This is an optimization exercise on Yosys and OpenROAD, whose aim is small area, not a production implementation. At most, simulation tests tie the RTL to the original design; equivalence was not proved. Some runs may be left out. An edit can pass the tests and still lose a function that they never use. The RTL of runs 3 to 9 was laid out without a check of its function.

==> run.sh <==
#!/bin/bash
# synth_recipe.tcl (not shown) runs the flow's synth.tcl, then flattens the netlist and writes it again
# the make line also repeats each setting of config.mk as NAME=value (left out here)
make -C /OpenROAD-flow-scripts/flow DESIGN_CONFIG=/design/flow/config.mk WORK_HOME=/design/flow/orfs CLKGATE_MAP_FILE= SYNTH_SCRIPT=/design/flow/synth_recipe.tcl finish
==> config.mk <==
export PLATFORM = sky130hd
export DESIGN_NAME = pianotiles
export DESIGN_NICKNAME = pianotiles
export VERILOG_FILES = /design/flow/design.v
export SDC_FILE = /design/flow/constraint.sdc
export NUM_CORES = 4
export LEC_CHECK = 0
export CAP_MARGIN = 20
export CORE_MARGIN = 2
export CORE_UTILIZATION = 40
export PLACE_DENSITY = 0.6
export SLEW_MARGIN = 20
==> constraint.sdc <==
create_clock -name core_clock -period 10.0 [get_ports {CLOCK_50}]
set_input_delay 2.0000 -clock core_clock [delete_from_list [all_inputs] [get_ports {CLOCK_50}]]
set_output_delay 2.0000 -clock core_clock [all_outputs]
set_load 0.01 [all_outputs]
==> design.v <==
module pianotiles(
		CLOCK_50,
		reset,
		KEY,
		plot,
		vga_x,
		vga_y,
		vga_colour,
		HEX0,
		HEX1,
		LEDR
		);
	input 			CLOCK_50;
	input			reset;
	input 	[3:0] KEY;
	output			plot;
	output	[8:0]	vga_x;
	output	[7:0]	vga_y;
	output	[2:0]	vga_colour;
	output [6:0] HEX0;
	output [6:0] HEX1;
	output [17:0] LEDR;
	reg [1:0] game_state;
	assign LEDR[1:0] = game_state;
	assign LEDR[3:2] = 2'b00;
	assign LEDR[5:4] = game_state;
	assign LEDR[13:6] = 8'd0;
	assign LEDR[17:14] = KEY;
	assign plot = (game_state == 2'd1);
	reg [3:0] rate;
	wire tick = (rate == 4'd7);
	always @(posedge CLOCK_50)
		if (reset) rate <= 4'd0;
		else rate <= rate + 4'd1;
	reg [8:0] n0;
	reg [5:0] n1;
	always @(posedge CLOCK_50)
		if (reset) begin
			n0 <= 9'h100;
			n1 <= 6'h20;
		end else begin
			n0 <= {n0[7:0], n0[3] ^ n0[8]};
			n1 <= {n1[4:0], n1[5] ^ n1[0]};
		end
	wire [1:0] rnd = {n0[0], n1[0]};
	reg [7:0] S;
	reg [5:0] f;
	reg [1:0] q0, q1, q2, q3, q4, q5;
	reg [50:0] B;
	reg [5:0] A;	 
	reg [1:0] ac;
	reg [7:0] score;
	function [2:0] tile_idx;
		input [7:0] r;
		input [5:0] ff;
		reg [8:0] d;
		begin
			d = {1'b0, r} - {3'b0, ff};
			if (d[8] || d == 9'd0) tile_idx = 3'd0;
			else if (d <= 9'd51) tile_idx = 3'd1;
			else if (d <= 9'd102) tile_idx = 3'd2;
			else if (d <= 9'd153) tile_idx = 3'd3;
			else if (d <= 9'd204) tile_idx = 3'd4;
			else tile_idx = 3'd5;
		end
	endfunction
	function [1:0] pick;
		input [2:0] i;
		input [1:0] c0, c1, c2, c3, c4, c5;
		case (i)
			3'd0: pick = c0;
			3'd1: pick = c1;
			3'd2: pick = c2;
			3'd3: pick = c3;
			3'd4: pick = c4;
			default: pick = c5;
		endcase
	endfunction
	wire new_tile = (f == 6'd51);
	wire [5:0] nf = new_tile ? 6'd1 : f + 6'd1;
	wire [1:0] nq0 = new_tile ? rnd : q0;
	wire [1:0] nq1 = new_tile ? q0 : q1;
	wire [1:0] nq2 = new_tile ? q1 : q2;
	wire [1:0] nq3 = new_tile ? q2 : q3;
	wire [1:0] nq4 = new_tile ? q3 : q4;
	wire [1:0] nq5 = new_tile ? q4 : q5;
	wire [7:0] nS = (S == 8'd240) ? S : S + 8'd1;
	wire [50:0] sB = {B[49:0], (S >= 8'd189)};
	wire lit239 = sB[49] & (nS >= 8'd239);
	wire [1:0] c239 = pick(tile_idx(8'd239, nf), nq0, nq1, nq2, nq3, nq4, nq5);
	wire hit = (A != 6'd63) && (A != 6'd0) && (KEY == ~(4'b1000 >> ac));
	wire [49:0] clr;
	genvar gi;
	generate
		for (gi = 0; gi < 50; gi = gi + 1) begin : g_clr
			assign clr[gi] = hit && (A >= 6'd50 - gi) &&
				(pick(tile_idx(8'd190 + gi, nf), nq0, nq1, nq2, nq3, nq4, nq5) == ac);
		end
	endgenerate
	wire start = tick && (game_state != 2'd1) && (KEY != 4'hf);
	wire step = tick && (game_state == 2'd1);
	always @(posedge CLOCK_50) begin
		if (reset) begin
			game_state <= 2'd0;
			S <= 8'd0;
			score <= 8'd0;
		end else if (start) begin
			game_state <= 2'd1;
			S <= 8'd0;
			f <= 6'd1;
			q0 <= rnd;
			A <= 6'd63;
			ac <= 2'd0;
			score <= 8'd0;
		end else if (step) begin
			S <= nS;
			f <= nf;
			q0 <= nq0; q1 <= nq1; q2 <= nq2; q3 <= nq3; q4 <= nq4; q5 <= nq5;
			B <= sB & ~{1'b0, clr};
			if (A == 6'd63) begin
				if (lit239) begin
					A <= 6'd50;
					ac <= c239;
				end
			end else if (A != 6'd0) begin
				if (hit) begin
					score <= score + 8'd1;
					if (lit239 && c239 != ac) begin
						A <= 6'd50;
						ac <= c239;
					end else
						A <= 6'd63;
				end else
					A <= A - 6'd1;
			end else
				game_state <= 2'd2;
		end
	end
	reg [8:0] x;
	reg [7:0] y;
	reg [2:0] colour;
	wire xwrap = (x == 9'd320);
	wire [8:0] nx = xwrap ? 9'd0 : x + 9'd1;
	wire [7:0] ny = xwrap ? ((y == 8'd240) ? 8'd0 : y + 8'd1) : y;
	wire [1:0] cx = (nx < 9'd80) ? 2'd0 : (nx < 9'd160) ? 2'd1 :
		(nx < 9'd240) ? 2'd2 : (nx < 9'd320) ? 2'd3 : 2'd0;
	wire [63:0] Bv = {B[1:0], 13'd0, B[50:2]};
	wire blit = Bv[ny[5:0]];
	wire lit = (ny != 8'd0) && (S >= ny) && ((ny < 8'd190) || blit);
	wire [1:0] rc = pick(tile_idx(ny, f), q0, q1, q2, q3, q4, q5);
	always @(posedge CLOCK_50)
		if (reset) begin
			x <= 9'd0;
			y <= 8'd0;
			colour <= 3'b111;
		end else begin
			x <= nx;
			y <= ny;
			colour <= (lit && rc == cx) ? {1'b0, cx} + 3'd1 : 3'b111;
		end
	assign vga_x = x;
	assign vga_y = y;
	assign vga_colour = colour;
	hex_decoder hd1(score[7:4], HEX1);
	hex_decoder hd0(score[3:0], HEX0);
endmodule
module hex_decoder(hex_digit, segments);
    input [3:0] hex_digit;
    output reg [6:0] segments;
    always @(*)
        case (hex_digit)
            4'h0: segments = 7'b100_0000;
            4'h1: segments = 7'b111_1001;
            4'h2: segments = 7'b010_0100;
            4'h3: segments = 7'b011_0000;
            4'h4: segments = 7'b001_1001;
            4'h5: segments = 7'b001_0010;
            4'h6: segments = 7'b000_0010;
            4'h7: segments = 7'b111_1000;
            4'h8: segments = 7'b000_0000;
            4'h9: segments = 7'b001_1000;
            4'hA: segments = 7'b000_1000;
            4'hB: segments = 7'b000_0011;
            4'hC: segments = 7'b100_0110;
            4'hD: segments = 7'b010_0001;
            4'hE: segments = 7'b000_0110;
            default: segments = 7'b000_1110;
        endcase
endmodule
run_1/closeup.png
Window x 129 to 169, y 30 to 70 um. Cells in gray, sequential cells in the stronger gray; small squares are vias.
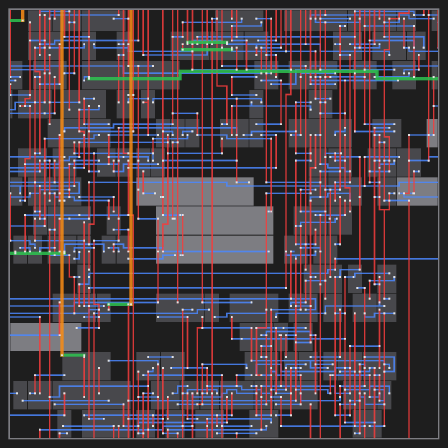
Key: orange = M4; red = M2; green = M3; blue = M1
Netlist names of flops here include `q1` (2). Sequential cells in the window: 5. 117 logic cells have their middle in the window. Most frequent: nand2_1 (24), a21oi_1 (7), inv_1 (6).

run_1/placed.png
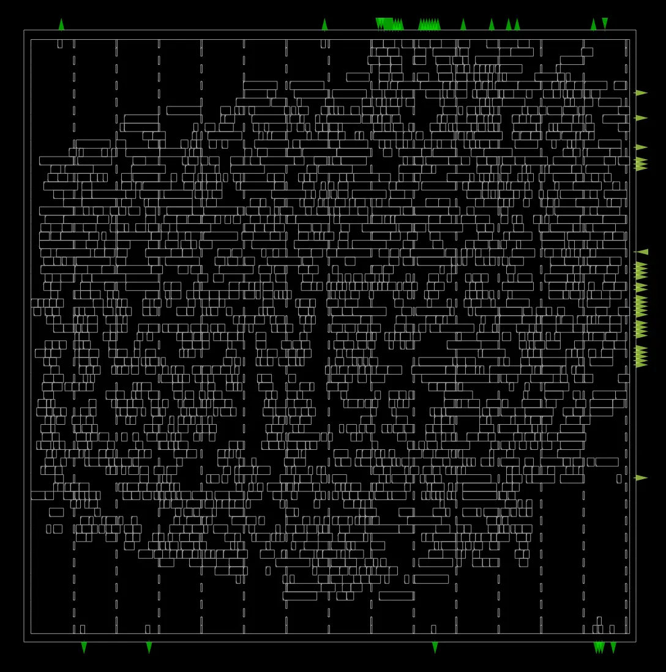
Rows: 71
Fillers: 3,741
sequential share of cell area: 22.5%
core area: 37,600 um2

run_1/class_map.png
The bar under the picture is 50 um long. Fill, decap, tap and diode cells in gray.
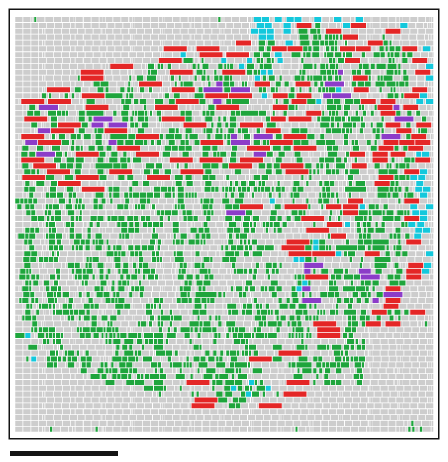
Key: red = registers [cells 148]; cyan = remaining buffers and delay cells [cells 76]; green = remaining logic cells [cells 1,612]; purple = clock drivers and dummy loads [cells 32]

[run 1: metrics by stage]
step                      cells  setup slack, ns
after floorplan            1900             4.54
after global placement     2347             4.43
after detailed placement   2347             4.26
after CTS                  2379             4.27
after global routing       2379             3.75
final                      2379             4.13
[run 1: worst paths after layout]
kind | start | endpoint | slack, ns | depth (start not counted)
worst min-delay path | n1[4]$_SDFF_PP0_ | n1[5]$_SDFF_PP1_ | 0.42 | 1
worst max register to register | f[0]$_SDFFCE_PP1P_ | ac[1]$_SDFFCE_PP0P_ | 4.13 | 15
worst max-delay path | f[0]$_SDFFCE_PP1P_ | ac[1]$_SDFFCE_PP0P_ | 4.13 | 15
worst min register to register | n1[4]$_SDFF_PP0_ | n1[5]$_SDFF_PP1_ | 0.42 | 1
[run 1: flip-flops by register name, summed over array words and instances (netlist names), 3 cells and up]
signal  count
colour      3
f           6
rate        4
HEX1        7
score       8
y           8
S           8
HEX0        7
n0          9
x           9
A           6
n1          6
B          51
==> impl_metrics.env, run 1 <==
export IMPL_path_cells="ha_1 -> and4_1 -> buf_4 -> nor2_4 -> inv_2 -> ha_1 -> o21ai_0 -> a21boi_0 -> o21a_1 -> mux2i_1 -> mux2i_1 -> xor2_1 -> a21o_1 -> nand3_1 -> and2_1"
export IMPL_layout_commonest_cell="nand2_1"
export IMPL_antenna_found_initial=0
export IMPL_met3_length_um=4260
export IMPL_initialDrtViolationCount=1693
export IMPL_grt_busiest_layer="met2"
export IMPL_ys_ff_latch=148
export IMPL_worstPathArrival_ns=6.03
export IMPL_rsz0062_at_grt="no"
export IMPL_cts_path_max_buffers=2
export IMPL_seq_cell_count=148
export IMPL_buffers_excl_clock=76
export IMPL_synth_top_area_share_pct=15.2
export IMPL_cts_root_buf="clkbuf_16"
export IMPL_critPathSlowestCell="ha_1"
export IMPL_grt_start_max_net_pins=62
export IMPL_clock_skew_ns=0.0220
export IMPL_grt_pass1_vias=14000
export IMPL_status="finished clean"
export IMPL_routed_via_density=6.31
export IMPL_cts_buffers_inserted=17
export IMPL_die_area_um2=39600
export IMPL_multi_input_area_um2=10600
export IMPL_synthToLayoutAreaGrowth_pct=9.04
export IMPL_cts_setup_buffers=0
export IMPL_synthTopCellsByCount="nand2_1 (173), nor2_1 (146), xnor2_1 (132), a21oi_1 (130), clkbuf_1 (88)"
export IMPL_critPathMaxFanout=27
export IMPL_use_met2_pct=43.8
export IMPL_relSlewSlack_pct=25.3
export IMPL_die_width_um=199
export IMPL_ys_seq_area_share_pct=24.6
export IMPL_placed_area_um2=16000
export IMPL_grt_first_pass_wirelength_um=82500
export IMPL_drv_slew=0
export IMPL_synth_top_family_by_area="compound AO/OA/AOI/OAI gates"
export IMPL_crit_family="compound AO/OA/AOI/OAI gates"
export IMPL_required_ns=10.16
export IMPL_setup_tns_final_ns=0
export IMPL_nNetsFinal=1945
export IMPL_fin_area_um2=16600
export IMPL_drtAntennaViolNets=0
export IMPL_synth_mux_area_share_pct=3.33
export IMPL_routed_wl_um=53700
export IMPL_top_layer_used="met4"
export IMPL_nWellTaps=511
export IMPL_clkTransAtPathRegs_ns=0.07
export IMPL_grtUsageTotal_pct=27.2
export IMPL_synth_xor_area_share_pct=11.5
export IMPL_first_pass_iters=6
export IMPL_postSynthCellCount=1891
export IMPL_synth_area_um2=15200
export IMPL_io_pins=59
export IMPL_num_nonclk_inverters=72
export IMPL_fp_dieH_um=199
export IMPL_cap_violations=0
export IMPL_final_cell_mix="nand2_1 (173), nor2_1 (144), xnor2_1 (132)"
export IMPL_drcViolationCount=0
export IMPL_synth_avg_cell_area_um2=8.04
export IMPL_seq_area_um2=3730
export IMPL_yosysMostFrequentCell="nand2_1"
export IMPL_cp_slowest_stage_delay_ns=0.97
export IMPL_clk_share_pct=3.64
export IMPL_final_core_util_pct=44.1
export IMPL_overflow=0
export IMPL_min_period_over_period_pct=58.7
export IMPL_buf_share_pct=4.17
export IMPL_antenna_cells=0
export IMPL_synth_fa_ha_area_share_pct=6.96
export IMPL_holdBufCountCts=0
export IMPL_grtUsageMet1_pct=35.6
export IMPL_hold_viol=0
export IMPL_ys_warn_count=2
export IMPL_routedWlPerCell_um=22.6
export IMPL_post_cts_resized=0
export IMPL_worst_pin_slew_ns=1.12
export IMPL_synthSimpleGateAreaFrac_pct=20.3
export IMPL_synth_compound_area_share_pct=27.4
export IMPL_m1WireLength_um=22500
export IMPL_num_vias=15000
export IMPL_synth_edf_count=77
export IMPL_clk_latency_ns=0.46
export IMPL_grtUsageMet3_pct=4.66
export IMPL_ys_types=105
export IMPL_area_dominant_class="multi-input combinational cells"
export IMPL_cts_tree="done"
export IMPL_setup_viol=0
export IMPL_layout_drive_gt1_share_pct=7.33
export IMPL_synth_area_leaders="edfxtp_1 (15%), dfxtp_1 (9.4%), xnor2_1 (7.6%), ha_1 (6.8%), a21oi_1 (4.3%)"
export IMPL_hpwlAfterDp_um=38900
export IMPL_ys_async_sr_fraction_pct=0
export IMPL_critPathBufInv=2
export IMPL_gp_congestion=0.953
export IMPL_htree_levels=4
export IMPL_fin_crit_ns=5.87
export IMPL_multi_input_area_share_pct=64.2
export IMPL_max_freq_mhz=170
export IMPL_worst_setup_path_end_kind="register"
export IMPL_ys_flop_type="edfxtp_1"
export IMPL_wl_met2_um=24600
export IMPL_crit_type="register to register"
export IMPL_multi_input_gates=1540
export IMPL_start_util_pct=40.4
export IMPL_timing_hold_ws_ns=0.417
export IMPL_hp_class="register to register"
export IMPL_start_kind="register"
export IMPL_yosysTopAreaCell="edfxtp_1"
export IMPL_port_buffer_count=48
export IMPL_nClkBuffers=17
export IMPL_clock_sinks=148
## Run 2: files that changed since run 1, shown whole
==> design.v <==
module pianotiles(
		CLOCK_50,
		reset,
		KEY,
		plot,
		vga_x,
		vga_y,
		vga_colour,
		HEX0,
		HEX1,
		LEDR
		);
	input 			CLOCK_50;
	input			reset;
	input 	[3:0] KEY;
	output			plot;
	output	[8:0]	vga_x;
	output	[7:0]	vga_y;
	output	[2:0]	vga_colour;
	output [6:0] HEX0;
	output [6:0] HEX1;
	output [17:0] LEDR;
	reg [1:0] game_state;
	assign LEDR[1:0] = game_state;
	assign LEDR[3:2] = 2'b00;
	assign LEDR[5:4] = game_state;
	assign LEDR[13:6] = 8'd0;
	assign LEDR[17:14] = KEY;
	assign plot = (game_state == 2'd1);
	reg [3:0] rate;
	wire tick = (rate == 4'd7);
	always @(posedge CLOCK_50)
		if (reset) rate <= 4'd0;
		else rate <= rate + 4'd1;
	reg [8:0] n0;
	reg [5:0] n1;
	always @(posedge CLOCK_50)
		if (reset) begin
			n0 <= 9'h100;
			n1 <= 6'h20;
		end else begin
			n0 <= {n0[7:0], n0[3] ^ n0[8]};
			n1 <= {n1[4:0], n1[5] ^ n1[0]};
		end
	wire [1:0] rnd = {n0[0], n1[0]};
	reg [5:0] f;
	reg [2:0] T;
	reg [1:0] q0, q1, q2, q3, q4, q5;
	reg [5:0] k3, k4, k5;
	reg P, R240;
	reg [5:0] A;	 
	reg [1:0] ac;
	reg [7:0] score;
	wire new_tile = (f == 6'd51);
	wire [5:0] nf = new_tile ? 6'd1 : f + 6'd1;
	wire [2:0] nT = (new_tile && T != 3'd5) ? T + 3'd1 : T;
	wire [1:0] nq0 = new_tile ? rnd : q0;
	wire [1:0] nq1 = new_tile ? q0 : q1;
	wire [1:0] nq2 = new_tile ? q1 : q2;
	wire [1:0] nq3 = new_tile ? q2 : q3;
	wire [1:0] nq4 = new_tile ? q3 : q4;
	wire [1:0] nq5 = new_tile ? q4 : q5;
	wire [5:0] nk3 = new_tile ? 6'd51 : k3;
	wire [5:0] nk4 = new_tile ? k3 : k4;
	wire [5:0] nk5 = new_tile ? k4 : k5;
	wire t4 = (nf >= 6'd35);
	wire [1:0] c239 = t4 ? nq4 : nq5;
	wire [5:0] o239 = t4 ? 6'd21 - nf : 6'd34 - nf;  
	wire [2:0] i239 = t4 ? 3'd4 : 3'd5;
	wire lit239 = (i239 <= nT) && !(i239 == nT && o239 == 6'd50) &&
		(o239 < (t4 ? nk4 : nk5));
	wire hit = (A != 6'd63) && (A != 6'd0) && (KEY == ~(4'b1000 >> ac));
	wire [6:0] u = A + nf;
	wire [7:0] v3 = 8'd137 - u;
	wire [7:0] v4 = 8'd86 - u;
	wire [7:0] v5 = 8'd35 - u;
	function [5:0] cut;
		input [5:0] k;
		input [7:0] v;
		input m;
		if (m && v[7]) cut = 6'd0;
		else if (m && v < k) cut = v[5:0];
		else cut = k;
	endfunction
	wire [5:0] ck3 = cut(nk3, v3, hit && nq3 == ac);
	wire [5:0] ck4 = cut(nk4, v4, hit && nq4 == ac);
	wire [5:0] ck5 = cut(nk5, v5, hit && nq5 == ac);
	wire start = tick && (game_state != 2'd1) && (KEY != 4'hf);
	wire step = tick && (game_state == 2'd1);
	always @(posedge CLOCK_50) begin
		if (reset) begin
			game_state <= 2'd0;
			f <= 6'd1;
			T <= 3'd0;
			score <= 8'd0;
		end else if (start) begin
			game_state <= 2'd1;
			f <= 6'd1;
			T <= 3'd0;
			q0 <= rnd;
			A <= 6'd63;
			score <= 8'd0;
		end else if (step) begin
			f <= nf;
			T <= nT;
			q0 <= nq0; q1 <= nq1; q2 <= nq2; q3 <= nq3; q4 <= nq4; q5 <= nq5;
			k3 <= ck3; k4 <= ck4; k5 <= ck5;
			R240 <= P;
			P <= lit239 && !(hit && c239 == ac);
			if (A == 6'd63) begin
				if (lit239) begin
					A <= 6'd50;
					ac <= c239;
				end
			end else if (A != 6'd0) begin
				if (hit) begin
					score <= score + 8'd1;
					if (lit239 && c239 != ac) begin
						A <= 6'd50;
						ac <= c239;
					end else
						A <= 6'd63;
				end else
					A <= A - 6'd1;
			end else
				game_state <= 2'd2;
		end
	end
	reg [8:0] x;
	reg [7:0] y;
	reg [2:0] colour;
	wire xwrap = (x == 9'd320);
	wire [8:0] nx = xwrap ? 9'd0 : x + 9'd1;
	wire [7:0] ny = xwrap ? ((y == 8'd240) ? 8'd0 : y + 8'd1) : y;
	wire [1:0] cx = (nx < 9'd80) ? 2'd0 : (nx < 9'd160) ? 2'd1 :
		(nx < 9'd240) ? 2'd2 : (nx < 9'd320) ? 2'd3 : 2'd0;
	wire [8:0] dd = {1'b0, ny} - {3'b0, f};
	wire [2:0] di = (dd[8] || dd == 9'd0) ? 3'd0 : (dd <= 9'd51) ? 3'd1 :
		(dd <= 9'd102) ? 3'd2 : (dd <= 9'd153) ? 3'd3 : (dd <= 9'd204) ? 3'd4 : 3'd5;
	wire [5:0] oo = dd[5:0] + ((di == 3'd0) ? 6'd50 : (di == 3'd1) ? 6'd63 :
		(di == 3'd2) ? 6'd12 : (di == 3'd3) ? 6'd25 : (di == 3'd4) ? 6'd38 : 6'd51);
	wire [5:0] kk = (di == 3'd3) ? k3 : (di == 3'd4) ? k4 : (di == 3'd5) ? k5 : 6'd51;
	wire [1:0] rc = (di == 3'd0) ? q0 : (di == 3'd1) ? q1 : (di == 3'd2) ? q2 :
		(di == 3'd3) ? q3 : (di == 3'd4) ? q4 : q5;
	wire lit = (ny != 8'd0) && (di <= T) && !(di == T && oo == 6'd50) &&
		((ny == 8'd240) ? R240 : (oo < kk));
	always @(posedge CLOCK_50)
		if (reset) begin
			x <= 9'd0;
			y <= 8'd0;
			colour <= 3'b111;
		end else begin
			x <= nx;
			y <= ny;
			colour <= (lit && rc == cx) ? {1'b0, cx} + 3'd1 : 3'b111;
		end
	assign vga_x = x;
	assign vga_y = y;
	assign vga_colour = colour;
	localparam [111:0] SEG = {
		7'b000_1110, 7'b000_0110, 7'b010_0001, 7'b100_0110,
		7'b000_0011, 7'b000_1000, 7'b001_1000, 7'b000_0000,
		7'b111_1000, 7'b000_0010, 7'b001_0010, 7'b001_1001,
		7'b011_0000, 7'b010_0100, 7'b111_1001, 7'b100_0000};
	assign HEX0 = SEG[score[3:0] * 7 +: 7];
	assign HEX1 = SEG[score[7:4] * 7 +: 7];
endmodule
==> impl_metrics.env, run 2 <==
export IMPL_timing_hold_ws_ns=0.412
export IMPL_nNetsFinal=1058
export IMPL_hp_class="register to register"
export IMPL_worst_setup_path_end_kind="register"
export IMPL_cap_violations=0
export IMPL_start_util_pct=40.3
export IMPL_reg2reg_to="colour[2]$_SDFF_PP1_"
export IMPL_min_to="n1[5]$_SDFF_PP1_"
export IMPL_met3_length_um=847
export IMPL_drtAntennaViolNets=0
export IMPL_hpwlAfterDp_um=14800
export IMPL_antenna_found_initial=0
export IMPL_top_layer_used="met4"
export IMPL_yosysTopAreaCell="edfxtp_1"
export IMPL_relSlewSlack_pct=38.2
export IMPL_start_kind="register"
export IMPL_cts_tree="done"
export IMPL_clock_skew_ns=0.00899
export IMPL_rsz0062_at_grt="no"
export IMPL_die_area_um2=21400
export IMPL_grt_busiest_layer="met2"
export IMPL_synth_area_leaders="edfxtp_1 (15%), dfxtp_1 (14%), ha_1 (12%), xnor2_1 (4.8%), nor2_1 (4.2%)"
export IMPL_antenna_cells=0
export IMPL_ys_types=87
export IMPL_htree_levels=3
export IMPL_synth_compound_area_share_pct=19.3
export IMPL_holdBufCountCts=0
export IMPL_multi_input_gates=742
export IMPL_ys_ff_latch=98
export IMPL_status="finished clean"
export IMPL_critPathMaxFanout=19
export IMPL_ys_warn_count=1
export IMPL_critPathBufInv=1
export IMPL_drcViolationCount=0
export IMPL_port_buffer_count=48
export IMPL_seq_area_um2=2360
export IMPL_place_inst=1229
export IMPL_required_ns=10.24
export IMPL_hp_start="n1[4]$_SDFF_PP0_"
export IMPL_buf_share_pct=5.90
export IMPL_ys_async_sr_fraction_pct=0
export IMPL_fp_dieH_um=146
export IMPL_ys_seq_area_share_pct=29.2
export IMPL_grt_pass1_vias=6189
export IMPL_gp_congestion=0.892
export IMPL_yosysMostFrequentCell="nor2_1"
export IMPL_synth_mux_area_share_pct=3.44
export IMPL_pre_cts_ws_ns=2.53
export IMPL_synthTopCellsByCount="nor2_1 (90), ha_1 (79), nand2_1 (70), inv_1 (62), dfxtp_1 (58)"
export IMPL_crit_family="compound AO/OA/AOI/OAI gates"
export IMPL_synth_fa_ha_area_share_pct=13.1
export IMPL_m1WireLength_um=9200
export IMPL_synthSimpleGateAreaFrac_pct=21.7
export IMPL_synth_avg_cell_area_um2=8.55
export IMPL_die_width_um=146
export IMPL_cts_buffers_inserted=9
export IMPL_synthToLayoutAreaGrowth_pct=11.8
export IMPL_worstPathArrival_ns=7.85
export IMPL_wl_met2_um=8880
export IMPL_routed_wl_um=19300
export IMPL_fin_crit_ns=7.61
export IMPL_reg_top3="n0 x9, x x9"
export IMPL_grt_start_max_net_pins=44
export IMPL_synth_top_family_by_area="simple AND/OR/NAND/NOR gates"
export IMPL_nClkBuffers=9
export IMPL_drv_slew=0
export IMPL_clock_sinks=98
export IMPL_critPathSlowestCell="o31ai_1"
export IMPL_fin_ws_ns=2.39
export IMPL_setup_viol=0
export IMPL_initialDrtViolationCount=465
export IMPL_grt_first_pass_wirelength_um=31800
export IMPL_nWellTaps=270
export IMPL_num_vias=6752
export IMPL_area_dominant_class="multi-input combinational cells"
export IMPL_clk_latency_ns=0.36
export IMPL_final_instance_count_excl_fill=1245
export IMPL_routed_via_density=5.42
export IMPL_routedWlPerCell_um=15.5
export IMPL_overflow=0
export IMPL_clkTransAtPathRegs_ns=0.08
export IMPL_placed_area_um2=8730
export IMPL_cp_slowest_stage_delay_ns=0.73
export IMPL_grtUsageTotal_pct=18.3
export IMPL_crit_path_frequent_cell="ha_1"
export IMPL_synth_top_area_share_pct=14.9
export IMPL_grtUsageMet1_pct=25.3
export IMPL_synth_edf_count=40
export IMPL_crit_type="register to register"
export IMPL_layout_drive_gt1_share_pct=6.15
export IMPL_multi_input_area_um2=5260
export IMPL_cts_path_max_buffers=2
export IMPL_buffers_excl_clock=55
export IMPL_use_met2_pct=29.8
export IMPL_setup_tns_final_ns=0
export IMPL_min_period_over_period_pct=76.1
export IMPL_grtUsageMet3_pct=2.22
export IMPL_reg2reg_depth=28
export IMPL_regToRegSetupSlack_ns=2.39
export IMPL_postSynthCellCount=945
export IMPL_post_cts_resized=0
export IMPL_io_pins=59
export IMPL_hold_viol=0
export IMPL_clk_share_pct=3.36
export IMPL_first_pass_iters=5
export IMPL_min_path_cells=1
export IMPL_num_nonclk_inverters=64
export IMPL_final_cell_mix="nor2_1 (89), ha_1 (79), nand2_1 (70)"
export IMPL_cts_setup_buffers=0
export IMPL_row_count=52
export IMPL_reg2reg_from="x[0]$_SDFF_PP0_"
export IMPL_layout_commonest_cell="nor2_1"
export IMPL_multi_input_area_share_pct=58.2
export IMPL_max_freq_mhz=131
export IMPL_worst_pin_slew_ns=0.917
export IMPL_synth_xor_area_share_pct=6.93
export IMPL_cts_root_buf="clkbuf_16"
export IMPL_ys_flop_type="dfxtp_1"
export IMPL_fin_area_um2=9040
export IMPL_synth_area_um2=8080
-- run 2: cell types whose count changed after synthesis, sizes merged, moves of 37 or more --
cell	before	now
a21oi	131	50
nand2	173	70
nor2	149	91
xnor2	136	44
edfxtp	77	40
a31oi	56	10
nand3	67	25
o21ai	89	38
xor2	58	20
clkbuf	88	23
-- run 2: how the worst max path moves through the flow --
stage | endpoint | depth (start not counted) | start | slack (ns)
6_report | colour[2]$_SDFF_PP1_ | 28 | x[0]$_SDFF_PP0_ | 2.39
5_1_grt | colour[1]$_SDFF_PP1_ | 30 | x[0]$_SDFF_PP0_ | 1.71
4_1_cts | colour[2]$_SDFF_PP1_ | 29 | x[0]$_SDFF_PP0_ | 2.50
3_5_place_dp | colour[2]$_SDFF_PP1_ | 29 | x[0]$_SDFF_PP0_ | 2.53
3_3_place_gp | colour[1]$_SDFF_PP1_ | 28 | x[0]$_SDFF_PP0_ | 2.83
2_1_floorplan | colour[1]$_SDFF_PP1_ | 33 | x[0]$_SDFF_PP0_ | 3.51
run_2/placed.png
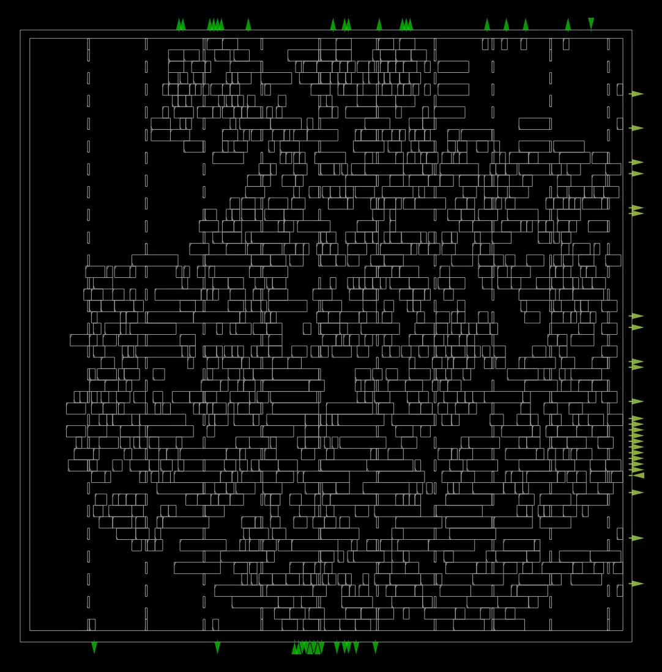
core area: 20,000 um2
seq_cells: 98
Fillers: 2,004
sequential share of cell area: 26.1%
Core Util, Final: 45.1%

run_2/sizing.png
The bar under the picture is 50 um long.
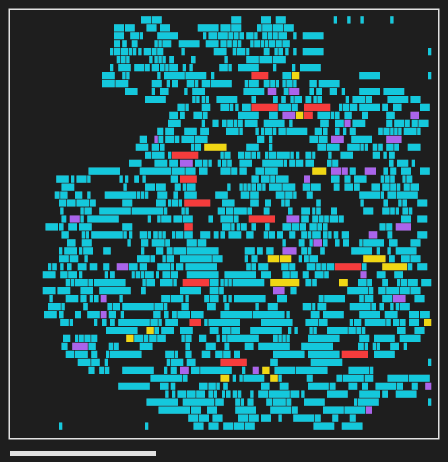
Key: purple = x2 [cells 30, share 3.1%]; yellow = x3 and x4 [cells 16, share 1.6%]; cyan = x1 and smaller [cells 915, share 94%]; red = x6 and larger [cells 14, share 1.4%]

run_2/port_trees.png
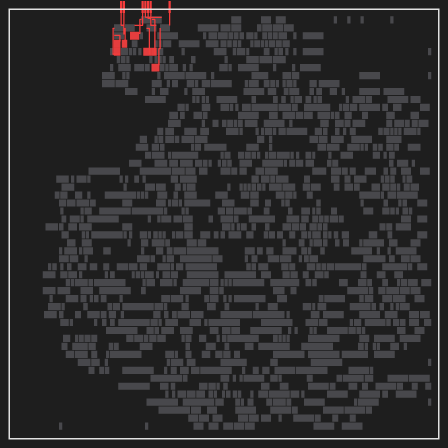
Key: red = `HEX0` [bits 7, direction output, end cells 7, buffers 7, wire 106 um]

--- run 3 (diff from run 2) ---
--- a/design.v
+++ b/design.v
@@ -48,7 +48,9 @@
 	reg [1:0] q0, q1, q2, q3, q4, q5;
 	reg [5:0] k3, k4, k5;
 	reg P, R240;
-	reg [5:0] A;	 
+	reg al;			 
+	reg [2:0] jc;
+	reg [5:0] oc;
 	reg [1:0] ac;
 	reg [7:0] score;
 	wire new_tile = (f == 6'd51);
@@ -69,22 +71,16 @@
 	wire [2:0] i239 = t4 ? 3'd4 : 3'd5;
 	wire lit239 = (i239 <= nT) && !(i239 == nT && o239 == 6'd50) &&
 		(o239 < (t4 ? nk4 : nk5));
-	wire hit = (A != 6'd63) && (A != 6'd0) && (KEY == ~(4'b1000 >> ac));
-	wire [6:0] u = A + nf;
-	wire [7:0] v3 = 8'd137 - u;
-	wire [7:0] v4 = 8'd86 - u;
-	wire [7:0] v5 = 8'd35 - u;
-	function [5:0] cut;
-		input [5:0] k;
-		input [7:0] v;
-		input m;
-		if (m && v[7]) cut = 6'd0;
-		else if (m && v < k) cut = v[5:0];
-		else cut = k;
-	endfunction
-	wire [5:0] ck3 = cut(nk3, v3, hit && nq3 == ac);
-	wire [5:0] ck4 = cut(nk4, v4, hit && nq4 == ac);
-	wire [5:0] ck5 = cut(nk5, v5, hit && nq5 == ac);
+	wire g = (nf >= 6'd36);
+	wire [5:0] oq = g ? 6'd22 - nf : 6'd35 - nf;  
+	wire [2:0] njc = new_tile ? jc + 3'd1 : jc;
+	wire over = al && (njc == (g ? 3'd4 : 3'd5)) && (oc == oq);
+	wire hit = al && !over && (KEY == ~(4'b1000 >> ac));
+	wire [5:0] kj = (njc == 3'd3) ? nk3 : (njc == 3'd4) ? nk4 : nk5;
+	wire [5:0] kc = (oc < kj) ? oc : kj;
+	wire [5:0] ck3 = (hit && nq3 == ac && njc == 3'd3) ? kc : nk3;
+	wire [5:0] ck4 = (hit && nq4 == ac) ? ((njc == 3'd4) ? kc : (njc == 3'd3) ? 6'd0 : nk4) : nk4;
+	wire [5:0] ck5 = (hit && nq5 == ac) ? ((njc == 3'd5) ? kc : 6'd0) : nk5;
 	wire start = tick && (game_state != 2'd1) && (KEY != 4'hf);
 	wire step = tick && (game_state == 2'd1);
 	always @(posedge CLOCK_50) begin
@@ -98,7 +94,7 @@
 			f <= 6'd1;
 			T <= 3'd0;
 			q0 <= rnd;
-			A <= 6'd63;
+			al <= 1'b0;
 			score <= 8'd0;
 		end else if (step) begin
 			f <= nf;
@@ -107,23 +103,25 @@
 			k3 <= ck3; k4 <= ck4; k5 <= ck5;
 			R240 <= P;
 			P <= lit239 && !(hit && c239 == ac);
-			if (A == 6'd63) begin
+			jc <= njc;
+			if (!al) begin
 				if (lit239) begin
-					A <= 6'd50;
+					al <= 1'b1;
+					jc <= g ? 3'd3 : 3'd4;
+					oc <= oq;
 					ac <= c239;
 				end
-			end else if (A != 6'd0) begin
-				if (hit) begin
-					score <= score + 8'd1;
-					if (lit239 && c239 != ac) begin
-						A <= 6'd50;
-						ac <= c239;
-					end else
-						A <= 6'd63;
+			end else if (over)
+				game_state <= 2'd2;
+			else if (hit) begin
+				score <= score + 8'd1;
+				if (lit239 && c239 != ac) begin
+					jc <= g ? 3'd3 : 3'd4;
+					oc <= oq;
+					ac <= c239;
 				end else
-					A <= A - 6'd1;
-			end else
-				game_state <= 2'd2;
+					al <= 1'b0;
+			end
 		end
 	end
 	reg [8:0] x;
--- a/config.mk
+++ b/config.mk
@@ -5,6 +5,7 @@
 export SDC_FILE = /design/flow/constraint.sdc
 export NUM_CORES = 4
 export LEC_CHECK = 0
+export ABC_AREA = 1
 export CAP_MARGIN = 20
 export CORE_MARGIN = 2
 export CORE_UTILIZATION = 40
==> impl_metrics.env, run 3 <==
export IMPL_endpoint="colour[0]$_SDFF_PP1_"
export IMPL_hold_viol=0
export IMPL_antenna_cells=0
export IMPL_min_period_over_period_pct=62.5
export IMPL_clk_latency_ns=0.37
export IMPL_layout_commonest_cell="nand2_1"
export IMPL_first_pass_iters=5
export IMPL_num_vias=6912
export IMPL_gp_congestion=0.888
export IMPL_wl_met2_um=8660
export IMPL_fin_area_um2=8660
export IMPL_synthTopCellsByCount="nand2_1 (247), inv_1 (152), nor2_1 (112), o21ai_0 (78)"
export IMPL_antenna_found_initial=0
export IMPL_reg2reg_from="x[0]$_SDFF_PP0_"
export IMPL_setup_worst_path_start="x[0]$_SDFF_PP0_"
export IMPL_cap_violations=0
export IMPL_ys_async_sr_fraction_pct=0
export IMPL_clock_skew_ns=0.00745
export IMPL_reg_top3="n0 x9, x x9"
export IMPL_start_util_pct=41.0
export IMPL_clkTransAtPathRegs_ns=0.07
export IMPL_ys_warn_count=1
export IMPL_crit_family="simple AND/OR/NAND/NOR gates"
export IMPL_synth_avg_cell_area_um2=7.09
export IMPL_yosysTopAreaCell="edfxtp_1"
export IMPL_crit_path_frequent_cell="nand2_1"
export IMPL_pre_cts_ws_ns=3.79
export IMPL_placed_area_um2=8360
export IMPL_routed_wl_um=19200
export IMPL_grtUsageTotal_pct=19.5
export IMPL_reg2reg_depth=43
export IMPL_cp_slowest_stage_delay_ns=0.36
export IMPL_synth_top_area_share_pct=17.1
export IMPL_yosysMostFrequentCell="nand2_1"
export IMPL_status="finished clean"
export IMPL_timing_hold_ws_ns=0.400
export IMPL_htree_levels=3
export IMPL_cts_buffers_inserted=9
export IMPL_final_cell_mix="nand2_1 (247), inv_1 (152), nor2_1 (111)"
export IMPL_setup_viol=0
export IMPL_post_cts_resized=0
export IMPL_hp_class="register to register"
export IMPL_crit_type="register to register"
export IMPL_start_kind="register"
export IMPL_ys_ff_latch=102
export IMPL_cts_path_max_buffers=2
export IMPL_nNetsFinal=1187
export IMPL_holdBufCountCts=0
export IMPL_seq_area_um2=2480
export IMPL_worst_pin_slew_ns=1.04
export IMPL_top_layer_used="met4"
export IMPL_rsz0062_at_grt="no"
export IMPL_required_ns=10.24
export IMPL_fin_ws_ns=3.75
export IMPL_grt_first_pass_wirelength_um=31700
export IMPL_coreArea_um2=18800
export IMPL_min_to="n0[3]$_SDFF_PP0_"
export IMPL_place_inst=1370
export IMPL_synth_edf_count=44
export IMPL_max_freq_mhz=160
export IMPL_min_path_cells=2
export IMPL_initialDrtViolationCount=567
export IMPL_clock_sinks=102
export IMPL_relSlewSlack_pct=29.0
export IMPL_drtAntennaViolNets=0
export IMPL_drcViolationCount=0
export IMPL_die_area_um2=20400
export IMPL_cts_root_buf="clkbuf_16"
export IMPL_port_buffer_count=48
export IMPL_io_pins=59
export IMPL_reg2reg_to="colour[0]$_SDFF_PP1_"
export IMPL_drv_slew=0
export IMPL_met3_length_um=847
export IMPL_synth_area_leaders="edfxtp_1 (17%), dfxtp_1 (15%), nand2_1 (12%), ha_1 (9.4%), inv_1 (7.4%)"
export IMPL_ys_flop_type="dfxtp_1"
export IMPL_fillers=1910
export IMPL_cts_tree="done"
export IMPL_fin_crit_ns=6.25
export IMPL_use_met2_pct=31.4
export IMPL_grt_busiest_layer="met2"
export IMPL_grt_start_max_net_pins=42
export IMPL_worst_setup_path_end_kind="register"
export IMPL_regToRegSetupSlack_ns=3.75
export IMPL_cp_depth=43
export IMPL_cts_setup_buffers=0
export IMPL_layout_drive_gt1_share_pct=6.39
export IMPL_hpwlAfterDp_um=14700
export IMPL_worstPathArrival_ns=6.49
export IMPL_die_width_um=143
export IMPL_grtUsageMet1_pct=27.0
export IMPL_synthToLayoutAreaGrowth_pct=12.1
export IMPL_critPathMaxFanout=12
export IMPL_row_count=50
export IMPL_critPathBufInv=6
export IMPL_critPathSlowestCell="a2111oi_0"
export IMPL_ys_seq_area_share_pct=32.1
export IMPL_grtUsageMet3_pct=2.98
export IMPL_ys_types=61
export IMPL_grt_pass1_vias=6305
export IMPL_postSynthCellCount=1090
export IMPL_fp_dieH_um=143
export IMPL_overflow=0
run 3: cell families after synthesis:
group / after synthesis / share of synthesized area [%]
buffers and inverters: 208 / 11.2
XOR/XNOR: 36 / 4.28
multiplexers: 2 / 0.421
flip-flops: 102 / 32.1
AND/OR/NAND/NOR: 475 / 27.0
other: 1 / 0.0485
adder cells (fa/ha/maj): 60 / 9.91
AO/OA/AOI/OAI: 206 / 15.1
run 3: area by class of cell:
cell class / count / share of cell area (%)
multi-input cells: 789 / 51.0
repair buffers: 51 / 5.81
inverters: 168 / 7.28
clock inverters: 7 / 0.910
clock buffers: 9 / 2.60
flip-flops and latches: 102 / 28.7
well taps: 260 / 3.76
run 3: worst register-to-register path, delay by kind of cell (launching register included):
family | cells | cell delay, ns
and+or+nand+nor | 25 | 2.71
adders and majority gates | 4 | 1.08
AOI/OAI and AO/OA | 6 | 1.03
buffers and inverters | 6 | 0.55
xor gates and xnor gates | 2 | 0.44
DFF | 1 | 0.35
run_3/class_map.png
The bar under the picture is 50 um long. Fill, decap, tap and diode cells in gray.
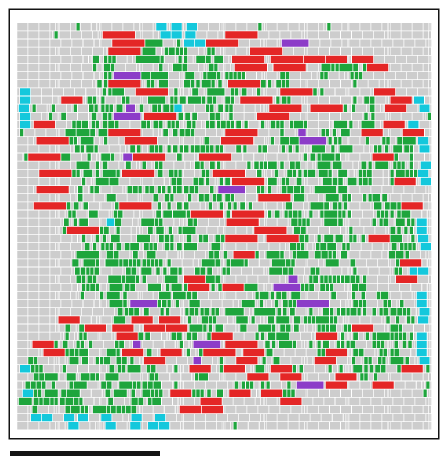
Key: green = remaining logic cells [cells 957]; purple = clock drivers and dummy loads [cells 16]; red = registers [cells 102]; cyan = remaining buffers and delay cells [cells 51]

run_3/closeup.png
Window x 87 to 127, y 16 to 56 um. Cells in gray, sequential cells in the stronger gray; small squares are vias.
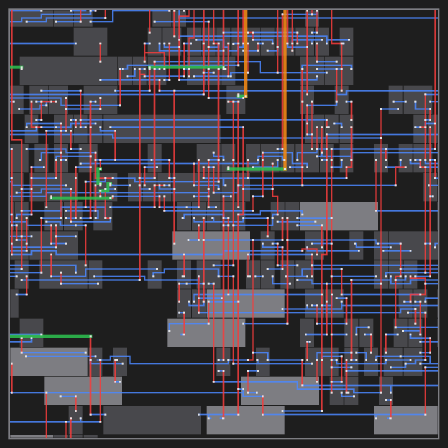
Key: red = M2; green = M3; orange = M4; blue = M1
Sequential cells in the window: 9. 137 logic cells have their middle in the window. Most frequent: nand2_1 (28), inv_1 (27), nor2_1 (24). Netlist names of flops here include `y` (7), `n0` (2).

run_3/placed.png
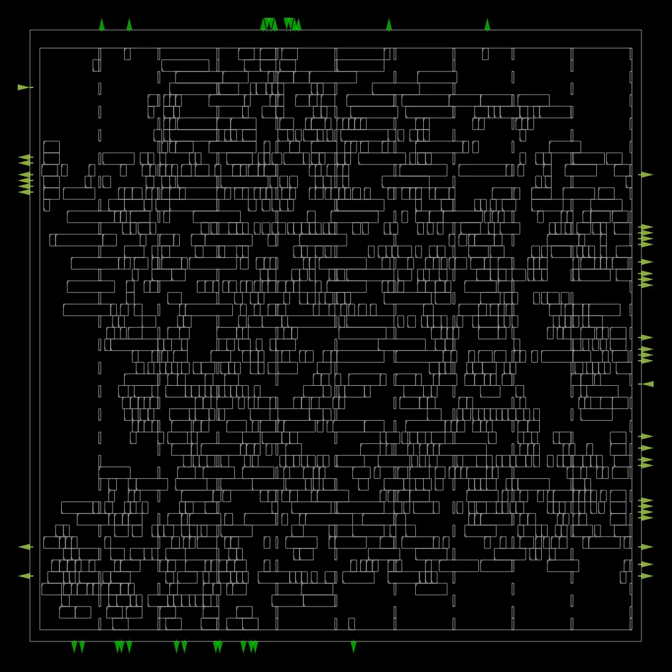
Core Util, Final: 46.0%
seq_cells: 102
num tapcells: 260
non-filler cells, final: 1,386

--- run 4 (diff from run 3) ---
==> flow/run.sh (new file) <==
#!/bin/bash
# Own layout flow: the standard layout (standard.sh) with two changes.
#  - Synthesis is the standard script (synth_recipe.tcl), but its abc step
#    uses an area-oriented ABC script (area.abc) and adders are left to ABC
#    (ADDER_MAP_FILE empty) instead of half/full-adder cells. Registers are
#    mapped before the abc step, exactly as in the standard synthesis.
#  - The port buffers are sky130_fd_sc_hd__buf_1 cells.
# Each tool writes its full log under orfs/logs/; make's output goes to
# standard.log in the work folder.
set -euo pipefail
here=$(cd "$(dirname "${BASH_SOURCE[0]}")" && pwd)
bash standard.sh \
	SYNTH_SCRIPT="$here/own_synth.tcl" \
	ADDER_MAP_FILE= \
	"BUFFER_PORTS_ARGS=-buffer_cell sky130_fd_sc_hd__buf_1" \
	finish > standard.log 2>&1
==> flow/area.abc (new file) <==
strash
&get -n
&st
&dch
&nf -a
&put
mfs2 -W 4 -M 5000
strash
&get -n
&st
&dch -f
&nf -a
&put
topo
==> flow/own_synth.tcl (new file) <==
# The standard synthesis (synth_recipe.tcl in the work folder) with its abc
# call pointed at area.abc, next to this file.
set own_dir [file dirname [file normalize [info script]]]
proc abc {args} {
  global own_dir
  set i [lsearch -exact $args -script]
  if { $i >= 0 } {
    lset args [expr { $i + 1 }] [file join $own_dir area.abc]
  }
  puts "own_synth: abc $args"
  yosys abc {*}$args
}
source [file join [file dirname $own_dir] synth_recipe.tcl]
==> standard.sh (new file) <==
#!/bin/bash
# synth_recipe.tcl (not shown) runs the flow's synth.tcl, then flattens the netlist and writes it again
# the make line also repeats each setting of config.mk as NAME=value (left out here)
make -C /OpenROAD-flow-scripts/flow DESIGN_CONFIG=/design/flow/config.mk WORK_HOME=/design/flow/orfs CLKGATE_MAP_FILE= SYNTH_SCRIPT=/design/flow/synth_recipe.tcl "${@:-finish}"
--- a/config.mk
+++ b/config.mk
@@ -5,7 +5,6 @@
 export SDC_FILE = /design/flow/constraint.sdc
 export NUM_CORES = 4
 export LEC_CHECK = 0
-export ABC_AREA = 1
 export CAP_MARGIN = 20
 export CORE_MARGIN = 2
 export CORE_UTILIZATION = 40
removed: run.sh
==> impl_metrics.env, run 4 <==
export IMPL_seq_area_um2=2480
export IMPL_post_cts_resized=0
export IMPL_coreArea_um2=15300
export IMPL_required_ns=10.23
export IMPL_buf_share_pct=3.21
export IMPL_drv_slew=0
export IMPL_multi_input_area_share_pct=52.2
export IMPL_clk_latency_ns=0.35
export IMPL_grt_start_max_net_pins=44
export IMPL_nClkBuffers=10
export IMPL_num_vias=5850
export IMPL_critPathMaxFanout=10
export IMPL_fp_dieH_um=130
export IMPL_synth_top_area_share_pct=20.9
export IMPL_min_period_over_period_pct=65.7
export IMPL_buffers_excl_clock=54
export IMPL_worstPathArrival_ns=6.79
export IMPL_synth_edf_count=44
export IMPL_synth_area_leaders="edfxtp_1 (21%), dfxtp_1 (18%), xnor2_1 (6.2%), nor2_1 (6.1%), nand2_1 (5.0%)"
export IMPL_m1WireLength_um=7930
export IMPL_clkTransAtPathRegs_ns=0.08
export IMPL_grt_first_pass_wirelength_um=27100
export IMPL_reg_top3="n0 x9, x x9"
export IMPL_fin_crit_ns=6.57
export IMPL_layout_drive_gt1_share_pct=3.18
export IMPL_cts_buffers_inserted=9
export IMPL_holdBufCountCts=0
export IMPL_cp_slowest_stage_delay_ns=0.76
export IMPL_antenna_cells=0
export IMPL_ys_types=59
export IMPL_timing_hold_ws_ns=0.435
export IMPL_grtUsageTotal_pct=20.4
export IMPL_multi_input_area_um2=3680
export IMPL_final_instance_count_excl_fill=1028
export IMPL_place_inst=1012
export IMPL_setup_viol=0
export IMPL_cts_path_max_buffers=2
export IMPL_fin_ws_ns=3.43
export IMPL_first_pass_iters=5
export IMPL_start_kind="register"
export IMPL_ys_seq_area_share_pct=39.2
export IMPL_clock_sinks=102
export IMPL_die_area_um2=16900
export IMPL_gp_congestion=0.929
export IMPL_routed_wl_um=17000
export IMPL_synthToLayoutAreaGrowth_pct=11.3
export IMPL_grtUsageMet1_pct=27.2
export IMPL_cap_violations=0
export IMPL_hp_class="register to register"
export IMPL_ys_warn_count=1
export IMPL_setup_tns_final_ns=0
export IMPL_synth_avg_cell_area_um2=8.40
export IMPL_seq_cell_count=102
export IMPL_final_cell_mix="nor2_1 (102), nand2_1 (85), dfxtp_1 (58)"
export IMPL_critPathBufInv=0
export IMPL_pre_cts_ws_ns=3.54
export IMPL_met3_length_um=764
export IMPL_htree_levels=3
export IMPL_yosysMostFrequentCell="nor2_1"
export IMPL_grtUsageMet3_pct=3.49
export IMPL_nNetsFinal=818
export IMPL_initialDrtViolationCount=575
export IMPL_crit_type="register to register"
export IMPL_hold_viol=0
export IMPL_max_freq_mhz=152
export IMPL_ys_flop_type="dfxtp_1"
export IMPL_synth_area_um2=6330
export IMPL_grt_pass1_vias=5358
export IMPL_routed_via_density=5.69
export IMPL_cts_setup_buffers=0
export IMPL_drtAntennaViolNets=0
export IMPL_start_util_pct=41.3
export IMPL_port_buffer_count=48
export IMPL_relSlewSlack_pct=30.5
export IMPL_clk_share_pct=4.23
export IMPL_die_width_um=130
export IMPL_synthTopCellsByCount="nor2_1 (103), nand2_1 (85), dfxtp_1 (58), a21oi_1 (48), xnor2_1 (45)"
export IMPL_num_nonclk_inverters=27
export IMPL_cts_tree="done"
export IMPL_wl_met2_um=7910
export IMPL_crit_family="compound AO/OA/AOI/OAI gates"
export IMPL_routedWlPerCell_um=16.5
export IMPL_hpwlAfterDp_um=12700
export IMPL_rsz0062_at_grt="no"
export IMPL_critPathSlowestCell="nor3_1"
export IMPL_worst_setup_path_end_kind="register"
export IMPL_status="finished clean"
export IMPL_yosysTopAreaCell="edfxtp_1"
export IMPL_overflow=0
export IMPL_multi_input_gates=618
export IMPL_cts_root_buf="clkbuf_16"
export IMPL_grt_busiest_layer="met2"
export IMPL_clock_skew_ns=0.00680
export IMPL_top_layer_used="met4"
[run 4: logic make-up after synthesis]
logic type,synth area share [%]
AO/OA/AOI/OAI,19.2
XOR/XNOR,8.02
adder cells (fa/ha/maj),1.11
buffers and inverters,3.50
flip-flops,39.2
multiplexers,4.90
other,0.0592
AND/OR/NAND/NOR,24.0
[run 4: through the flow]
stage / instance area (um2)
floorplan: 6370
global placement: 6750
detailed placement: 6750
CTS: 7040
global route: 7050
finish: 7050
[run 4: final timing paths]
check,depth (start not counted),endpoint,slack (ns),from
min reg2reg,1,n0[8]$_SDFF_PP1_,0.43,n0[7]$_SDFF_PP0_
max,18,colour[0]$_SDFF_PP1_,3.43,x[3]$_SDFF_PP0_
max reg2reg,18,colour[0]$_SDFF_PP1_,3.43,x[3]$_SDFF_PP0_
min,1,n0[8]$_SDFF_PP1_,0.43,n0[7]$_SDFF_PP0_
run_4/placed.png
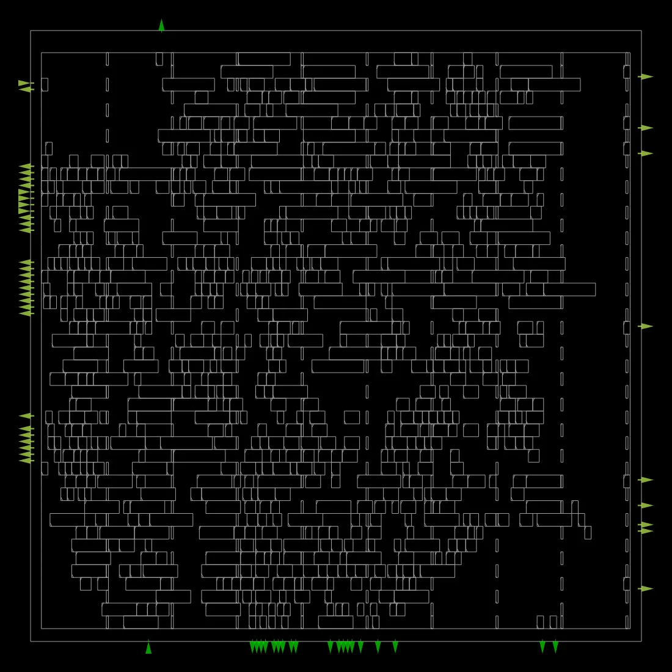
Fillers: 1,547
Rows: 45
num tapcells: 211
sequential share of cell area: 35.2%
Core Util, Final: 46.0%

run_4/sizing.png
The bar under the picture is 50 um long.
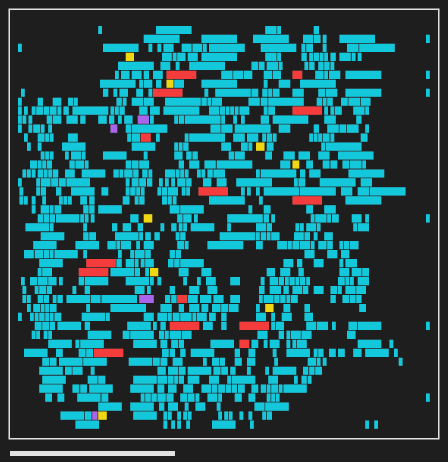
Key: yellow = x3 and x4 [cells 8, share 0.98%]; cyan = x1 and smaller [cells 791, share 97%]; purple = x2 [cells 4, share 0.49%]; red = x6 and larger [cells 14, share 1.7%]

run_4/class_map.png
The bar under the picture is 50 um long. Fill, decap, tap and diode cells in gray.
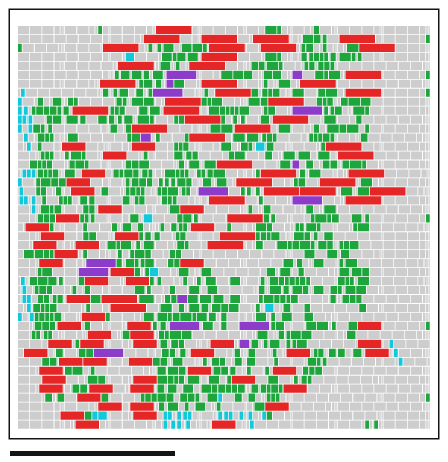
Key: green = remaining logic cells [cells 645]; purple = clock drivers and dummy loads [cells 16]; cyan = remaining buffers and delay cells [cells 54]; red = registers [cells 102]

--- run 5 (diff from run 4) ---
--- a/config.mk
+++ b/config.mk
@@ -8,5 +8,6 @@
 export CAP_MARGIN = 20
 export CORE_MARGIN = 2
 export CORE_UTILIZATION = 40
+export CTS_BUF_LIST = sky130_fd_sc_hd__clkbuf_8
 export PLACE_DENSITY = 0.6
 export SLEW_MARGIN = 20
==> impl_metrics.env, run 5 <==
export IMPL_antenna_cells=0
export IMPL_ys_async_sr_fraction_pct=0
export IMPL_ys_seq_area_share_pct=39.2
export IMPL_min_period_over_period_pct=66.1
export IMPL_fin_area_um2=6950
export IMPL_hp_class="register to register"
export IMPL_synth_top_area_share_pct=20.9
export IMPL_synthToLayoutAreaGrowth_pct=9.78
export IMPL_start_util_pct=41.3
export IMPL_min_path_cells=1
export IMPL_status="finished clean"
export IMPL_synth_avg_cell_area_um2=8.40
export IMPL_num_vias=5845
export IMPL_setup_tns_final_ns=0
export IMPL_yosysTopAreaCell="edfxtp_1"
export IMPL_regToRegSetupSlack_ns=3.39
export IMPL_gp_congestion=0.929
export IMPL_ys_warn_count=1
export IMPL_synth_compound_area_share_pct=19.2
export IMPL_clkTransAtPathRegs_ns=0.11
export IMPL_grt_first_pass_wirelength_um=27100
export IMPL_grtUsageTotal_pct=20.4
export IMPL_place_inst=1012
export IMPL_cp_slowest_stage_delay_ns=0.77
export IMPL_antenna_found_initial=0
export IMPL_overflow=0
export IMPL_worst_pin_slew_ns=1.01
export IMPL_cts_setup_buffers=0
export IMPL_io_pins=59
export IMPL_ys_flop_type="dfxtp_1"
export IMPL_fp_dieH_um=130
export IMPL_final_cell_mix="nor2_1 (102), nand2_1 (85), dfxtp_1 (58)"
export IMPL_drtAntennaViolNets=0
export IMPL_postSynthCellCount=754
export IMPL_relSlewSlack_pct=32.0
export IMPL_hold_viol=0
export IMPL_port_buffer_count=48
export IMPL_cts_root_buf="clkbuf_8"
export IMPL_synth_area_um2=6330
export IMPL_post_cts_resized=0
export IMPL_required_ns=10.27
export IMPL_clk_latency_ns=0.38
export IMPL_worst_setup_path_end_kind="register"
export IMPL_synth_mux_area_share_pct=4.90
export IMPL_seq_area_um2=2480
export IMPL_critPathBufInv=0
export IMPL_layout_drive_gt1_share_pct=3.18
export IMPL_drv_slew=0
export IMPL_critPathMaxFanout=10
export IMPL_grt_start_max_net_pins=44
export IMPL_clock_skew_ns=0.00838
export IMPL_routed_wl_um=16900
export IMPL_crit_family="compound AO/OA/AOI/OAI gates"
export IMPL_start_kind="register"
export IMPL_cts_tree="done"
export IMPL_die_width_um=130
export IMPL_fin_ws_ns=3.39
export IMPL_die_area_um2=16900
export IMPL_fin_crit_ns=6.61
export IMPL_synthTopCellsByCount="nor2_1 (103), nand2_1 (85), dfxtp_1 (58), a21oi_1 (48), xnor2_1 (45)"
export IMPL_yosysMostFrequentCell="nor2_1"
export IMPL_ys_types=59
export IMPL_rsz0062_at_grt="no"
export IMPL_hp_start="n0[7]$_SDFF_PP0_"
export IMPL_htree_levels=3
export IMPL_initialDrtViolationCount=543
export IMPL_grt_pass1_vias=5339
export IMPL_first_pass_iters=5
export IMPL_routedWlPerCell_um=16.4
export IMPL_reg_top3="n0 x9, x x9"
export IMPL_cts_path_max_buffers=2
export IMPL_min_to="n0[8]$_SDFF_PP1_"
export IMPL_hpwlAfterDp_um=12700
export IMPL_synth_edf_count=44
export IMPL_synth_area_leaders="edfxtp_1 (21%), dfxtp_1 (18%), xnor2_1 (6.2%), nor2_1 (6.1%), nand2_1 (5.0%)"
export IMPL_nNetsFinal=818
export IMPL_multi_input_area_um2=3680
export IMPL_holdBufCountCts=0
export IMPL_reg2reg_to="colour[0]$_SDFF_PP1_"
export IMPL_synth_fa_ha_area_share_pct=1.11
export IMPL_ys_ff_latch=102
export IMPL_synth_xor_area_share_pct=8.02
export IMPL_setup_viol=0
export IMPL_worstPathArrival_ns=6.87
export IMPL_synthSimpleGateAreaFrac_pct=24.0
export IMPL_synth_top_family_by_area="simple AND/OR/NAND/NOR gates"
export IMPL_layout_commonest_cell="nor2_1"
export IMPL_row_count=45
export IMPL_reg2reg_from="x[3]$_SDFF_PP0_"
export IMPL_timing_hold_ws_ns=0.441
export IMPL_path_cells="or4_1 -> nor3_1 -> a311oi_1 -> maj3_1 -> o32ai_1 -> xnor2_1 -> a21o_1 -> o2111ai_1 -> o21ai_0 -> xnor2_1 -> a2111oi_0 -> o31ai_1 -> nand2_1 -> nand2_1 -> xor2_1 -> a221o_1 -> a21oi_1 -> o211ai_1"
export IMPL_endpoint="colour[0]$_SDFF_PP1_"
export IMPL_drcViolationCount=0
export IMPL_cts_buffers_inserted=9
export IMPL_reg2reg_depth=18
export IMPL_max_freq_mhz=151
export IMPL_crit_type="register to register"
export IMPL_cap_violations=0
export IMPL_critPathSlowestCell="nor3_1"
export IMPL_cp_depth=18
export IMPL_placed_area_um2=6750
export IMPL_routed_via_density=5.69
export IMPL_clock_sinks=102
export IMPL_pre_cts_ws_ns=3.54
export IMPL_setup_worst_path_start="x[3]$_SDFF_PP0_"
-- run 5: cell count changes in the layout (fill, tap and decap cells not counted), sizes merged --
cell | before | now
bufinv | 0 | 1
clkbuf | 11 | 10
-- run 5: metal layers --
layer,routed length (um),track usage [%],vias up,share of wire [%]
li1,-,-,2857,-
met1,7850,27.4,2791,46
met2,7910,33.5,169,47
met3,776,3.08,28,4.6
met4,363,7.15,0,2.1
met5,0,0,-,0
-- run 5: kinds of logic (layout without fill, tap and decap cells) --
family / count (synthesis) / in the layout
buf+inv: 43 / 97
xor+xnor: 58 / 58
other cells: 1 / 10
fa+ha+maj: 7 / 7
simple gates: 324 / 324
flops: 102 / 102
compound gates: 188 / 188
mux: 31 / 31
-- run 5: cell type report --
class | count | share of cell area (%)
clock buffer | 9 | 1.78
timing repair buffer | 54 | 3.26
tap | 211 | 3.80
clock inverter | 7 | 1.12
inverter | 27 | 1.46
multi-input combinational | 618 | 52.9
sequential | 102 | 35.7
run_5/placed.png
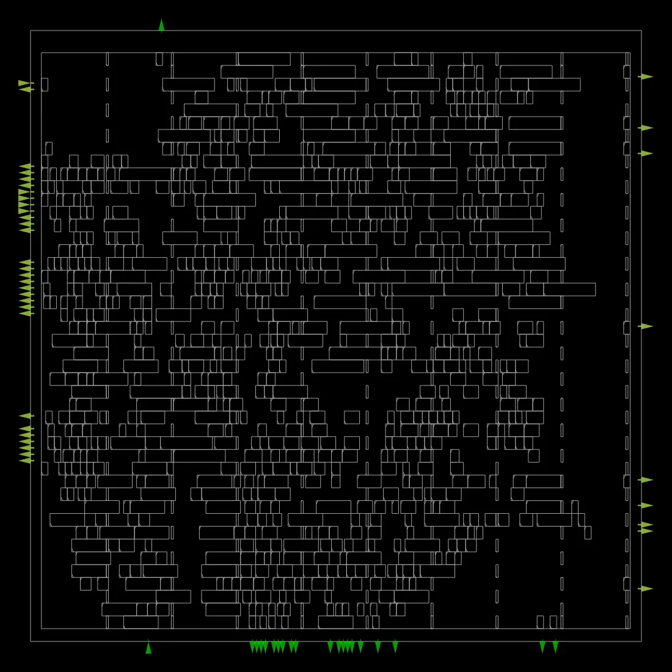
sequential share of cell area: 35.7%
core area: 15,300 um2
Fillers: 1,560
Core Util, Final: 45.4%
non-filler cells, final: 1,028

run_5/sizing.png
The bar under the picture is 50 um long.
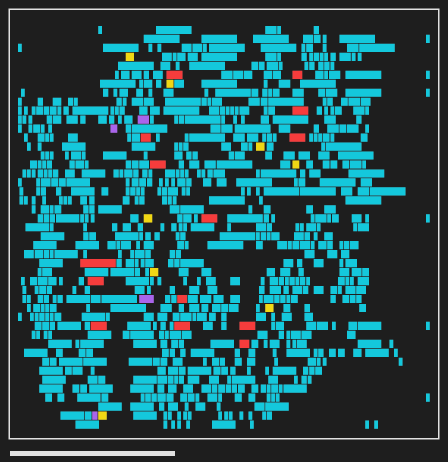
Key: purple = x2 [cells 4, share 0.49%]; yellow = x3 and x4 [cells 8, share 0.98%]; red = x6 and larger [cells 14, share 1.7%]; cyan = x1 and smaller [cells 791, share 97%]

run_5/port_trees.png
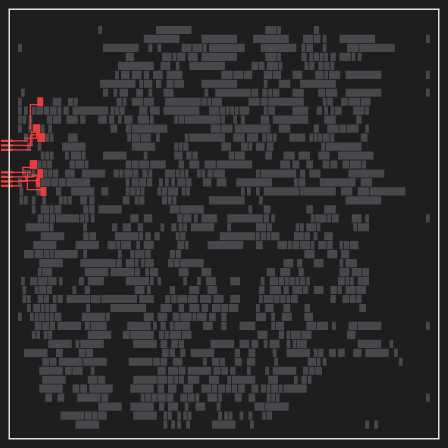
Key: red = `HEX0` [bits 7, direction output, end cells 7, buffers 7, wire 91.7 um]

--- run 6 (diff from run 5) ---
--- a/flow/run.sh
+++ b/flow/run.sh
@@ -5,6 +5,7 @@
 #    (ADDER_MAP_FILE empty) instead of half/full-adder cells. Registers are
 #    mapped before the abc step, exactly as in the standard synthesis.
 #  - The port buffers are sky130_fd_sc_hd__buf_1 cells.
+#  - Clock tree synthesis takes its arguments from cts_args.
 # Each tool writes its full log under orfs/logs/; make's output goes to
 # standard.log in the work folder.
 set -euo pipefail
@@ -13,4 +14,5 @@
 	SYNTH_SCRIPT="$here/own_synth.tcl" \
 	ADDER_MAP_FILE= \
 	"BUFFER_PORTS_ARGS=-buffer_cell sky130_fd_sc_hd__buf_1" \
+	"CTS_ARGS=$(cat "$here/cts_args")" \
 	finish > standard.log 2>&1
==> flow/area.abc (replaced) <==
strash
&get -n
&deepsyn -T 10
&put
&get -n
&st
&dch -f
&nf -a
&put
topo
==> flow/cts_args (new file) <==
-sink_clustering_enable -repair_clock_nets -buf_list sky130_fd_sc_hd__clkbuf_8 -sink_clustering_size 20 -dont_use_dummy_load
--- a/config.mk
+++ b/config.mk
@@ -8,6 +8,5 @@
 export CAP_MARGIN = 20
 export CORE_MARGIN = 2
 export CORE_UTILIZATION = 40
-export CTS_BUF_LIST = sky130_fd_sc_hd__clkbuf_8
 export PLACE_DENSITY = 0.6
 export SLEW_MARGIN = 20
==> impl_metrics.env, run 6 <==
export IMPL_reg2reg_to="colour[2]$_SDFF_PP1_"
export IMPL_num_vias=5828
export IMPL_placed_area_um2=6500
export IMPL_rsz0062_at_grt="no"
export IMPL_grt_start_max_net_pins=40
export IMPL_drtAntennaViolNets=0
export IMPL_gp_congestion=0.913
export IMPL_timing_hold_ws_ns=0.430
export IMPL_reg_top3="n0 x9, x x9"
export IMPL_synth_avg_cell_area_um2=8.37
export IMPL_overflow=0
export IMPL_relSlewSlack_pct=41.2
export IMPL_crit_type="register to register"
export IMPL_endpoint="colour[2]$_SDFF_PP1_"
export IMPL_die_width_um=128
export IMPL_grtUsageMet3_pct=4.51
export IMPL_min_path_cells=1
export IMPL_cts_tree="done"
export IMPL_nNetsFinal=795
export IMPL_setup_viol=0
export IMPL_io_pins=59
export IMPL_m1WireLength_um=7930
export IMPL_cts_root_buf="clkbuf_8"
export IMPL_setup_worst_path_start="x[7]$_SDFF_PP0_"
export IMPL_synth_edf_count=44
export IMPL_grtUsageTotal_pct=21.2
export IMPL_yosysTopAreaCell="edfxtp_1"
export IMPL_post_cts_resized=0
export IMPL_holdBufCountCts=0
export IMPL_fp_dieH_um=128
export IMPL_reg2reg_depth=19
export IMPL_fin_crit_ns=6.11
export IMPL_synth_area_leaders="edfxtp_1 (21%), dfxtp_1 (19%), nor2_1 (5.9%), a21oi_1 (4.6%), o21ai_0 (4.5%)"
export IMPL_synth_fa_ha_area_share_pct=0.326
export IMPL_required_ns=10.24
export IMPL_synth_xor_area_share_pct=5.99
export IMPL_synth_top_family_by_area="compound AO/OA/AOI/OAI gates"
export IMPL_row_count=45
export IMPL_ys_warn_count=1
export IMPL_worst_pin_slew_ns=0.876
export IMPL_synth_compound_area_share_pct=24.4
export IMPL_layout_commonest_cell="nor2_1"
export IMPL_cts_path_max_buffers=2
export IMPL_setup_tns_final_ns=0
export IMPL_port_buffer_count=48
export IMPL_yosysMostFrequentCell="nor2_1"
export IMPL_drcViolationCount=0
export IMPL_max_freq_mhz=164
export IMPL_ys_async_sr_fraction_pct=0
export IMPL_status="finished clean"
export IMPL_top_layer_used="met4"
export IMPL_place_inst=966
export IMPL_grt_pass1_vias=5153
export IMPL_routedWlPerCell_um=17.8
export IMPL_grt_first_pass_wirelength_um=27200
export IMPL_regToRegSetupSlack_ns=3.89
export IMPL_drv_slew=0
export IMPL_fin_area_um2=6630
export IMPL_antenna_cells=0
export IMPL_htree_levels=3
export IMPL_synthSimpleGateAreaFrac_pct=23.8
export IMPL_start_util_pct=40.7
export IMPL_synth_area_um2=6150
export IMPL_layout_drive_gt1_share_pct=1.78
export IMPL_wl_met2_um=7820
export IMPL_clock_skew_ns=0.0476
export IMPL_antenna_found_initial=0
export IMPL_hpwlAfterDp_um=12800
export IMPL_worstPathArrival_ns=6.34
export IMPL_critPathMaxFanout=8
export IMPL_clock_sinks=102
export IMPL_cts_setup_buffers=0
export IMPL_grt_busiest_layer="met2"
export IMPL_cts_buffers_inserted=9
export IMPL_reg2reg_from="x[7]$_SDFF_PP0_"
export IMPL_die_area_um2=16400
export IMPL_grtUsageMet1_pct=29.1
export IMPL_routed_via_density=5.98
export IMPL_synthTopCellsByCount="nor2_1 (97), dfxtp_1 (58), nand2_1 (57), a21oi_1 (56), o21ai_0 (55)"
export IMPL_ys_seq_area_share_pct=40.4
export IMPL_pre_cts_ws_ns=4.10
export IMPL_hp_start="n0[7]$_SDFF_PP0_"
export IMPL_fin_ws_ns=3.89
export IMPL_ys_ff_latch=102
export IMPL_min_period_over_period_pct=61.1
export IMPL_clkTransAtPathRegs_ns=0.12
export IMPL_final_cell_mix="nor2_1 (96), dfxtp_1 (58), nand2_1 (57)"
export IMPL_worst_setup_path_end_kind="register"
export IMPL_synth_mux_area_share_pct=1.34
export IMPL_synthToLayoutAreaGrowth_pct=7.80
export IMPL_postSynthCellCount=734
export IMPL_clk_latency_ns=0.40
export IMPL_hp_class="register to register"
export IMPL_ys_flop_type="dfxtp_1"
export IMPL_hold_viol=0
export IMPL_start_kind="register"
export IMPL_cap_violations=0
export IMPL_use_met2_pct=33.5
==> run 6: changes by cell type in the layout (fill, tap and decap cells not counted), moves of 5 or more <==
cell,change
nor2_1,-6
nor3_1,+13
xnor2_1,-18
and2_0,+8
o21ai_0,+21
o22ai_1,-16
mux2i_1,-25
nand2_1,-28
a22oi_1,+14
and3_1,+5
maj3_1,-5
a21oi_1,+8
==> run 6: critical path, stage by stage (launching register included) <==
cell and delay, ns:
dfxtp_1 0.40, nand2b_1 0.18, or3_1 0.30, nor4_1 0.54, and3_1 0.30, nor2_1 0.07, nor3_1 0.38, xor2_1 0.22
o311a_1 0.39, o31ai_1 0.55, o211ai_1 0.34, a22oi_1 0.44, o211ai_1 0.19, maj3_1 0.45, a211oi_1 0.31, o21a_1 0.17
o21a_1 0.16, nor4_1 0.08, nor3_1 0.34, nand4_1 0.14
==> run 6: layout make-up <==
cell class	count	area, um2	share of cell area [%]
Inverter	29	109	1.64
Clock buffer	9	124	1.87
Multi-Input combinational cell	596	3470	52.4
Timing Repair Buffer	51	204	3.08
Sequential cell	102	2480	37.5
Tap cell	188	235	3.55
run_6/class_map.png
The bar under the picture is 50 um long. Fill, decap, tap and diode cells in gray.
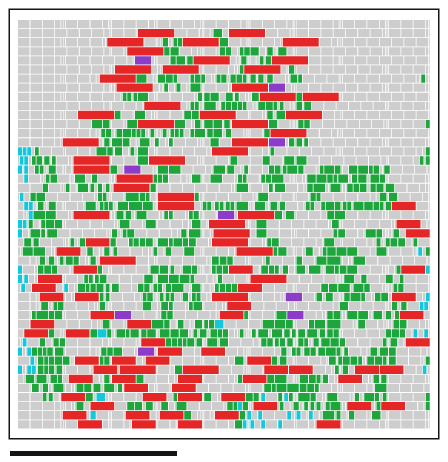
Key: red = registers [cells 102]; green = remaining logic cells [cells 625]; purple = clock-net drivers [cells 9]; cyan = remaining buffers and delay cells [cells 51]

run_6/sizing.png
The bar under the picture is 50 um long.
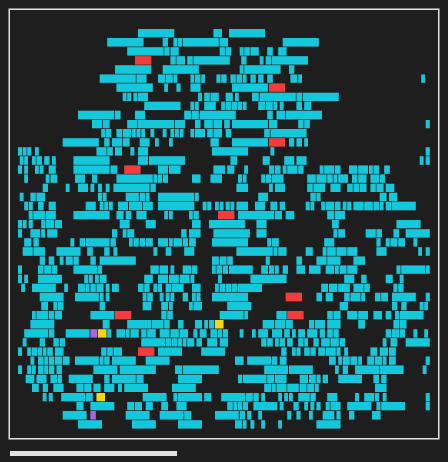
Key: red = x6 and larger [cells 9, share 1.1%]; cyan = x1 and smaller [cells 773, share 98%]; purple = x2 [cells 2, share 0.25%]; yellow = x3 and x4 [cells 3, share 0.38%]

run_6/placed.png
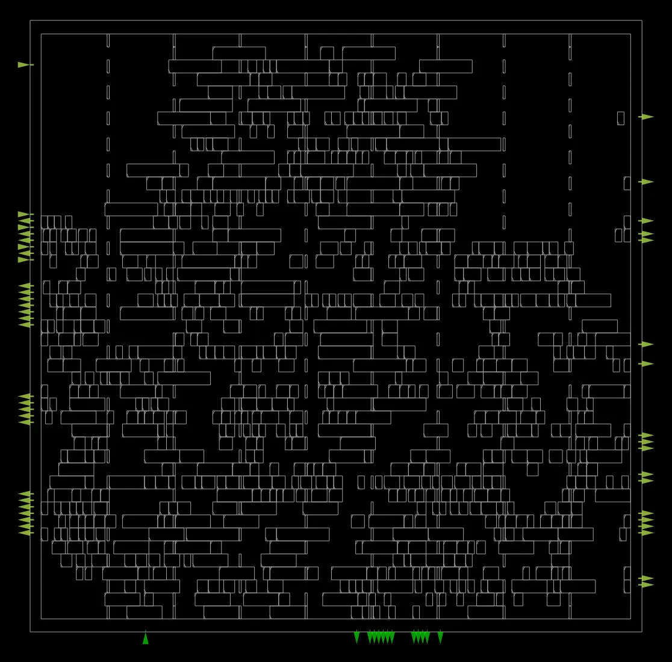
core area: 15,100 um2
Core Util, Final: 43.9%
Fillers: 1,520
non-filler cells, final: 975

--- run 7 (diff from run 6) ---
==> flow/cts_args (replaced) <==
-sink_clustering_enable -repair_clock_nets -buf_list sky130_fd_sc_hd__clkbuf_16 -sink_clustering_size 35 -dont_use_dummy_load
==> impl_metrics.env, run 7 <==
export IMPL_num_vias=5811
export IMPL_ys_ff_latch=102
export IMPL_drtAntennaViolNets=0
export IMPL_cp_slowest_stage_delay_ns=0.55
export IMPL_rsz0062_at_grt="no"
export IMPL_layout_commonest_cell="nor2_1"
export IMPL_fp_dieH_um=128
export IMPL_synth_edf_count=44
export IMPL_ys_async_sr_fraction_pct=0
export IMPL_grt_first_pass_wirelength_um=27200
export IMPL_final_instance_count_excl_fill=975
export IMPL_ys_warn_count=1
export IMPL_reg_top3="n0 x9, x x9"
export IMPL_initialDrtViolationCount=684
export IMPL_reg2reg_from="x[7]$_SDFF_PP0_"
export IMPL_nNetsFinal=795
export IMPL_endpoint="colour[2]$_SDFF_PP1_"
export IMPL_final_cell_mix="nor2_1 (96), dfxtp_1 (58), nand2_1 (57)"
export IMPL_synth_compound_area_share_pct=24.4
export IMPL_layout_drive_gt1_share_pct=1.78
export IMPL_relSlewSlack_pct=40.8
export IMPL_ys_types=62
export IMPL_synth_top_family_by_area="compound AO/OA/AOI/OAI gates"
export IMPL_synth_area_um2=6150
export IMPL_worst_setup_path_end_kind="register"
export IMPL_holdBufCountCts=0
export IMPL_cts_root_buf="clkbuf_16"
export IMPL_start_kind="register"
export IMPL_first_pass_iters=5
export IMPL_die_width_um=128
export IMPL_antenna_found_initial=0
export IMPL_path_cells="nand2b_1 -> or3_1 -> nor4_1 -> and3_1 -> nor2_1 -> nor3_1 -> xor2_1 -> o311a_1 -> o31ai_1 -> o211ai_1 -> a22oi_1 -> o211ai_1 -> maj3_1 -> a211oi_1 -> o21a_1 -> o21a_1 -> nor4_1 -> nor3_1 -> nand4_1"
export IMPL_fin_area_um2=6730
export IMPL_gp_congestion=0.913
export IMPL_fin_ws_ns=3.92
export IMPL_min_period_over_period_pct=60.8
export IMPL_use_met2_pct=33.5
export IMPL_die_area_um2=16400
export IMPL_setup_tns_final_ns=0
export IMPL_synth_area_leaders="edfxtp_1 (21%), dfxtp_1 (19%), nor2_1 (5.9%), a21oi_1 (4.6%), o21ai_0 (4.5%)"
export IMPL_synth_xor_area_share_pct=5.99
export IMPL_place_inst=966
export IMPL_cts_tree="done"
export IMPL_placed_area_um2=6500
export IMPL_routed_via_density=5.96
export IMPL_row_count=45
export IMPL_grtUsageTotal_pct=21.2
export IMPL_grtUsageMet1_pct=29.2
export IMPL_met3_length_um=1130
export IMPL_grt_busiest_layer="met2"
export IMPL_htree_levels=3
export IMPL_io_pins=59
export IMPL_yosysTopAreaCell="edfxtp_1"
export IMPL_hp_start="n0[7]$_SDFF_PP0_"
export IMPL_reg2reg_to="colour[2]$_SDFF_PP1_"
export IMPL_clock_skew_ns=0.0309
export IMPL_min_to="n0[8]$_SDFF_PP1_"
export IMPL_grtUsageMet3_pct=3.88
export IMPL_worstPathArrival_ns=6.29
export IMPL_ys_seq_area_share_pct=40.4
export IMPL_critPathMaxFanout=8
export IMPL_clkTransAtPathRegs_ns=0.08
export IMPL_routed_wl_um=17300
export IMPL_grt_start_max_net_pins=40
export IMPL_synthToLayoutAreaGrowth_pct=9.45
export IMPL_synth_mux_area_share_pct=1.34
export IMPL_fin_crit_ns=6.08
export IMPL_critPathSlowestCell="nor4_1"
export IMPL_setup_viol=0
export IMPL_critPathBufInv=0
export IMPL_overflow=0
export IMPL_max_freq_mhz=164
export IMPL_postSynthCellCount=734
export IMPL_hpwlAfterDp_um=12800
export IMPL_required_ns=10.21
export IMPL_yosysMostFrequentCell="nor2_1"
export IMPL_routedWlPerCell_um=17.7
export IMPL_drv_slew=0
export IMPL_hold_viol=0
export IMPL_top_layer_used="met4"
export IMPL_regToRegSetupSlack_ns=3.92
export IMPL_clk_latency_ns=0.36
export IMPL_post_cts_resized=0
export IMPL_antenna_cells=0
export IMPL_synthTopCellsByCount="nor2_1 (97), dfxtp_1 (58), nand2_1 (57), a21oi_1 (56), o21ai_0 (55)"
export IMPL_grt_pass1_vias=5145
export IMPL_cap_violations=0
export IMPL_cts_setup_buffers=0
export IMPL_pre_cts_ws_ns=4.10
export IMPL_port_buffer_count=48
export IMPL_drcViolationCount=0
export IMPL_synth_fa_ha_area_share_pct=0.326
export IMPL_wl_met2_um=7790
export IMPL_cts_path_max_buffers=2
export IMPL_start_util_pct=40.7
export IMPL_min_path_cells=1
export IMPL_ys_flop_type="dfxtp_1"
export IMPL_worst_pin_slew_ns=0.883
export IMPL_hp_class="register to register"
export IMPL_cts_buffers_inserted=9
export IMPL_coreArea_um2=15100
export IMPL_crit_family="compound AO/OA/AOI/OAI gates"
export IMPL_cp_depth=19
export IMPL_synth_avg_cell_area_um2=8.37
export IMPL_synthSimpleGateAreaFrac_pct=23.8
export IMPL_timing_hold_ws_ns=0.423
export IMPL_status="finished clean"
export IMPL_setup_worst_path_start="x[7]$_SDFF_PP0_"
export IMPL_synth_top_area_share_pct=21.5
export IMPL_clock_sinks=102
export IMPL_crit_type="register to register"
export IMPL_m1WireLength_um=8000
export IMPL_reg2reg_depth=19
-- run 7: cell count changes in the layout (fill, tap and decap cells not counted) --
cell | previous run | this run
clkbuf_16 | 0 | 9
clkbuf_8 | 9 | 0
-- run 7: worst reg2reg max path, delay by kind of cell, from the launching register on --
kind | cells | cell delay [ns]
XOR/XNOR | 1 | 0.22
flip-flops | 1 | 0.39
AO/OA/AOI/OAI | 8 | 2.54
AND/OR/NAND/NOR | 9 | 2.34
adder cells (fa/ha/maj) | 1 | 0.45
-- run 7: logic make-up (layout without fill, tap and decap cells) --
kind of cell	count (synthesis)	in the layout
xor gates and xnor gates	42	42
other	1	10
DFF	102	102
adders and majority gates	2	2
and+or+nand+nor	305	305
buffers and inverters	45	89
muxes	8	8
AOI/OAI and AO/OA	229	229
-- run 7: layout make-up --
| cell class | count | area (um2) |
|---|---|---|
| tap | 188 | 235 |
| multi-input combinational | 596 | 3470 |
| timing repair buffer | 51 | 204 |
| clock buffer | 9 | 225 |
| inverter | 29 | 109 |
| sequential | 102 | 2480 |
| fill | 1510 | 8360 |
run_7/closeup.png
Window x 76 to 116, y 12 to 52 um. Cells in gray, sequential cells in the stronger gray; small squares are vias.
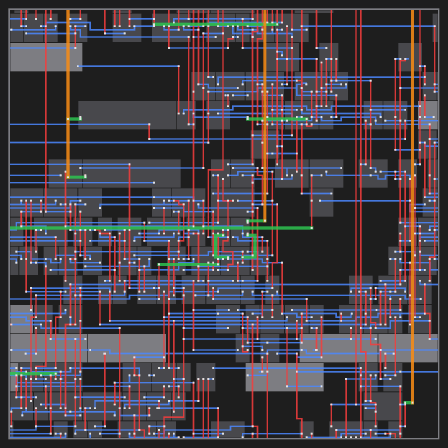
Key: orange = M4; green = M3; blue = M1; red = M2
Netlist names of flops here include `y` (3), `x` (2). Most frequent: nor2_1 (14), nand2_1 (9), nor3_1 (9). 125 logic cells have their middle in the window. Sequential cells in the window: 6.

run_7/class_map.png
The bar under the picture is 50 um long. Fill, decap, tap and diode cells in gray.
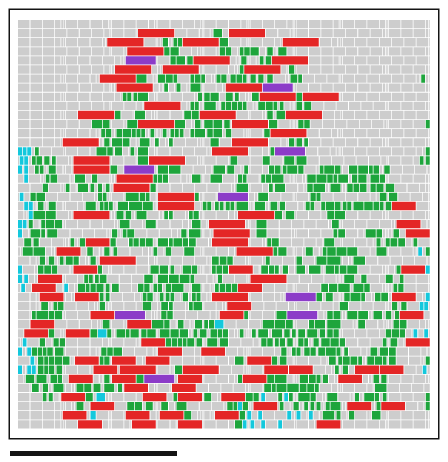
Key: purple = clock-net drivers [cells 9]; cyan = remaining buffers and delay cells [cells 51]; red = registers [cells 102]; green = remaining logic cells [cells 625]

run_7/placed.png
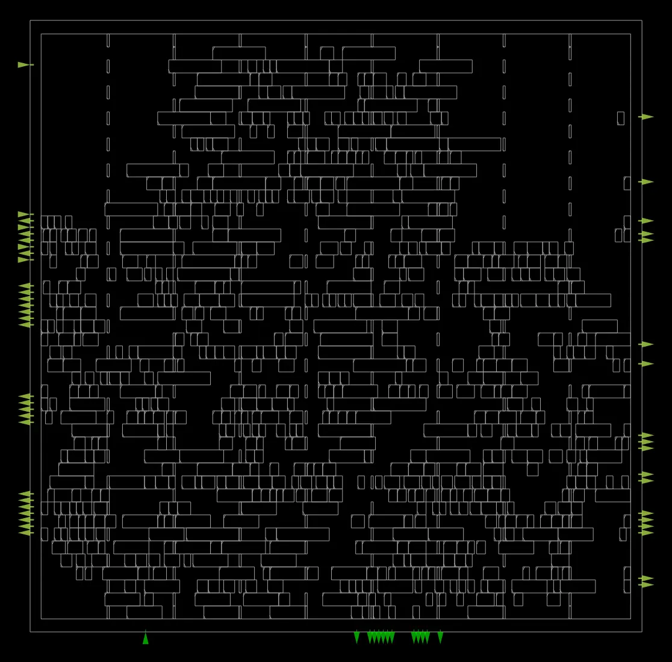
sequential share of cell area: 36.9%
num tapcells: 188
Core Util, Final: 44.6%
Fillers: 1,510

--- run 8 (diff from run 7) ---
--- a/design.v
+++ b/design.v
@@ -49,13 +49,13 @@
 	reg [5:0] k3, k4, k5;
 	reg P, R240;
 	reg al;			 
-	reg [2:0] jc;
+	reg [1:0] jc;
 	reg [5:0] oc;
 	reg [1:0] ac;
 	reg [7:0] score;
 	wire new_tile = (f == 6'd51);
 	wire [5:0] nf = new_tile ? 6'd1 : f + 6'd1;
-	wire [2:0] nT = (new_tile && T != 3'd5) ? T + 3'd1 : T;
+	wire [2:0] nT = (new_tile && T != 3'd6) ? T + 3'd1 : T;
 	wire [1:0] nq0 = new_tile ? rnd : q0;
 	wire [1:0] nq1 = new_tile ? q0 : q1;
 	wire [1:0] nq2 = new_tile ? q1 : q2;
@@ -69,30 +69,29 @@
 	wire [1:0] c239 = t4 ? nq4 : nq5;
 	wire [5:0] o239 = t4 ? 6'd21 - nf : 6'd34 - nf;  
 	wire [2:0] i239 = t4 ? 3'd4 : 3'd5;
-	wire lit239 = (i239 <= nT) && !(i239 == nT && o239 == 6'd50) &&
+	wire lit239 = (i239 < nT) && !(i239 + 3'd1 == nT && o239 == 6'd50) &&
 		(o239 < (t4 ? nk4 : nk5));
 	wire g = (nf >= 6'd36);
 	wire [5:0] oq = g ? 6'd22 - nf : 6'd35 - nf;  
-	wire [2:0] njc = new_tile ? jc + 3'd1 : jc;
-	wire over = al && (njc == (g ? 3'd4 : 3'd5)) && (oc == oq);
+	wire [1:0] njc = new_tile ? jc + 2'd1 : jc;
+	wire over = al && (njc == (g ? 2'd1 : 2'd2)) && (oc == oq);
 	wire hit = al && !over && (KEY == ~(4'b1000 >> ac));
-	wire [5:0] kj = (njc == 3'd3) ? nk3 : (njc == 3'd4) ? nk4 : nk5;
+	wire [5:0] kj = (njc == 2'd0) ? nk3 : (njc == 2'd1) ? nk4 : nk5;
 	wire [5:0] kc = (oc < kj) ? oc : kj;
-	wire [5:0] ck3 = (hit && nq3 == ac && njc == 3'd3) ? kc : nk3;
-	wire [5:0] ck4 = (hit && nq4 == ac) ? ((njc == 3'd4) ? kc : (njc == 3'd3) ? 6'd0 : nk4) : nk4;
-	wire [5:0] ck5 = (hit && nq5 == ac) ? ((njc == 3'd5) ? kc : 6'd0) : nk5;
+	wire [5:0] ck3 = (hit && nq3 == ac && njc == 2'd0) ? kc : nk3;
+	wire [5:0] ck4 = (hit && nq4 == ac) ? ((njc == 2'd1) ? kc : (njc == 2'd0) ? 6'd0 : nk4) : nk4;
+	wire [5:0] ck5 = (hit && nq5 == ac) ? ((njc == 2'd2) ? kc : 6'd0) : nk5;
 	wire start = tick && (game_state != 2'd1) && (KEY != 4'hf);
 	wire step = tick && (game_state == 2'd1);
 	always @(posedge CLOCK_50) begin
 		if (reset) begin
 			game_state <= 2'd0;
-			f <= 6'd1;
 			T <= 3'd0;
 			score <= 8'd0;
 		end else if (start) begin
 			game_state <= 2'd1;
 			f <= 6'd1;
-			T <= 3'd0;
+			T <= 3'd1;
 			q0 <= rnd;
 			al <= 1'b0;
 			score <= 8'd0;
@@ -107,7 +106,7 @@
 			if (!al) begin
 				if (lit239) begin
 					al <= 1'b1;
-					jc <= g ? 3'd3 : 3'd4;
+					jc <= g ? 2'd0 : 2'd1;
 					oc <= oq;
 					ac <= c239;
 				end
@@ -116,7 +115,7 @@
 			else if (hit) begin
 				score <= score + 8'd1;
 				if (lit239 && c239 != ac) begin
-					jc <= g ? 3'd3 : 3'd4;
+					jc <= g ? 2'd0 : 2'd1;
 					oc <= oq;
 					ac <= c239;
 				end else
@@ -140,7 +139,7 @@
 	wire [5:0] kk = (di == 3'd3) ? k3 : (di == 3'd4) ? k4 : (di == 3'd5) ? k5 : 6'd51;
 	wire [1:0] rc = (di == 3'd0) ? q0 : (di == 3'd1) ? q1 : (di == 3'd2) ? q2 :
 		(di == 3'd3) ? q3 : (di == 3'd4) ? q4 : q5;
-	wire lit = (ny != 8'd0) && (di <= T) && !(di == T && oo == 6'd50) &&
+	wire lit = (ny != 8'd0) && (di < T) && !(di + 3'd1 == T && oo == 6'd50) &&
 		((ny == 8'd240) ? R240 : (oo < kk));
 	always @(posedge CLOCK_50)
 		if (reset) begin
==> flow/cts_args (replaced) <==
-sink_clustering_enable -repair_clock_nets -root_buf sky130_fd_sc_hd__clkbuf_16 -buf_list sky130_fd_sc_hd__clkbuf_8 -dont_use_dummy_load
==> impl_metrics.env, run 8 <==
export IMPL_drcViolationCount=0
export IMPL_multi_input_area_share_pct=50.8
export IMPL_worstPathArrival_ns=6.87
export IMPL_nNetsFinal=754
export IMPL_htree_levels=3
export IMPL_use_met2_pct=30.3
export IMPL_worst_pin_slew_ns=1.02
export IMPL_synth_xor_area_share_pct=9.04
export IMPL_row_count=45
export IMPL_synthToLayoutAreaGrowth_pct=9.97
export IMPL_coreArea_um2=15000
export IMPL_cap_violations=0
export IMPL_die_area_um2=16200
export IMPL_overflow=0
export IMPL_nClkBuffers=9
export IMPL_ys_seq_area_share_pct=41.3
export IMPL_wl_met2_um=6940
export IMPL_post_cts_resized=0
export IMPL_reg_top3="n0 x9, x x9"
export IMPL_clk_share_pct=3.36
export IMPL_ys_types=55
export IMPL_first_pass_iters=5
export IMPL_status="finished clean"
export IMPL_multi_input_gates=556
export IMPL_io_pins=59
export IMPL_synth_edf_count=49
export IMPL_synth_area_leaders="edfxtp_1 (24%), dfxtp_1 (17%), nor2_1 (5.6%), xnor2_1 (5.0%), mux2i_1 (4.6%)"
export IMPL_multi_input_area_um2=3400
export IMPL_cp_depth=18
export IMPL_buffers_excl_clock=54
export IMPL_antenna_found_initial=0
export IMPL_setup_tns_final_ns=0
export IMPL_buf_share_pct=3.36
export IMPL_grt_busiest_layer="met2"
export IMPL_grtUsageTotal_pct=19.5
export IMPL_yosysTopAreaCell="edfxtp_1"
export IMPL_ys_ff_latch=101
export IMPL_synthTopCellsByCount="nor2_1 (91), nand2_1 (61), dfxtp_1 (52), a21oi_1 (51), edfxtp_1 (49)"
export IMPL_synth_fa_ha_area_share_pct=1.81
export IMPL_synth_top_area_share_pct=24.2
export IMPL_cts_path_max_buffers=2
export IMPL_rsz0062_at_grt="no"
export IMPL_cts_buffers_inserted=9
export IMPL_layout_commonest_cell="nor2_1"
export IMPL_critPathMaxFanout=6
export IMPL_nWellTaps=188
export IMPL_min_period_over_period_pct=66.6
export IMPL_initialDrtViolationCount=498
export IMPL_grt_first_pass_wirelength_um=24900
export IMPL_final_cell_mix="nor2_1 (90), nand2_1 (61), dfxtp_1 (52)"
export IMPL_holdBufCountCts=0
export IMPL_synth_top_family_by_area="simple AND/OR/NAND/NOR gates"
export IMPL_yosysMostFrequentCell="nor2_1"
export IMPL_start_util_pct=40.5
export IMPL_met3_length_um=1020
export IMPL_layout_drive_gt1_share_pct=2.28
export IMPL_top_layer_used="met4"
export IMPL_num_nonclk_inverters=26
export IMPL_path_cells="nor4_1 -> nand3_1 -> nor4_1 -> o211ai_1 -> a311oi_1 -> o21a_1 -> or2_0 -> o211ai_1 -> o311ai_0 -> nand2_1 -> xnor2_1 -> a31oi_1 -> maj3_1 -> maj3_1 -> maj3_1 -> xor2_1 -> a221oi_1 -> o221ai_1"
export IMPL_final_core_util_pct=44.5
export IMPL_cts_root_buf="clkbuf_16"
export IMPL_place_inst=925
export IMPL_clkTransAtPathRegs_ns=0.06
export IMPL_hp_class="register to register"
export IMPL_critPathSlowestCell="o311ai_0"
export IMPL_setup_viol=0
export IMPL_routed_wl_um=15500
export IMPL_fin_ws_ns=3.34
export IMPL_port_buffer_count=48
export IMPL_cts_tree="done"
export IMPL_ys_flop_type="dfxtp_1"
export IMPL_grt_pass1_vias=4935
export IMPL_clk_latency_ns=0.36
export IMPL_required_ns=10.21
export IMPL_placed_area_um2=6470
export IMPL_start_kind="register"
export IMPL_timing_hold_ws_ns=0.425
export IMPL_reg2reg_depth=18
export IMPL_crit_family="compound AO/OA/AOI/OAI gates"
export IMPL_clock_sinks=101
export IMPL_seq_area_um2=2510
export IMPL_drv_slew=0
export IMPL_routed_via_density=5.75
export IMPL_routedWlPerCell_um=16.6
export IMPL_fin_crit_ns=6.66
## run 8: changes by cell type in the layout (fill, tap and decap cells not counted), moves of 6 or more
| cell | change |
|---|---|
| a22oi_1 | -14 |
| and2_0 | -6 |
| dfxtp_1 | -6 |
| maj3_1 | +9 |
| mux2i_1 | +22 |
| nand3_1 | -7 |
| nor2_1 | -6 |
| nor3_1 | -14 |
| o211ai_1 | -6 |
| o21ai_0 | -25 |
| o22ai_1 | +12 |
| xnor2_1 | +8 |
## run 8: worst paths after layout
kind | start | endpoint | slack (ns)
worst max-delay path | x[4]$_SDFF_PP0_ | colour[2]$_SDFF_PP1_ | 3.34
worst min-delay path | n0[7]$_SDFF_PP0_ | n0[8]$_SDFF_PP1_ | 0.42
worst max register to register | x[4]$_SDFF_PP0_ | colour[2]$_SDFF_PP1_ | 3.34
worst min register to register | n0[7]$_SDFF_PP0_ | n0[8]$_SDFF_PP1_ | 0.42
run_8/sizing.png
The bar under the picture is 50 um long.
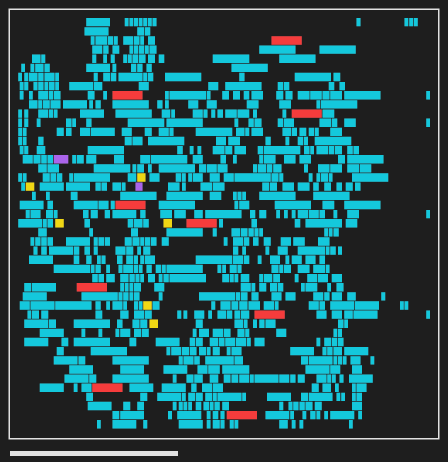
Key: cyan = x1 and smaller [cells 729, share 98%]; red = x6 and larger [cells 9, share 1.2%]; yellow = x3 and x4 [cells 6, share 0.80%]; purple = x2 [cells 2, share 0.27%]

run_8/class_map.png
The bar under the picture is 50 um long. Fill, decap, tap and diode cells in gray.
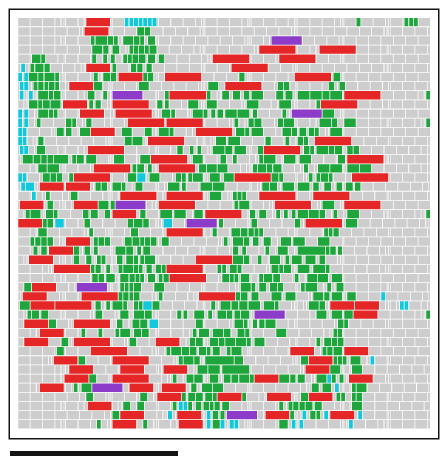
Key: green = remaining logic cells [cells 582]; red = registers [cells 101]; purple = clock-net drivers [cells 9]; cyan = remaining buffers and delay cells [cells 54]

run_8/placed.png
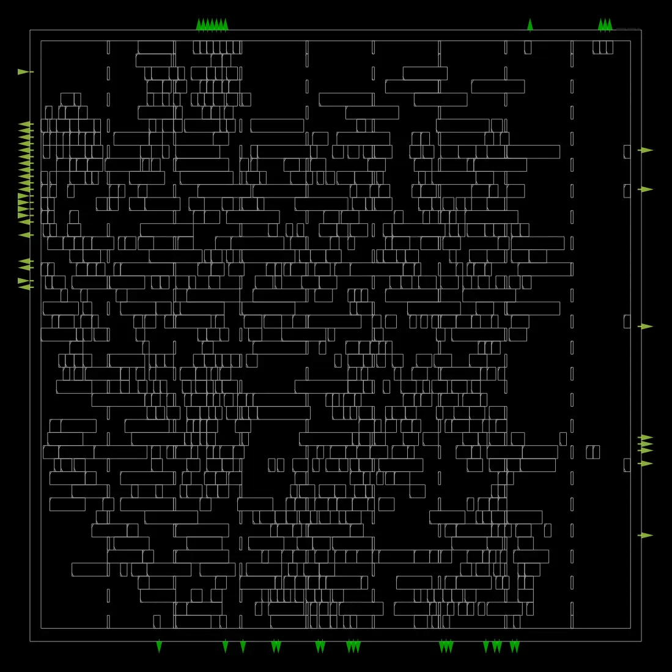
sequential share of cell area: 37.5%
seq_cells: 101
Fillers: 1,449
non-filler cells, final: 934

--- run 9 (diff from run 8) ---
==> flow/cts_args (replaced) <==
-sink_clustering_enable -repair_clock_nets -root_buf sky130_fd_sc_hd__clkbuf_16 -buf_list sky130_fd_sc_hd__clkbuf_4 -dont_use_dummy_load
==> impl_metrics.env, run 9 <==
export IMPL_status="finished clean"
export IMPL_drcViolationCount=0
export IMPL_clk_latency_ns=0.36
export IMPL_postSynthCellCount=690
export IMPL_grtUsageMet3_pct=3.39
export IMPL_synth_edf_count=49
export IMPL_critPathBufInv=0
export IMPL_worstPathArrival_ns=6.87
export IMPL_cts_root_buf="clkbuf_16"
export IMPL_fp_dieH_um=127
export IMPL_hpwlAfterDp_um=11500
export IMPL_min_period_over_period_pct=66.6
export IMPL_ys_flop_type="dfxtp_1"
export IMPL_crit_type="register to register"
export IMPL_overflow=0
export IMPL_max_freq_mhz=150
export IMPL_path_cells="nor4_1 -> nand3_1 -> nor4_1 -> o211ai_1 -> a311oi_1 -> o21a_1 -> or2_0 -> o211ai_1 -> o311ai_0 -> nand2_1 -> xnor2_1 -> a31oi_1 -> maj3_1 -> maj3_1 -> maj3_1 -> xor2_1 -> a221oi_1 -> o221ai_1"
export IMPL_critPathSlowestCell="o311ai_0"
export IMPL_endpoint="colour[2]$_SDFF_PP1_"
export IMPL_grt_busiest_layer="met2"
export IMPL_yosysTopAreaCell="edfxtp_1"
export IMPL_pre_cts_ws_ns=3.44
export IMPL_layout_commonest_cell="nor2_1"
export IMPL_fin_ws_ns=3.34
export IMPL_regToRegSetupSlack_ns=3.34
export IMPL_min_to="n0[8]$_SDFF_PP1_"
export IMPL_cts_tree="done"
export IMPL_clock_skew_ns=0.0130
export IMPL_synth_area_leaders="edfxtp_1 (24%), dfxtp_1 (17%), nor2_1 (5.6%), xnor2_1 (5.0%), mux2i_1 (4.6%)"
export IMPL_reg2reg_to="colour[2]$_SDFF_PP1_"
export IMPL_cap_violations=0
export IMPL_cts_setup_buffers=0
export IMPL_grtUsageMet1_pct=26.8
export IMPL_final_core_util_pct=44.5
export IMPL_layout_drive_gt1_share_pct=2.28
export IMPL_met3_length_um=1020
export IMPL_reg_top3="n0 x9, x x9"
export IMPL_grt_pass1_vias=4935
export IMPL_ys_seq_area_share_pct=41.3
export IMPL_rsz0062_at_grt="no"
export IMPL_required_ns=10.21
export IMPL_coreArea_um2=15000
export IMPL_grt_start_max_net_pins=41
export IMPL_die_area_um2=16200
export IMPL_synth_top_area_share_pct=24.2
export IMPL_cts_path_max_buffers=2
export IMPL_routed_via_density=5.75
export IMPL_drv_slew=0
export IMPL_ys_types=55
export IMPL_drtAntennaViolNets=0
export IMPL_io_pins=59
export IMPL_cp_depth=18
export IMPL_setup_viol=0
export IMPL_synthTopCellsByCount="nor2_1 (91), nand2_1 (61), dfxtp_1 (52), a21oi_1 (51), edfxtp_1 (49)"
export IMPL_initialDrtViolationCount=498
export IMPL_ys_async_sr_fraction_pct=0
export IMPL_num_vias=5370
export IMPL_start_util_pct=40.5
export IMPL_synthToLayoutAreaGrowth_pct=9.97
export IMPL_use_met2_pct=30.3
export IMPL_antenna_cells=0
export IMPL_hp_start="n0[7]$_SDFF_PP0_"
export IMPL_grt_first_pass_wirelength_um=24900
export IMPL_reg2reg_from="x[4]$_SDFF_PP0_"
export IMPL_worst_setup_path_end_kind="register"
export IMPL_holdBufCountCts=0
export IMPL_die_width_um=127
export IMPL_cp_slowest_stage_delay_ns=0.87
export IMPL_antenna_found_initial=0
export IMPL_clkTransAtPathRegs_ns=0.06
export IMPL_routedWlPerCell_um=16.6
export IMPL_wl_met2_um=6940
export IMPL_m1WireLength_um=7130
export IMPL_crit_family="compound AO/OA/AOI/OAI gates"
export IMPL_top_layer_used="met4"
export IMPL_row_count=45
export IMPL_relSlewSlack_pct=30.8
export IMPL_hp_class="register to register"
export IMPL_hold_viol=0
export IMPL_start_kind="register"
export IMPL_reg2reg_depth=18
export IMPL_grtUsageTotal_pct=19.5
export IMPL_htree_levels=3
export IMPL_critPathMaxFanout=6
export IMPL_routed_wl_um=15500
export IMPL_gp_congestion=0.931
export IMPL_clock_sinks=101
export IMPL_fin_crit_ns=6.66
export IMPL_first_pass_iters=5
export IMPL_port_buffer_count=48
export IMPL_final_cell_mix="nor2_1 (90), nand2_1 (61), dfxtp_1 (52)"
export IMPL_synth_avg_cell_area_um2=8.83
export IMPL_nNetsFinal=754
export IMPL_cts_buffers_inserted=9
export IMPL_min_path_cells=1
export IMPL_ys_warn_count=1
export IMPL_synth_area_um2=6090
export IMPL_ys_ff_latch=101
export IMPL_worst_pin_slew_ns=1.02
export IMPL_setup_worst_path_start="x[4]$_SDFF_PP0_"
export IMPL_post_cts_resized=0
export IMPL_yosysMostFrequentCell="nor2_1"
export IMPL_crit_path_frequent_cell="maj3_1"
export IMPL_setup_tns_final_ns=0
## run 9: cell counts in the layout (fill, tap and decap cells not counted)
No cell type changed its count.
## run 9: cells by family after synthesis
family	Yosys count	share of synthesized area, %
compound gates	169	17.6
xor+xnor	58	9.04
fa+ha+maj	11	1.81
buf+inv	42	3.58
flops	101	41.3
mux	28	4.60
other cells	1	0.0616
simple gates	280	22.1
## run 9: stage by stage
| step | cells | hold WS (ns) | area, um2 |
|---|---|---|---|
| final | 934 | 0.425 | 6700 |
| after global routing | 934 | 0.440 | 6700 |
| after CTS | 934 | 0.425 | 6690 |
| after detailed placement | 925 | 0.411 | 6470 |
| after global placement | 925 | 0.407 | 6470 |
| after floorplan | 699 | 0.391 | 6120 |
## run 9: cell type report
class                           instances  area, um2
Fill cell                            1449       8340
Multi-Input combinational cell        556       3400
Sequential cell                       101       2510
Tap cell                              188        235
Clock buffer                            9        225
Timing Repair Buffer                   54        225
Inverter                               26       97.6
run_9/closeup.png
Window x 76 to 116, y 12 to 52 um. Cells in gray, sequential cells in the stronger gray; small squares are vias.
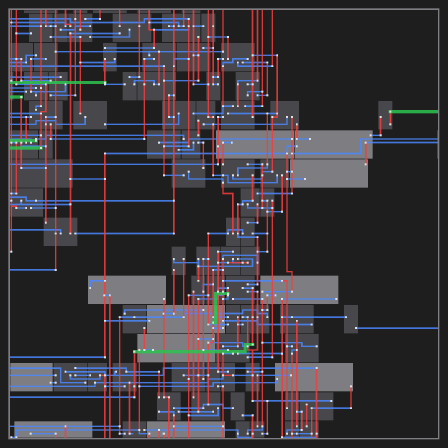
Key: red = M2; green = M3; blue = M1
Netlist names of flops here include `x` (7), `colour` (3). 82 logic cells have their middle in the window. Sequential cells in the window: 11. Most frequent: nor2_1 (11), dfxtp_1 (11).

run_9/port_trees.png
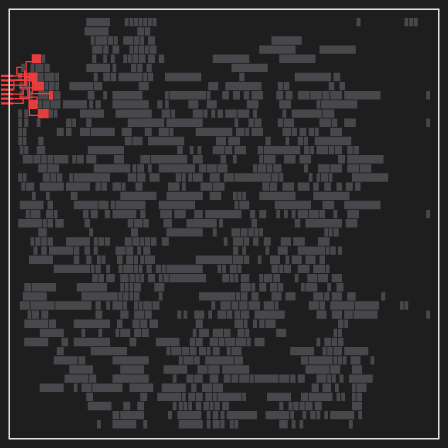
Key: red = `HEX0` [bits 7, direction output, end cells 7, buffers 7, wire 113 um]

--- run 10 (diff from run 9) ---
--- a/design.v
+++ b/design.v
@@ -76,11 +76,9 @@
 	wire [1:0] njc = new_tile ? jc + 2'd1 : jc;
 	wire over = al && (njc == (g ? 2'd1 : 2'd2)) && (oc == oq);
 	wire hit = al && !over && (KEY == ~(4'b1000 >> ac));
-	wire [5:0] kj = (njc == 2'd0) ? nk3 : (njc == 2'd1) ? nk4 : nk5;
-	wire [5:0] kc = (oc < kj) ? oc : kj;
-	wire [5:0] ck3 = (hit && nq3 == ac && njc == 2'd0) ? kc : nk3;
-	wire [5:0] ck4 = (hit && nq4 == ac) ? ((njc == 2'd1) ? kc : (njc == 2'd0) ? 6'd0 : nk4) : nk4;
-	wire [5:0] ck5 = (hit && nq5 == ac) ? ((njc == 2'd2) ? kc : 6'd0) : nk5;
+	wire [5:0] ck3 = (hit && nq3 == ac && njc == 2'd0) ? oc : nk3;
+	wire [5:0] ck4 = (hit && nq4 == ac) ? ((njc == 2'd1) ? oc : (njc == 2'd0) ? 6'd0 : nk4) : nk4;
+	wire [5:0] ck5 = (hit && nq5 == ac) ? ((njc == 2'd2) ? oc : 6'd0) : nk5;
 	wire start = tick && (game_state != 2'd1) && (KEY != 4'hf);
 	wire step = tick && (game_state == 2'd1);
 	always @(posedge CLOCK_50) begin
==> flow/cts_args (replaced) <==
-sink_clustering_enable -repair_clock_nets -root_buf sky130_fd_sc_hd__clkbuf_16 -tree_buf sky130_fd_sc_hd__clkbuf_8 -buf_list sky130_fd_sc_hd__clkbuf_8 -dont_use_dummy_load
==> impl_metrics.env, run 10 <==
export IMPL_num_vias=5161
export IMPL_routed_wl_um=14500
export IMPL_cts_buffers_inserted=9
export IMPL_start_util_pct=40.7
export IMPL_grt_busiest_layer="met2"
export IMPL_cp_slowest_stage_delay_ns=0.53
export IMPL_status="finished clean"
export IMPL_pre_cts_ws_ns=4.06
export IMPL_grtUsageMet3_pct=3.04
export IMPL_drv_slew=0
export IMPL_drtAntennaViolNets=0
export IMPL_synth_xor_area_share_pct=7.80
export IMPL_worst_setup_path_end_kind="register"
export IMPL_htree_levels=3
export IMPL_synth_top_family_by_area="simple AND/OR/NAND/NOR gates"
export IMPL_ys_ff_latch=101
export IMPL_ys_flop_type="dfxtp_1"
export IMPL_hp_start="P$_DFFE_PP_"
export IMPL_setup_viol=0
export IMPL_cts_path_max_buffers=2
export IMPL_fin_ws_ns=4.02
export IMPL_synth_area_leaders="edfxtp_1 (25%), dfxtp_1 (18%), a21oi_1 (4.6%), nor2_1 (4.6%), xnor2_1 (4.2%)"
export IMPL_ys_warn_count=1
export IMPL_worstPathArrival_ns=6.20
export IMPL_met3_length_um=682
export IMPL_nNetsFinal=719
export IMPL_top_layer_used="met4"
export IMPL_gp_congestion=0.903
export IMPL_grt_pass1_vias=4651
export IMPL_use_met2_pct=30.0
export IMPL_overflow=0
export IMPL_critPathMaxFanout=7
export IMPL_worst_pin_slew_ns=0.821
export IMPL_synth_top_area_share_pct=25.1
export IMPL_postSynthCellCount=657
export IMPL_io_pins=59
export IMPL_yosysTopAreaCell="edfxtp_1"
export IMPL_grt_first_pass_wirelength_um=23500
export IMPL_clk_latency_ns=0.35
export IMPL_max_freq_mhz=167
export IMPL_grt_start_max_net_pins=44
export IMPL_port_buffer_count=48
export IMPL_synth_mux_area_share_pct=2.28
export IMPL_holdBufCountCts=0
export IMPL_critPathBufInv=0
export IMPL_relSlewSlack_pct=45.3
export IMPL_die_width_um=125
export IMPL_crit_family="simple AND/OR/NAND/NOR gates"
export IMPL_synth_avg_cell_area_um2=8.94
export IMPL_cts_setup_buffers=0
export IMPL_start_kind="register"
export IMPL_antenna_cells=0
export IMPL_setup_tns_final_ns=0
export IMPL_fin_crit_ns=5.98
export IMPL_first_pass_iters=7
export IMPL_routedWlPerCell_um=16.2
export IMPL_layout_drive_gt1_share_pct=2.25
export IMPL_routed_via_density=5.77
export IMPL_critPathSlowestCell="or3b_1"
export IMPL_clock_skew_ns=0.0102
export IMPL_reg2reg_from="x[6]$_SDFF_PP0_"
export IMPL_hold_viol=0
export IMPL_m1WireLength_um=6860
export IMPL_ys_async_sr_fraction_pct=0
export IMPL_die_area_um2=15700
export IMPL_wl_met2_um=6770
export IMPL_synth_edf_count=49
export IMPL_grtUsageMet1_pct=25.1
export IMPL_path_cells="nor3b_1 -> and4_1 -> xnor2_1 -> maj3_1 -> a211oi_1 -> o31ai_1 -> maj3_1 -> xor2_1 -> nand3_1 -> or3b_1 -> and3_1 -> a211oi_1 -> o31ai_1 -> xnor2_1 -> o221ai_1 -> a21oi_1 -> o211ai_1 -> or3b_1"
export IMPL_row_count=44
export IMPL_ys_types=60
export IMPL_setup_worst_path_start="x[6]$_SDFF_PP0_"
export IMPL_grtUsageTotal_pct=18.3
export IMPL_rsz0062_at_grt="no"
export IMPL_synthTopCellsByCount="nor2_1 (72), a21oi_1 (54), nand2_1 (53), dfxtp_1 (52), edfxtp_1 (49)"
export IMPL_drcViolationCount=0
export IMPL_required_ns=10.22
export IMPL_clkTransAtPathRegs_ns=0.06
export IMPL_ys_seq_area_share_pct=42.8
export IMPL_crit_type="register to register"
export IMPL_antenna_found_initial=0
export IMPL_synth_fa_ha_area_share_pct=1.19
export IMPL_initialDrtViolationCount=375
export IMPL_hp_class="register to register"
export IMPL_synthToLayoutAreaGrowth_pct=10.0
export IMPL_cts_root_buf="clkbuf_16"
export IMPL_cts_tree="done"
export IMPL_reg_top3="n0 x9, x x9"
export IMPL_fp_dieH_um=125
export IMPL_synthSimpleGateAreaFrac_pct=22.3
export IMPL_min_period_over_period_pct=59.8
export IMPL_synth_compound_area_share_pct=19.4
export IMPL_clock_sinks=101
export IMPL_synth_area_um2=5870
export IMPL_post_cts_resized=0
export IMPL_cap_violations=0
export IMPL_hpwlAfterDp_um=10900
export IMPL_final_cell_mix="nor2_1 (71), a21oi_1 (54), nand2_1 (53)"
export IMPL_yosysMostFrequentCell="nor2_1"
export IMPL_layout_commonest_cell="nor2_1"
run 10: cell count changes after synthesis, sizes merged, moves of 7 or more:
cell and delta:
nand4 -7, xnor2 -7, clkinv +7, o22ai -12
mux2i -18, nor3 +12, nor2 -19, nand2 -8
a222oi +11
run 10: per-stage QoR:
stage | hold WS, ns | utilization, % | instances | cell area, um2
6_report | 0.419 | 44.8 | 895 | 6460
4_1_cts | 0.422 | 44.8 | 895 | 6460
5_1_grt | 0.427 | 44.8 | 895 | 6460
3_5_place_dp | 0.406 | 43.2 | 886 | 6230
2_1_floorplan | 0.391 | - | 666 | 5910
3_3_place_gp | 0.396 | 43.2 | 886 | 6230
run 10: cell type report:
type,instances,area (um2)
Tap cell,184,230
Multi-Input combinational cell,516,3160
Sequential cell,101,2510
Clock buffer,9,225
Inverter,33,124
Fill cell,1425,7960
Timing Repair Buffer,52,211
run 10: worst paths after layout:
kind	to	slack (ns)	depth (start not counted)
setup / recovery	colour[0]$_SDFF_PP1_	4.02	18
hold / removal	R240$_DFFE_PP_	0.42	0
setup reg to reg	colour[0]$_SDFF_PP1_	4.02	18
hold reg to reg	R240$_DFFE_PP_	0.42	0
run_10/port_trees.png
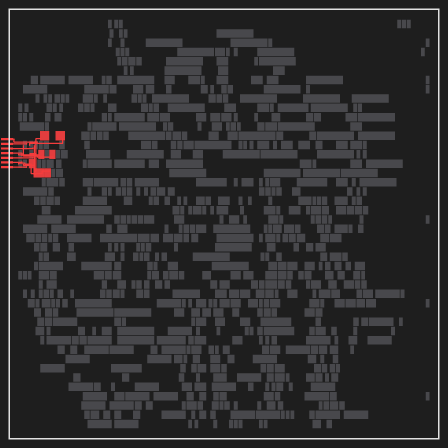
Key: red = `HEX0` [bits 7, direction output, end cells 7, buffers 7, wire 107 um]

run_10/class_map.png
The bar under the picture is 50 um long. Fill, decap, tap and diode cells in gray.
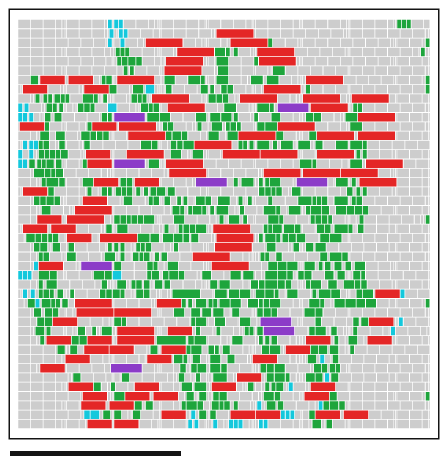
Key: purple = clock-net drivers [cells 9]; cyan = remaining buffers and delay cells [cells 52]; red = registers [cells 101]; green = remaining logic cells [cells 549]

run_10/placed.png
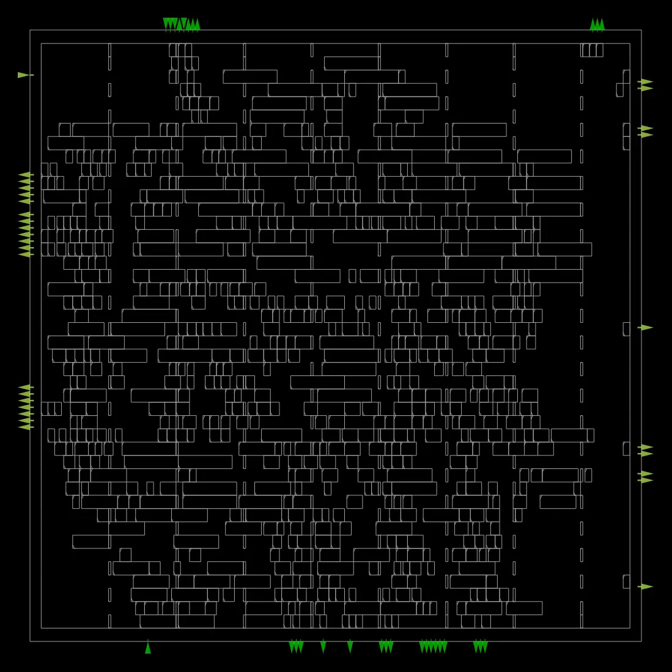
core area: 14,400 um2
sequential share of cell area: 38.9%

--- run 11 (diff from run 10) ---
==> flow/cts_args (replaced) <==
-sink_clustering_enable -repair_clock_nets -buf_list sky130_fd_sc_hd__clkbuf_8 -sink_clustering_max_diameter 50 -dont_use_dummy_load
==> impl_metrics.env, run 11 <==
export IMPL_ys_ff_latch=101
export IMPL_post_cts_resized=0
export IMPL_yosysMostFrequentCell="nor2_1"
export IMPL_relSlewSlack_pct=44.8
export IMPL_rsz0062_at_grt="no"
export IMPL_routedWlPerCell_um=16.3
export IMPL_place_inst=886
export IMPL_final_cell_mix="nor2_1 (71), a21oi_1 (54), nand2_1 (53)"
export IMPL_hp_class="register to register"
export IMPL_synth_area_leaders="edfxtp_1 (25%), dfxtp_1 (18%), a21oi_1 (4.6%), nor2_1 (4.6%), xnor2_1 (4.2%)"
export IMPL_fp_dieH_um=125
export IMPL_min_path_cells=0
export IMPL_cts_path_max_buffers=2
export IMPL_drcViolationCount=0
export IMPL_antenna_cells=0
export IMPL_htree_levels=3
export IMPL_max_freq_mhz=168
export IMPL_cts_tree="done"
export IMPL_clkTransAtPathRegs_ns=0.09
export IMPL_cts_buffers_inserted=9
export IMPL_antenna_found_initial=0
export IMPL_setup_viol=0
export IMPL_hpwlAfterDp_um=10900
export IMPL_start_util_pct=40.7
export IMPL_required_ns=10.26
export IMPL_initialDrtViolationCount=354
export IMPL_setup_worst_path_start="x[6]$_SDFF_PP0_"
export IMPL_synth_top_area_share_pct=25.1
export IMPL_port_buffer_count=48
export IMPL_overflow=0
export IMPL_gp_congestion=0.903
export IMPL_met3_length_um=786
export IMPL_layout_commonest_cell="nor2_1"
export IMPL_fin_area_um2=6360
export IMPL_worst_setup_path_end_kind="register"
export IMPL_ys_seq_area_share_pct=42.8
export IMPL_final_instance_count_excl_fill=895
export IMPL_wl_met2_um=6780
export IMPL_m1WireLength_um=6690
export IMPL_min_period_over_period_pct=59.7
export IMPL_reg2reg_to="colour[0]$_SDFF_PP1_"
export IMPL_final_core_util_pct=44.1
export IMPL_grt_start_max_net_pins=44
export IMPL_synth_fa_ha_area_share_pct=1.19
export IMPL_die_area_um2=15700
export IMPL_hold_viol=0
export IMPL_coreArea_um2=14400
export IMPL_critPathMaxFanout=11
export IMPL_synth_top_family_by_area="simple AND/OR/NAND/NOR gates"
export IMPL_synthTopCellsByCount="nor2_1 (72), a21oi_1 (54), nand2_1 (53), dfxtp_1 (52), edfxtp_1 (49)"
export IMPL_holdBufCountCts=0
export IMPL_die_width_um=125
export IMPL_endpoint="colour[0]$_SDFF_PP1_"
export IMPL_crit_type="register to register"
export IMPL_worst_pin_slew_ns=0.827
export IMPL_synth_edf_count=49
export IMPL_synthSimpleGateAreaFrac_pct=22.3
export IMPL_reg_top3="n0 x9, x x9"
export IMPL_synth_avg_cell_area_um2=8.94
export IMPL_postSynthCellCount=657
export IMPL_grtUsageTotal_pct=18.5
export IMPL_ys_async_sr_fraction_pct=0
export IMPL_cap_violations=0
export IMPL_clk_latency_ns=0.38
export IMPL_synth_xor_area_share_pct=7.80
export IMPL_ys_types=60
export IMPL_fin_ws_ns=4.03
export IMPL_num_vias=5126
export IMPL_ys_warn_count=1
export IMPL_reg2reg_depth=18
export IMPL_drtAntennaViolNets=0
export IMPL_grt_pass1_vias=4658
export IMPL_layout_drive_gt1_share_pct=2.25
export IMPL_yosysTopAreaCell="edfxtp_1"
export IMPL_drv_slew=0
export IMPL_regToRegSetupSlack_ns=4.03
export IMPL_routed_wl_um=14600
export IMPL_nNetsFinal=719
export IMPL_worstPathArrival_ns=6.23
export IMPL_synth_compound_area_share_pct=19.4
export IMPL_setup_tns_final_ns=0
export IMPL_top_layer_used="met4"
export IMPL_reg2reg_from="x[6]$_SDFF_PP0_"
export IMPL_clock_sinks=101
export IMPL_synthToLayoutAreaGrowth_pct=8.29
export IMPL_grt_first_pass_wirelength_um=23600
export IMPL_status="finished clean"
export IMPL_synth_area_um2=5870
export IMPL_routed_via_density=5.73
export IMPL_start_kind="register"
export IMPL_first_pass_iters=8
export IMPL_synth_mux_area_share_pct=2.28
export IMPL_ys_flop_type="dfxtp_1"
[run 11: cell count changes in the layout (fill, tap and decap cells not counted)]
cell and change:
clkbuf_16 -9, clkbuf_8 +9
[run 11: routing by layer]
layer	global-route usage, %	up-vias
met1	24.9	2423
met5	0	-
met4	7.39	0
met2	30.0	152
met3	2.78	24
li1	-	2527
[run 11: cell type report]
| type | instances | area [um2] |
|---|---|---|
| fill | 1442 | 8060 |
| tap | 184 | 230 |
| clock buffer | 9 | 124 |
| inverter | 33 | 124 |
| sequential | 101 | 2510 |
| multi-input combinational | 516 | 3160 |
| timing repair buffer | 52 | 211 |
[run 11: critical path, stage by stage, from the launching register on]
cell	delay [ns]
dfxtp_1	0.44
nor3b_1	0.48
and4_1	0.41
xnor2_1	0.15
maj3_1	0.40
a211oi_1	0.33
o31ai_1	0.18
maj3_1	0.48
o221ai_1	0.37
o211a_1	0.34
o21a_1	0.37
o311ai_0	0.21
a211oi_1	0.44
o31ai_1	0.16
xnor2_1	0.27
o221ai_1	0.19
a21oi_1	0.19
o211ai_1	0.11
or3b_1	0.34
run_11/placed.png
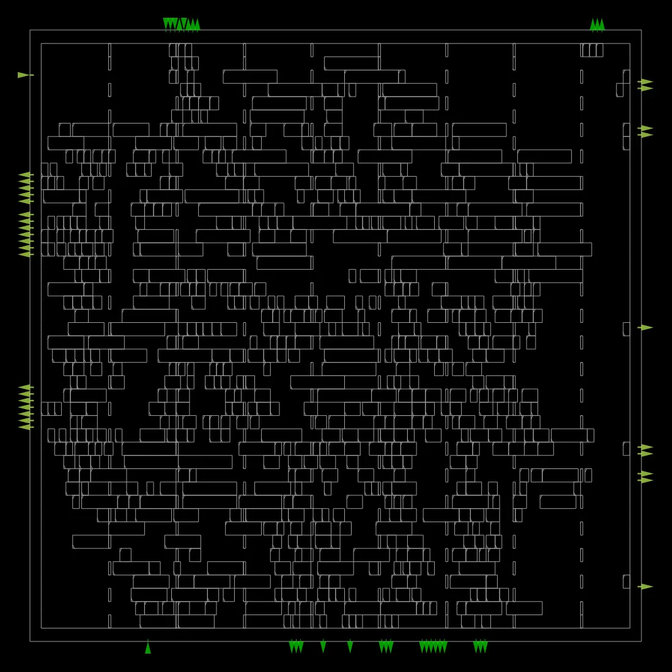
Fillers: 1,442
Rows: 44

run_11/class_map.png
The bar under the picture is 50 um long. Fill, decap, tap and diode cells in gray.
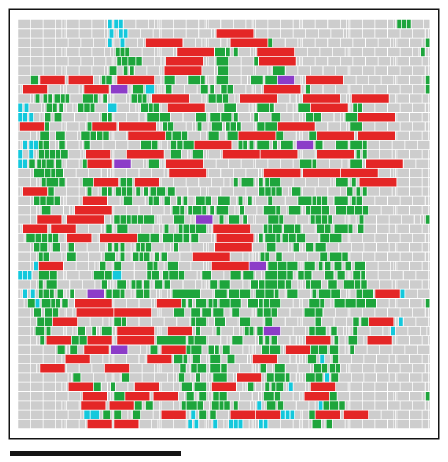
Key: red = registers [cells 101]; purple = clock-net drivers [cells 9]; green = remaining logic cells [cells 549]; cyan = remaining buffers and delay cells [cells 52]

run_11/closeup.png
Window x 74 to 114, y 11 to 51 um. Cells in gray, sequential cells in the stronger gray; small squares are vias.
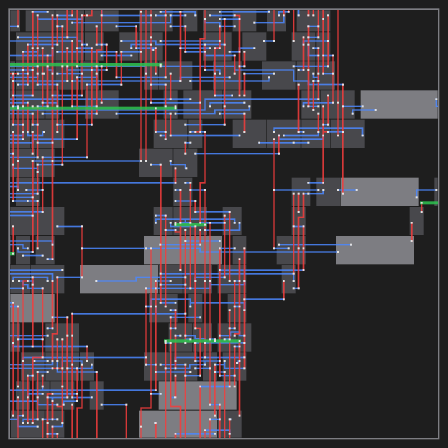
Key: blue = M1; red = M2; green = M3
Most frequent: a21oi_1 (8), dfxtp_1 (8), nand2_1 (7). 98 logic cells have their middle in the window. Sequential cells in the window: 8. Netlist names of flops here include `x` (5), `colour` (3).

## Run 12: large edit since run 11, in outline
design.v: 162 -> 173 lines; modules unchanged: 0
  pianotiles: edited, 162 -> 173 lines
==> impl_metrics.env, run 12 <==
export IMPL_status="finished clean"
export IMPL_reg_top3="n0 x9, x x9"
export IMPL_met3_length_um=667
export IMPL_worstPathArrival_ns=6.91
export IMPL_die_area_um2=14600
export IMPL_critPathMaxFanout=11
export IMPL_io_pins=59
export IMPL_port_buffer_count=48
export IMPL_antenna_found_initial=0
export IMPL_nNetsFinal=684
export IMPL_grtUsageMet1_pct=24.1
export IMPL_drcViolationCount=0
export IMPL_hp_start="P$_DFFE_PP_"
export IMPL_clock_skew_ns=0.0295
export IMPL_cp_slowest_stage_delay_ns=0.78
export IMPL_path_cells="nor4b_1 -> and3_1 -> and4_1 -> xnor2_1 -> nand4_1 -> xor3_1 -> a21boi_0 -> o21ai_0 -> a21boi_0 -> nor2_1 -> a31oi_1 -> clkinv_1 -> o41ai_1 -> o21ai_0 -> xnor2_1 -> a221oi_1 -> o31ai_1 -> a311oi_1 -> o211ai_1"
export IMPL_grt_pass1_vias=4406
export IMPL_ys_async_sr_fraction_pct=0
export IMPL_hold_viol=0
export IMPL_reg2reg_to="colour[0]$_SDFF_PP1_"
export IMPL_synth_area_um2=5460
export IMPL_crit_family="compound AO/OA/AOI/OAI gates"
export IMPL_fin_area_um2=5920
export IMPL_antenna_cells=0
export IMPL_grt_first_pass_wirelength_um=21200
export IMPL_routed_via_density=5.51
export IMPL_cts_tree="done"
export IMPL_first_pass_iters=5
export IMPL_grt_start_max_net_pins=43
export IMPL_relSlewSlack_pct=31.5
export IMPL_cts_root_buf="clkbuf_8"
export IMPL_worst_pin_slew_ns=1.02
export IMPL_clkTransAtPathRegs_ns=0.08
export IMPL_reg2reg_depth=19
export IMPL_pre_cts_ws_ns=3.45
export IMPL_setup_worst_path_start="x[2]$_SDFF_PP0_"
export IMPL_holdBufCountCts=0
export IMPL_routedWlPerCell_um=15.2
export IMPL_synthToLayoutAreaGrowth_pct=8.51
export IMPL_drtAntennaViolNets=0
export IMPL_drv_slew=0
export IMPL_required_ns=10.23
export IMPL_rsz0062_at_grt="no"
export IMPL_hpwlAfterDp_um=9890
export IMPL_fin_ws_ns=3.32
export IMPL_yosysTopAreaCell="edfxtp_1"
export IMPL_synth_edf_count=41
export IMPL_num_vias=4696
export IMPL_cp_depth=19
export IMPL_postSynthCellCount=623
export IMPL_m1WireLength_um=5950
export IMPL_row_count=42
export IMPL_critPathBufInv=1
export IMPL_final_cell_mix="nor2_1 (80), nand2_1 (60), dfxtp_1 (52)"
export IMPL_overflow=0
export IMPL_cts_setup_buffers=0
export IMPL_fp_dieH_um=121
export IMPL_crit_type="register to register"
export IMPL_timing_hold_ws_ns=0.423
export IMPL_synth_top_area_share_pct=22.6
export IMPL_max_freq_mhz=150
export IMPL_min_period_over_period_pct=66.8
export IMPL_ys_flop_type="dfxtp_1"
export IMPL_yosysMostFrequentCell="nor2_1"
export IMPL_final_core_util_pct=44.5
export IMPL_reg2reg_from="x[2]$_SDFF_PP0_"
export IMPL_regToRegSetupSlack_ns=3.32
export IMPL_clock_sinks=93
export IMPL_synth_avg_cell_area_um2=8.76
export IMPL_coreArea_um2=13300
export IMPL_critPathSlowestCell="a31oi_1"
export IMPL_layout_drive_gt1_share_pct=2.07
export IMPL_grt_busiest_layer="met2"
export IMPL_placed_area_um2=5800
export IMPL_post_cts_resized=0
export IMPL_start_util_pct=41.0
export IMPL_ys_warn_count=1
export IMPL_top_layer_used="met4"
export IMPL_start_kind="register"
export IMPL_initialDrtViolationCount=253
export IMPL_die_width_um=121
-- run 12: cell count changes in the layout (fill, tap and decap cells not counted), sizes merged, moves of 8 or more --
cell | before | now
a21oi | 54 | 41
a222oi | 13 | 0
clkinv | 33 | 18
edfxtp | 49 | 41
nor2 | 72 | 81
nor3 | 37 | 19
-- run 12: area by class of cell --
cell class	instances	area, um2
fill	1294	7370
multi-input combinational	505	3030
sequential	93	2270
tap	176	220
timing repair buffer	51	204
clock buffer	9	124
inverter	18	67.6
-- run 12: per-stage QoR --
stage	cells
after global placement	843
final	852
after CTS	852
after detailed placement	843
after global routing	852
after floorplan	632
-- run 12: kinds of logic after synthesis --
family | Yosys count | synth area share, %
buffers and inverters | 34 | 3.44
multiplexers | 10 | 1.83
AO/OA/AOI/OAI | 143 | 16.9
XOR/XNOR | 60 | 10.5
flip-flops | 93 | 41.6
AND/OR/NAND/NOR | 282 | 25.6
other | 1 | 0.0687
run_12/class_map.png
The bar under the picture is 20 um long. Fill, decap, tap and diode cells in gray.
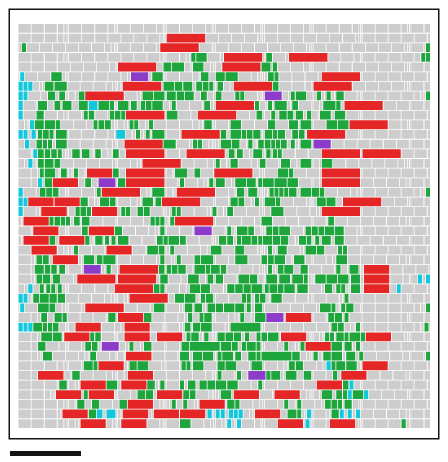
Key: green = remaining logic cells [cells 523]; cyan = remaining buffers and delay cells [cells 51]; red = registers [cells 93]; purple = clock-net drivers [cells 9]

run_12/closeup.png
Window x 71 to 111, y 10 to 50 um. Cells in gray, sequential cells in the stronger gray; small squares are vias.
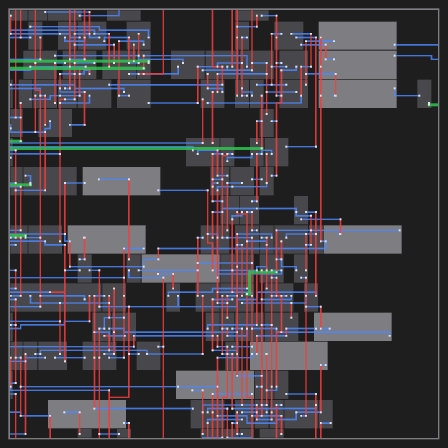
Key: red = M2; green = M3; blue = M1
Netlist names of flops here include `x` (7), `colour` (3). Sequential cells in the window: 11. Most frequent: nor2_1 (12), dfxtp_1 (11). 88 logic cells have their middle in the window.

run_12/port_trees.png
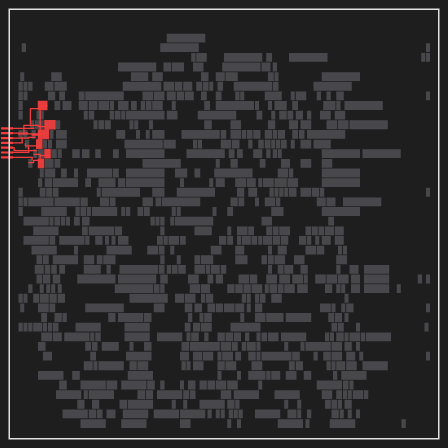
Key: red = `HEX0` [bits 7, direction output, end cells 7, buffers 7, wire 93.9 um]

[static timing again, ports no longer ideal]
Ports are ideal in the flow. The routed layouts listed here were re-timed in OpenROAD. Step 1, drivers: a clkbuf_16 drives CLOCK_50 and a buf_2 each remaining input, both assumed. Step 2 adds t to the input delays and takes it off the output delays; t is the mean of the earliest and latest rising clock arrival at the registers after step 1. Input paths then give back, and output paths get back, about the clock's delay inside the block. Three values: ideal, step 1, step 2; two values: the first two.
run	t (ns)	slack for setup (ns)	worst setup path at the end	slew at the worst register clock pin (ns)
run 1	0.500	4.131 / 4.131 / 4.131	register to register	0.09 / 0.09
run 2	0.404	2.391 / 2.391 / 2.391	register to register	0.08 / 0.08
run 3	0.404	3.748 / 3.748 / 3.748	register to register	0.08 / 0.08
run 4	0.387	3.434 / 3.434 / 3.434	register to register	0.08 / 0.08
run 5	0.414	3.392 / 3.392 / 3.392	register to register	0.11 / 0.11
run 6	0.415	3.891 / 3.891 / 3.891	register to register	0.12 / 0.12
run 7	0.391	3.918 / 3.918 / 3.918	register to register	0.08 / 0.08
run 8	0.395	3.343 / 3.343 / 3.343	register to register	0.07 / 0.07
run 9	0.395	3.343 / 3.343 / 3.343	register to register	0.07 / 0.07
run 10	0.380	4.021 / 4.021 / 4.021	register to register	0.07 / 0.07
run 11	0.411	4.032 / 4.032 / 4.032	register to register	0.09 / 0.09
run 12	0.406	3.322 / 3.322 / 3.322	register to register	0.10 / 0.10
After both steps every run listed still meets setup and hold.
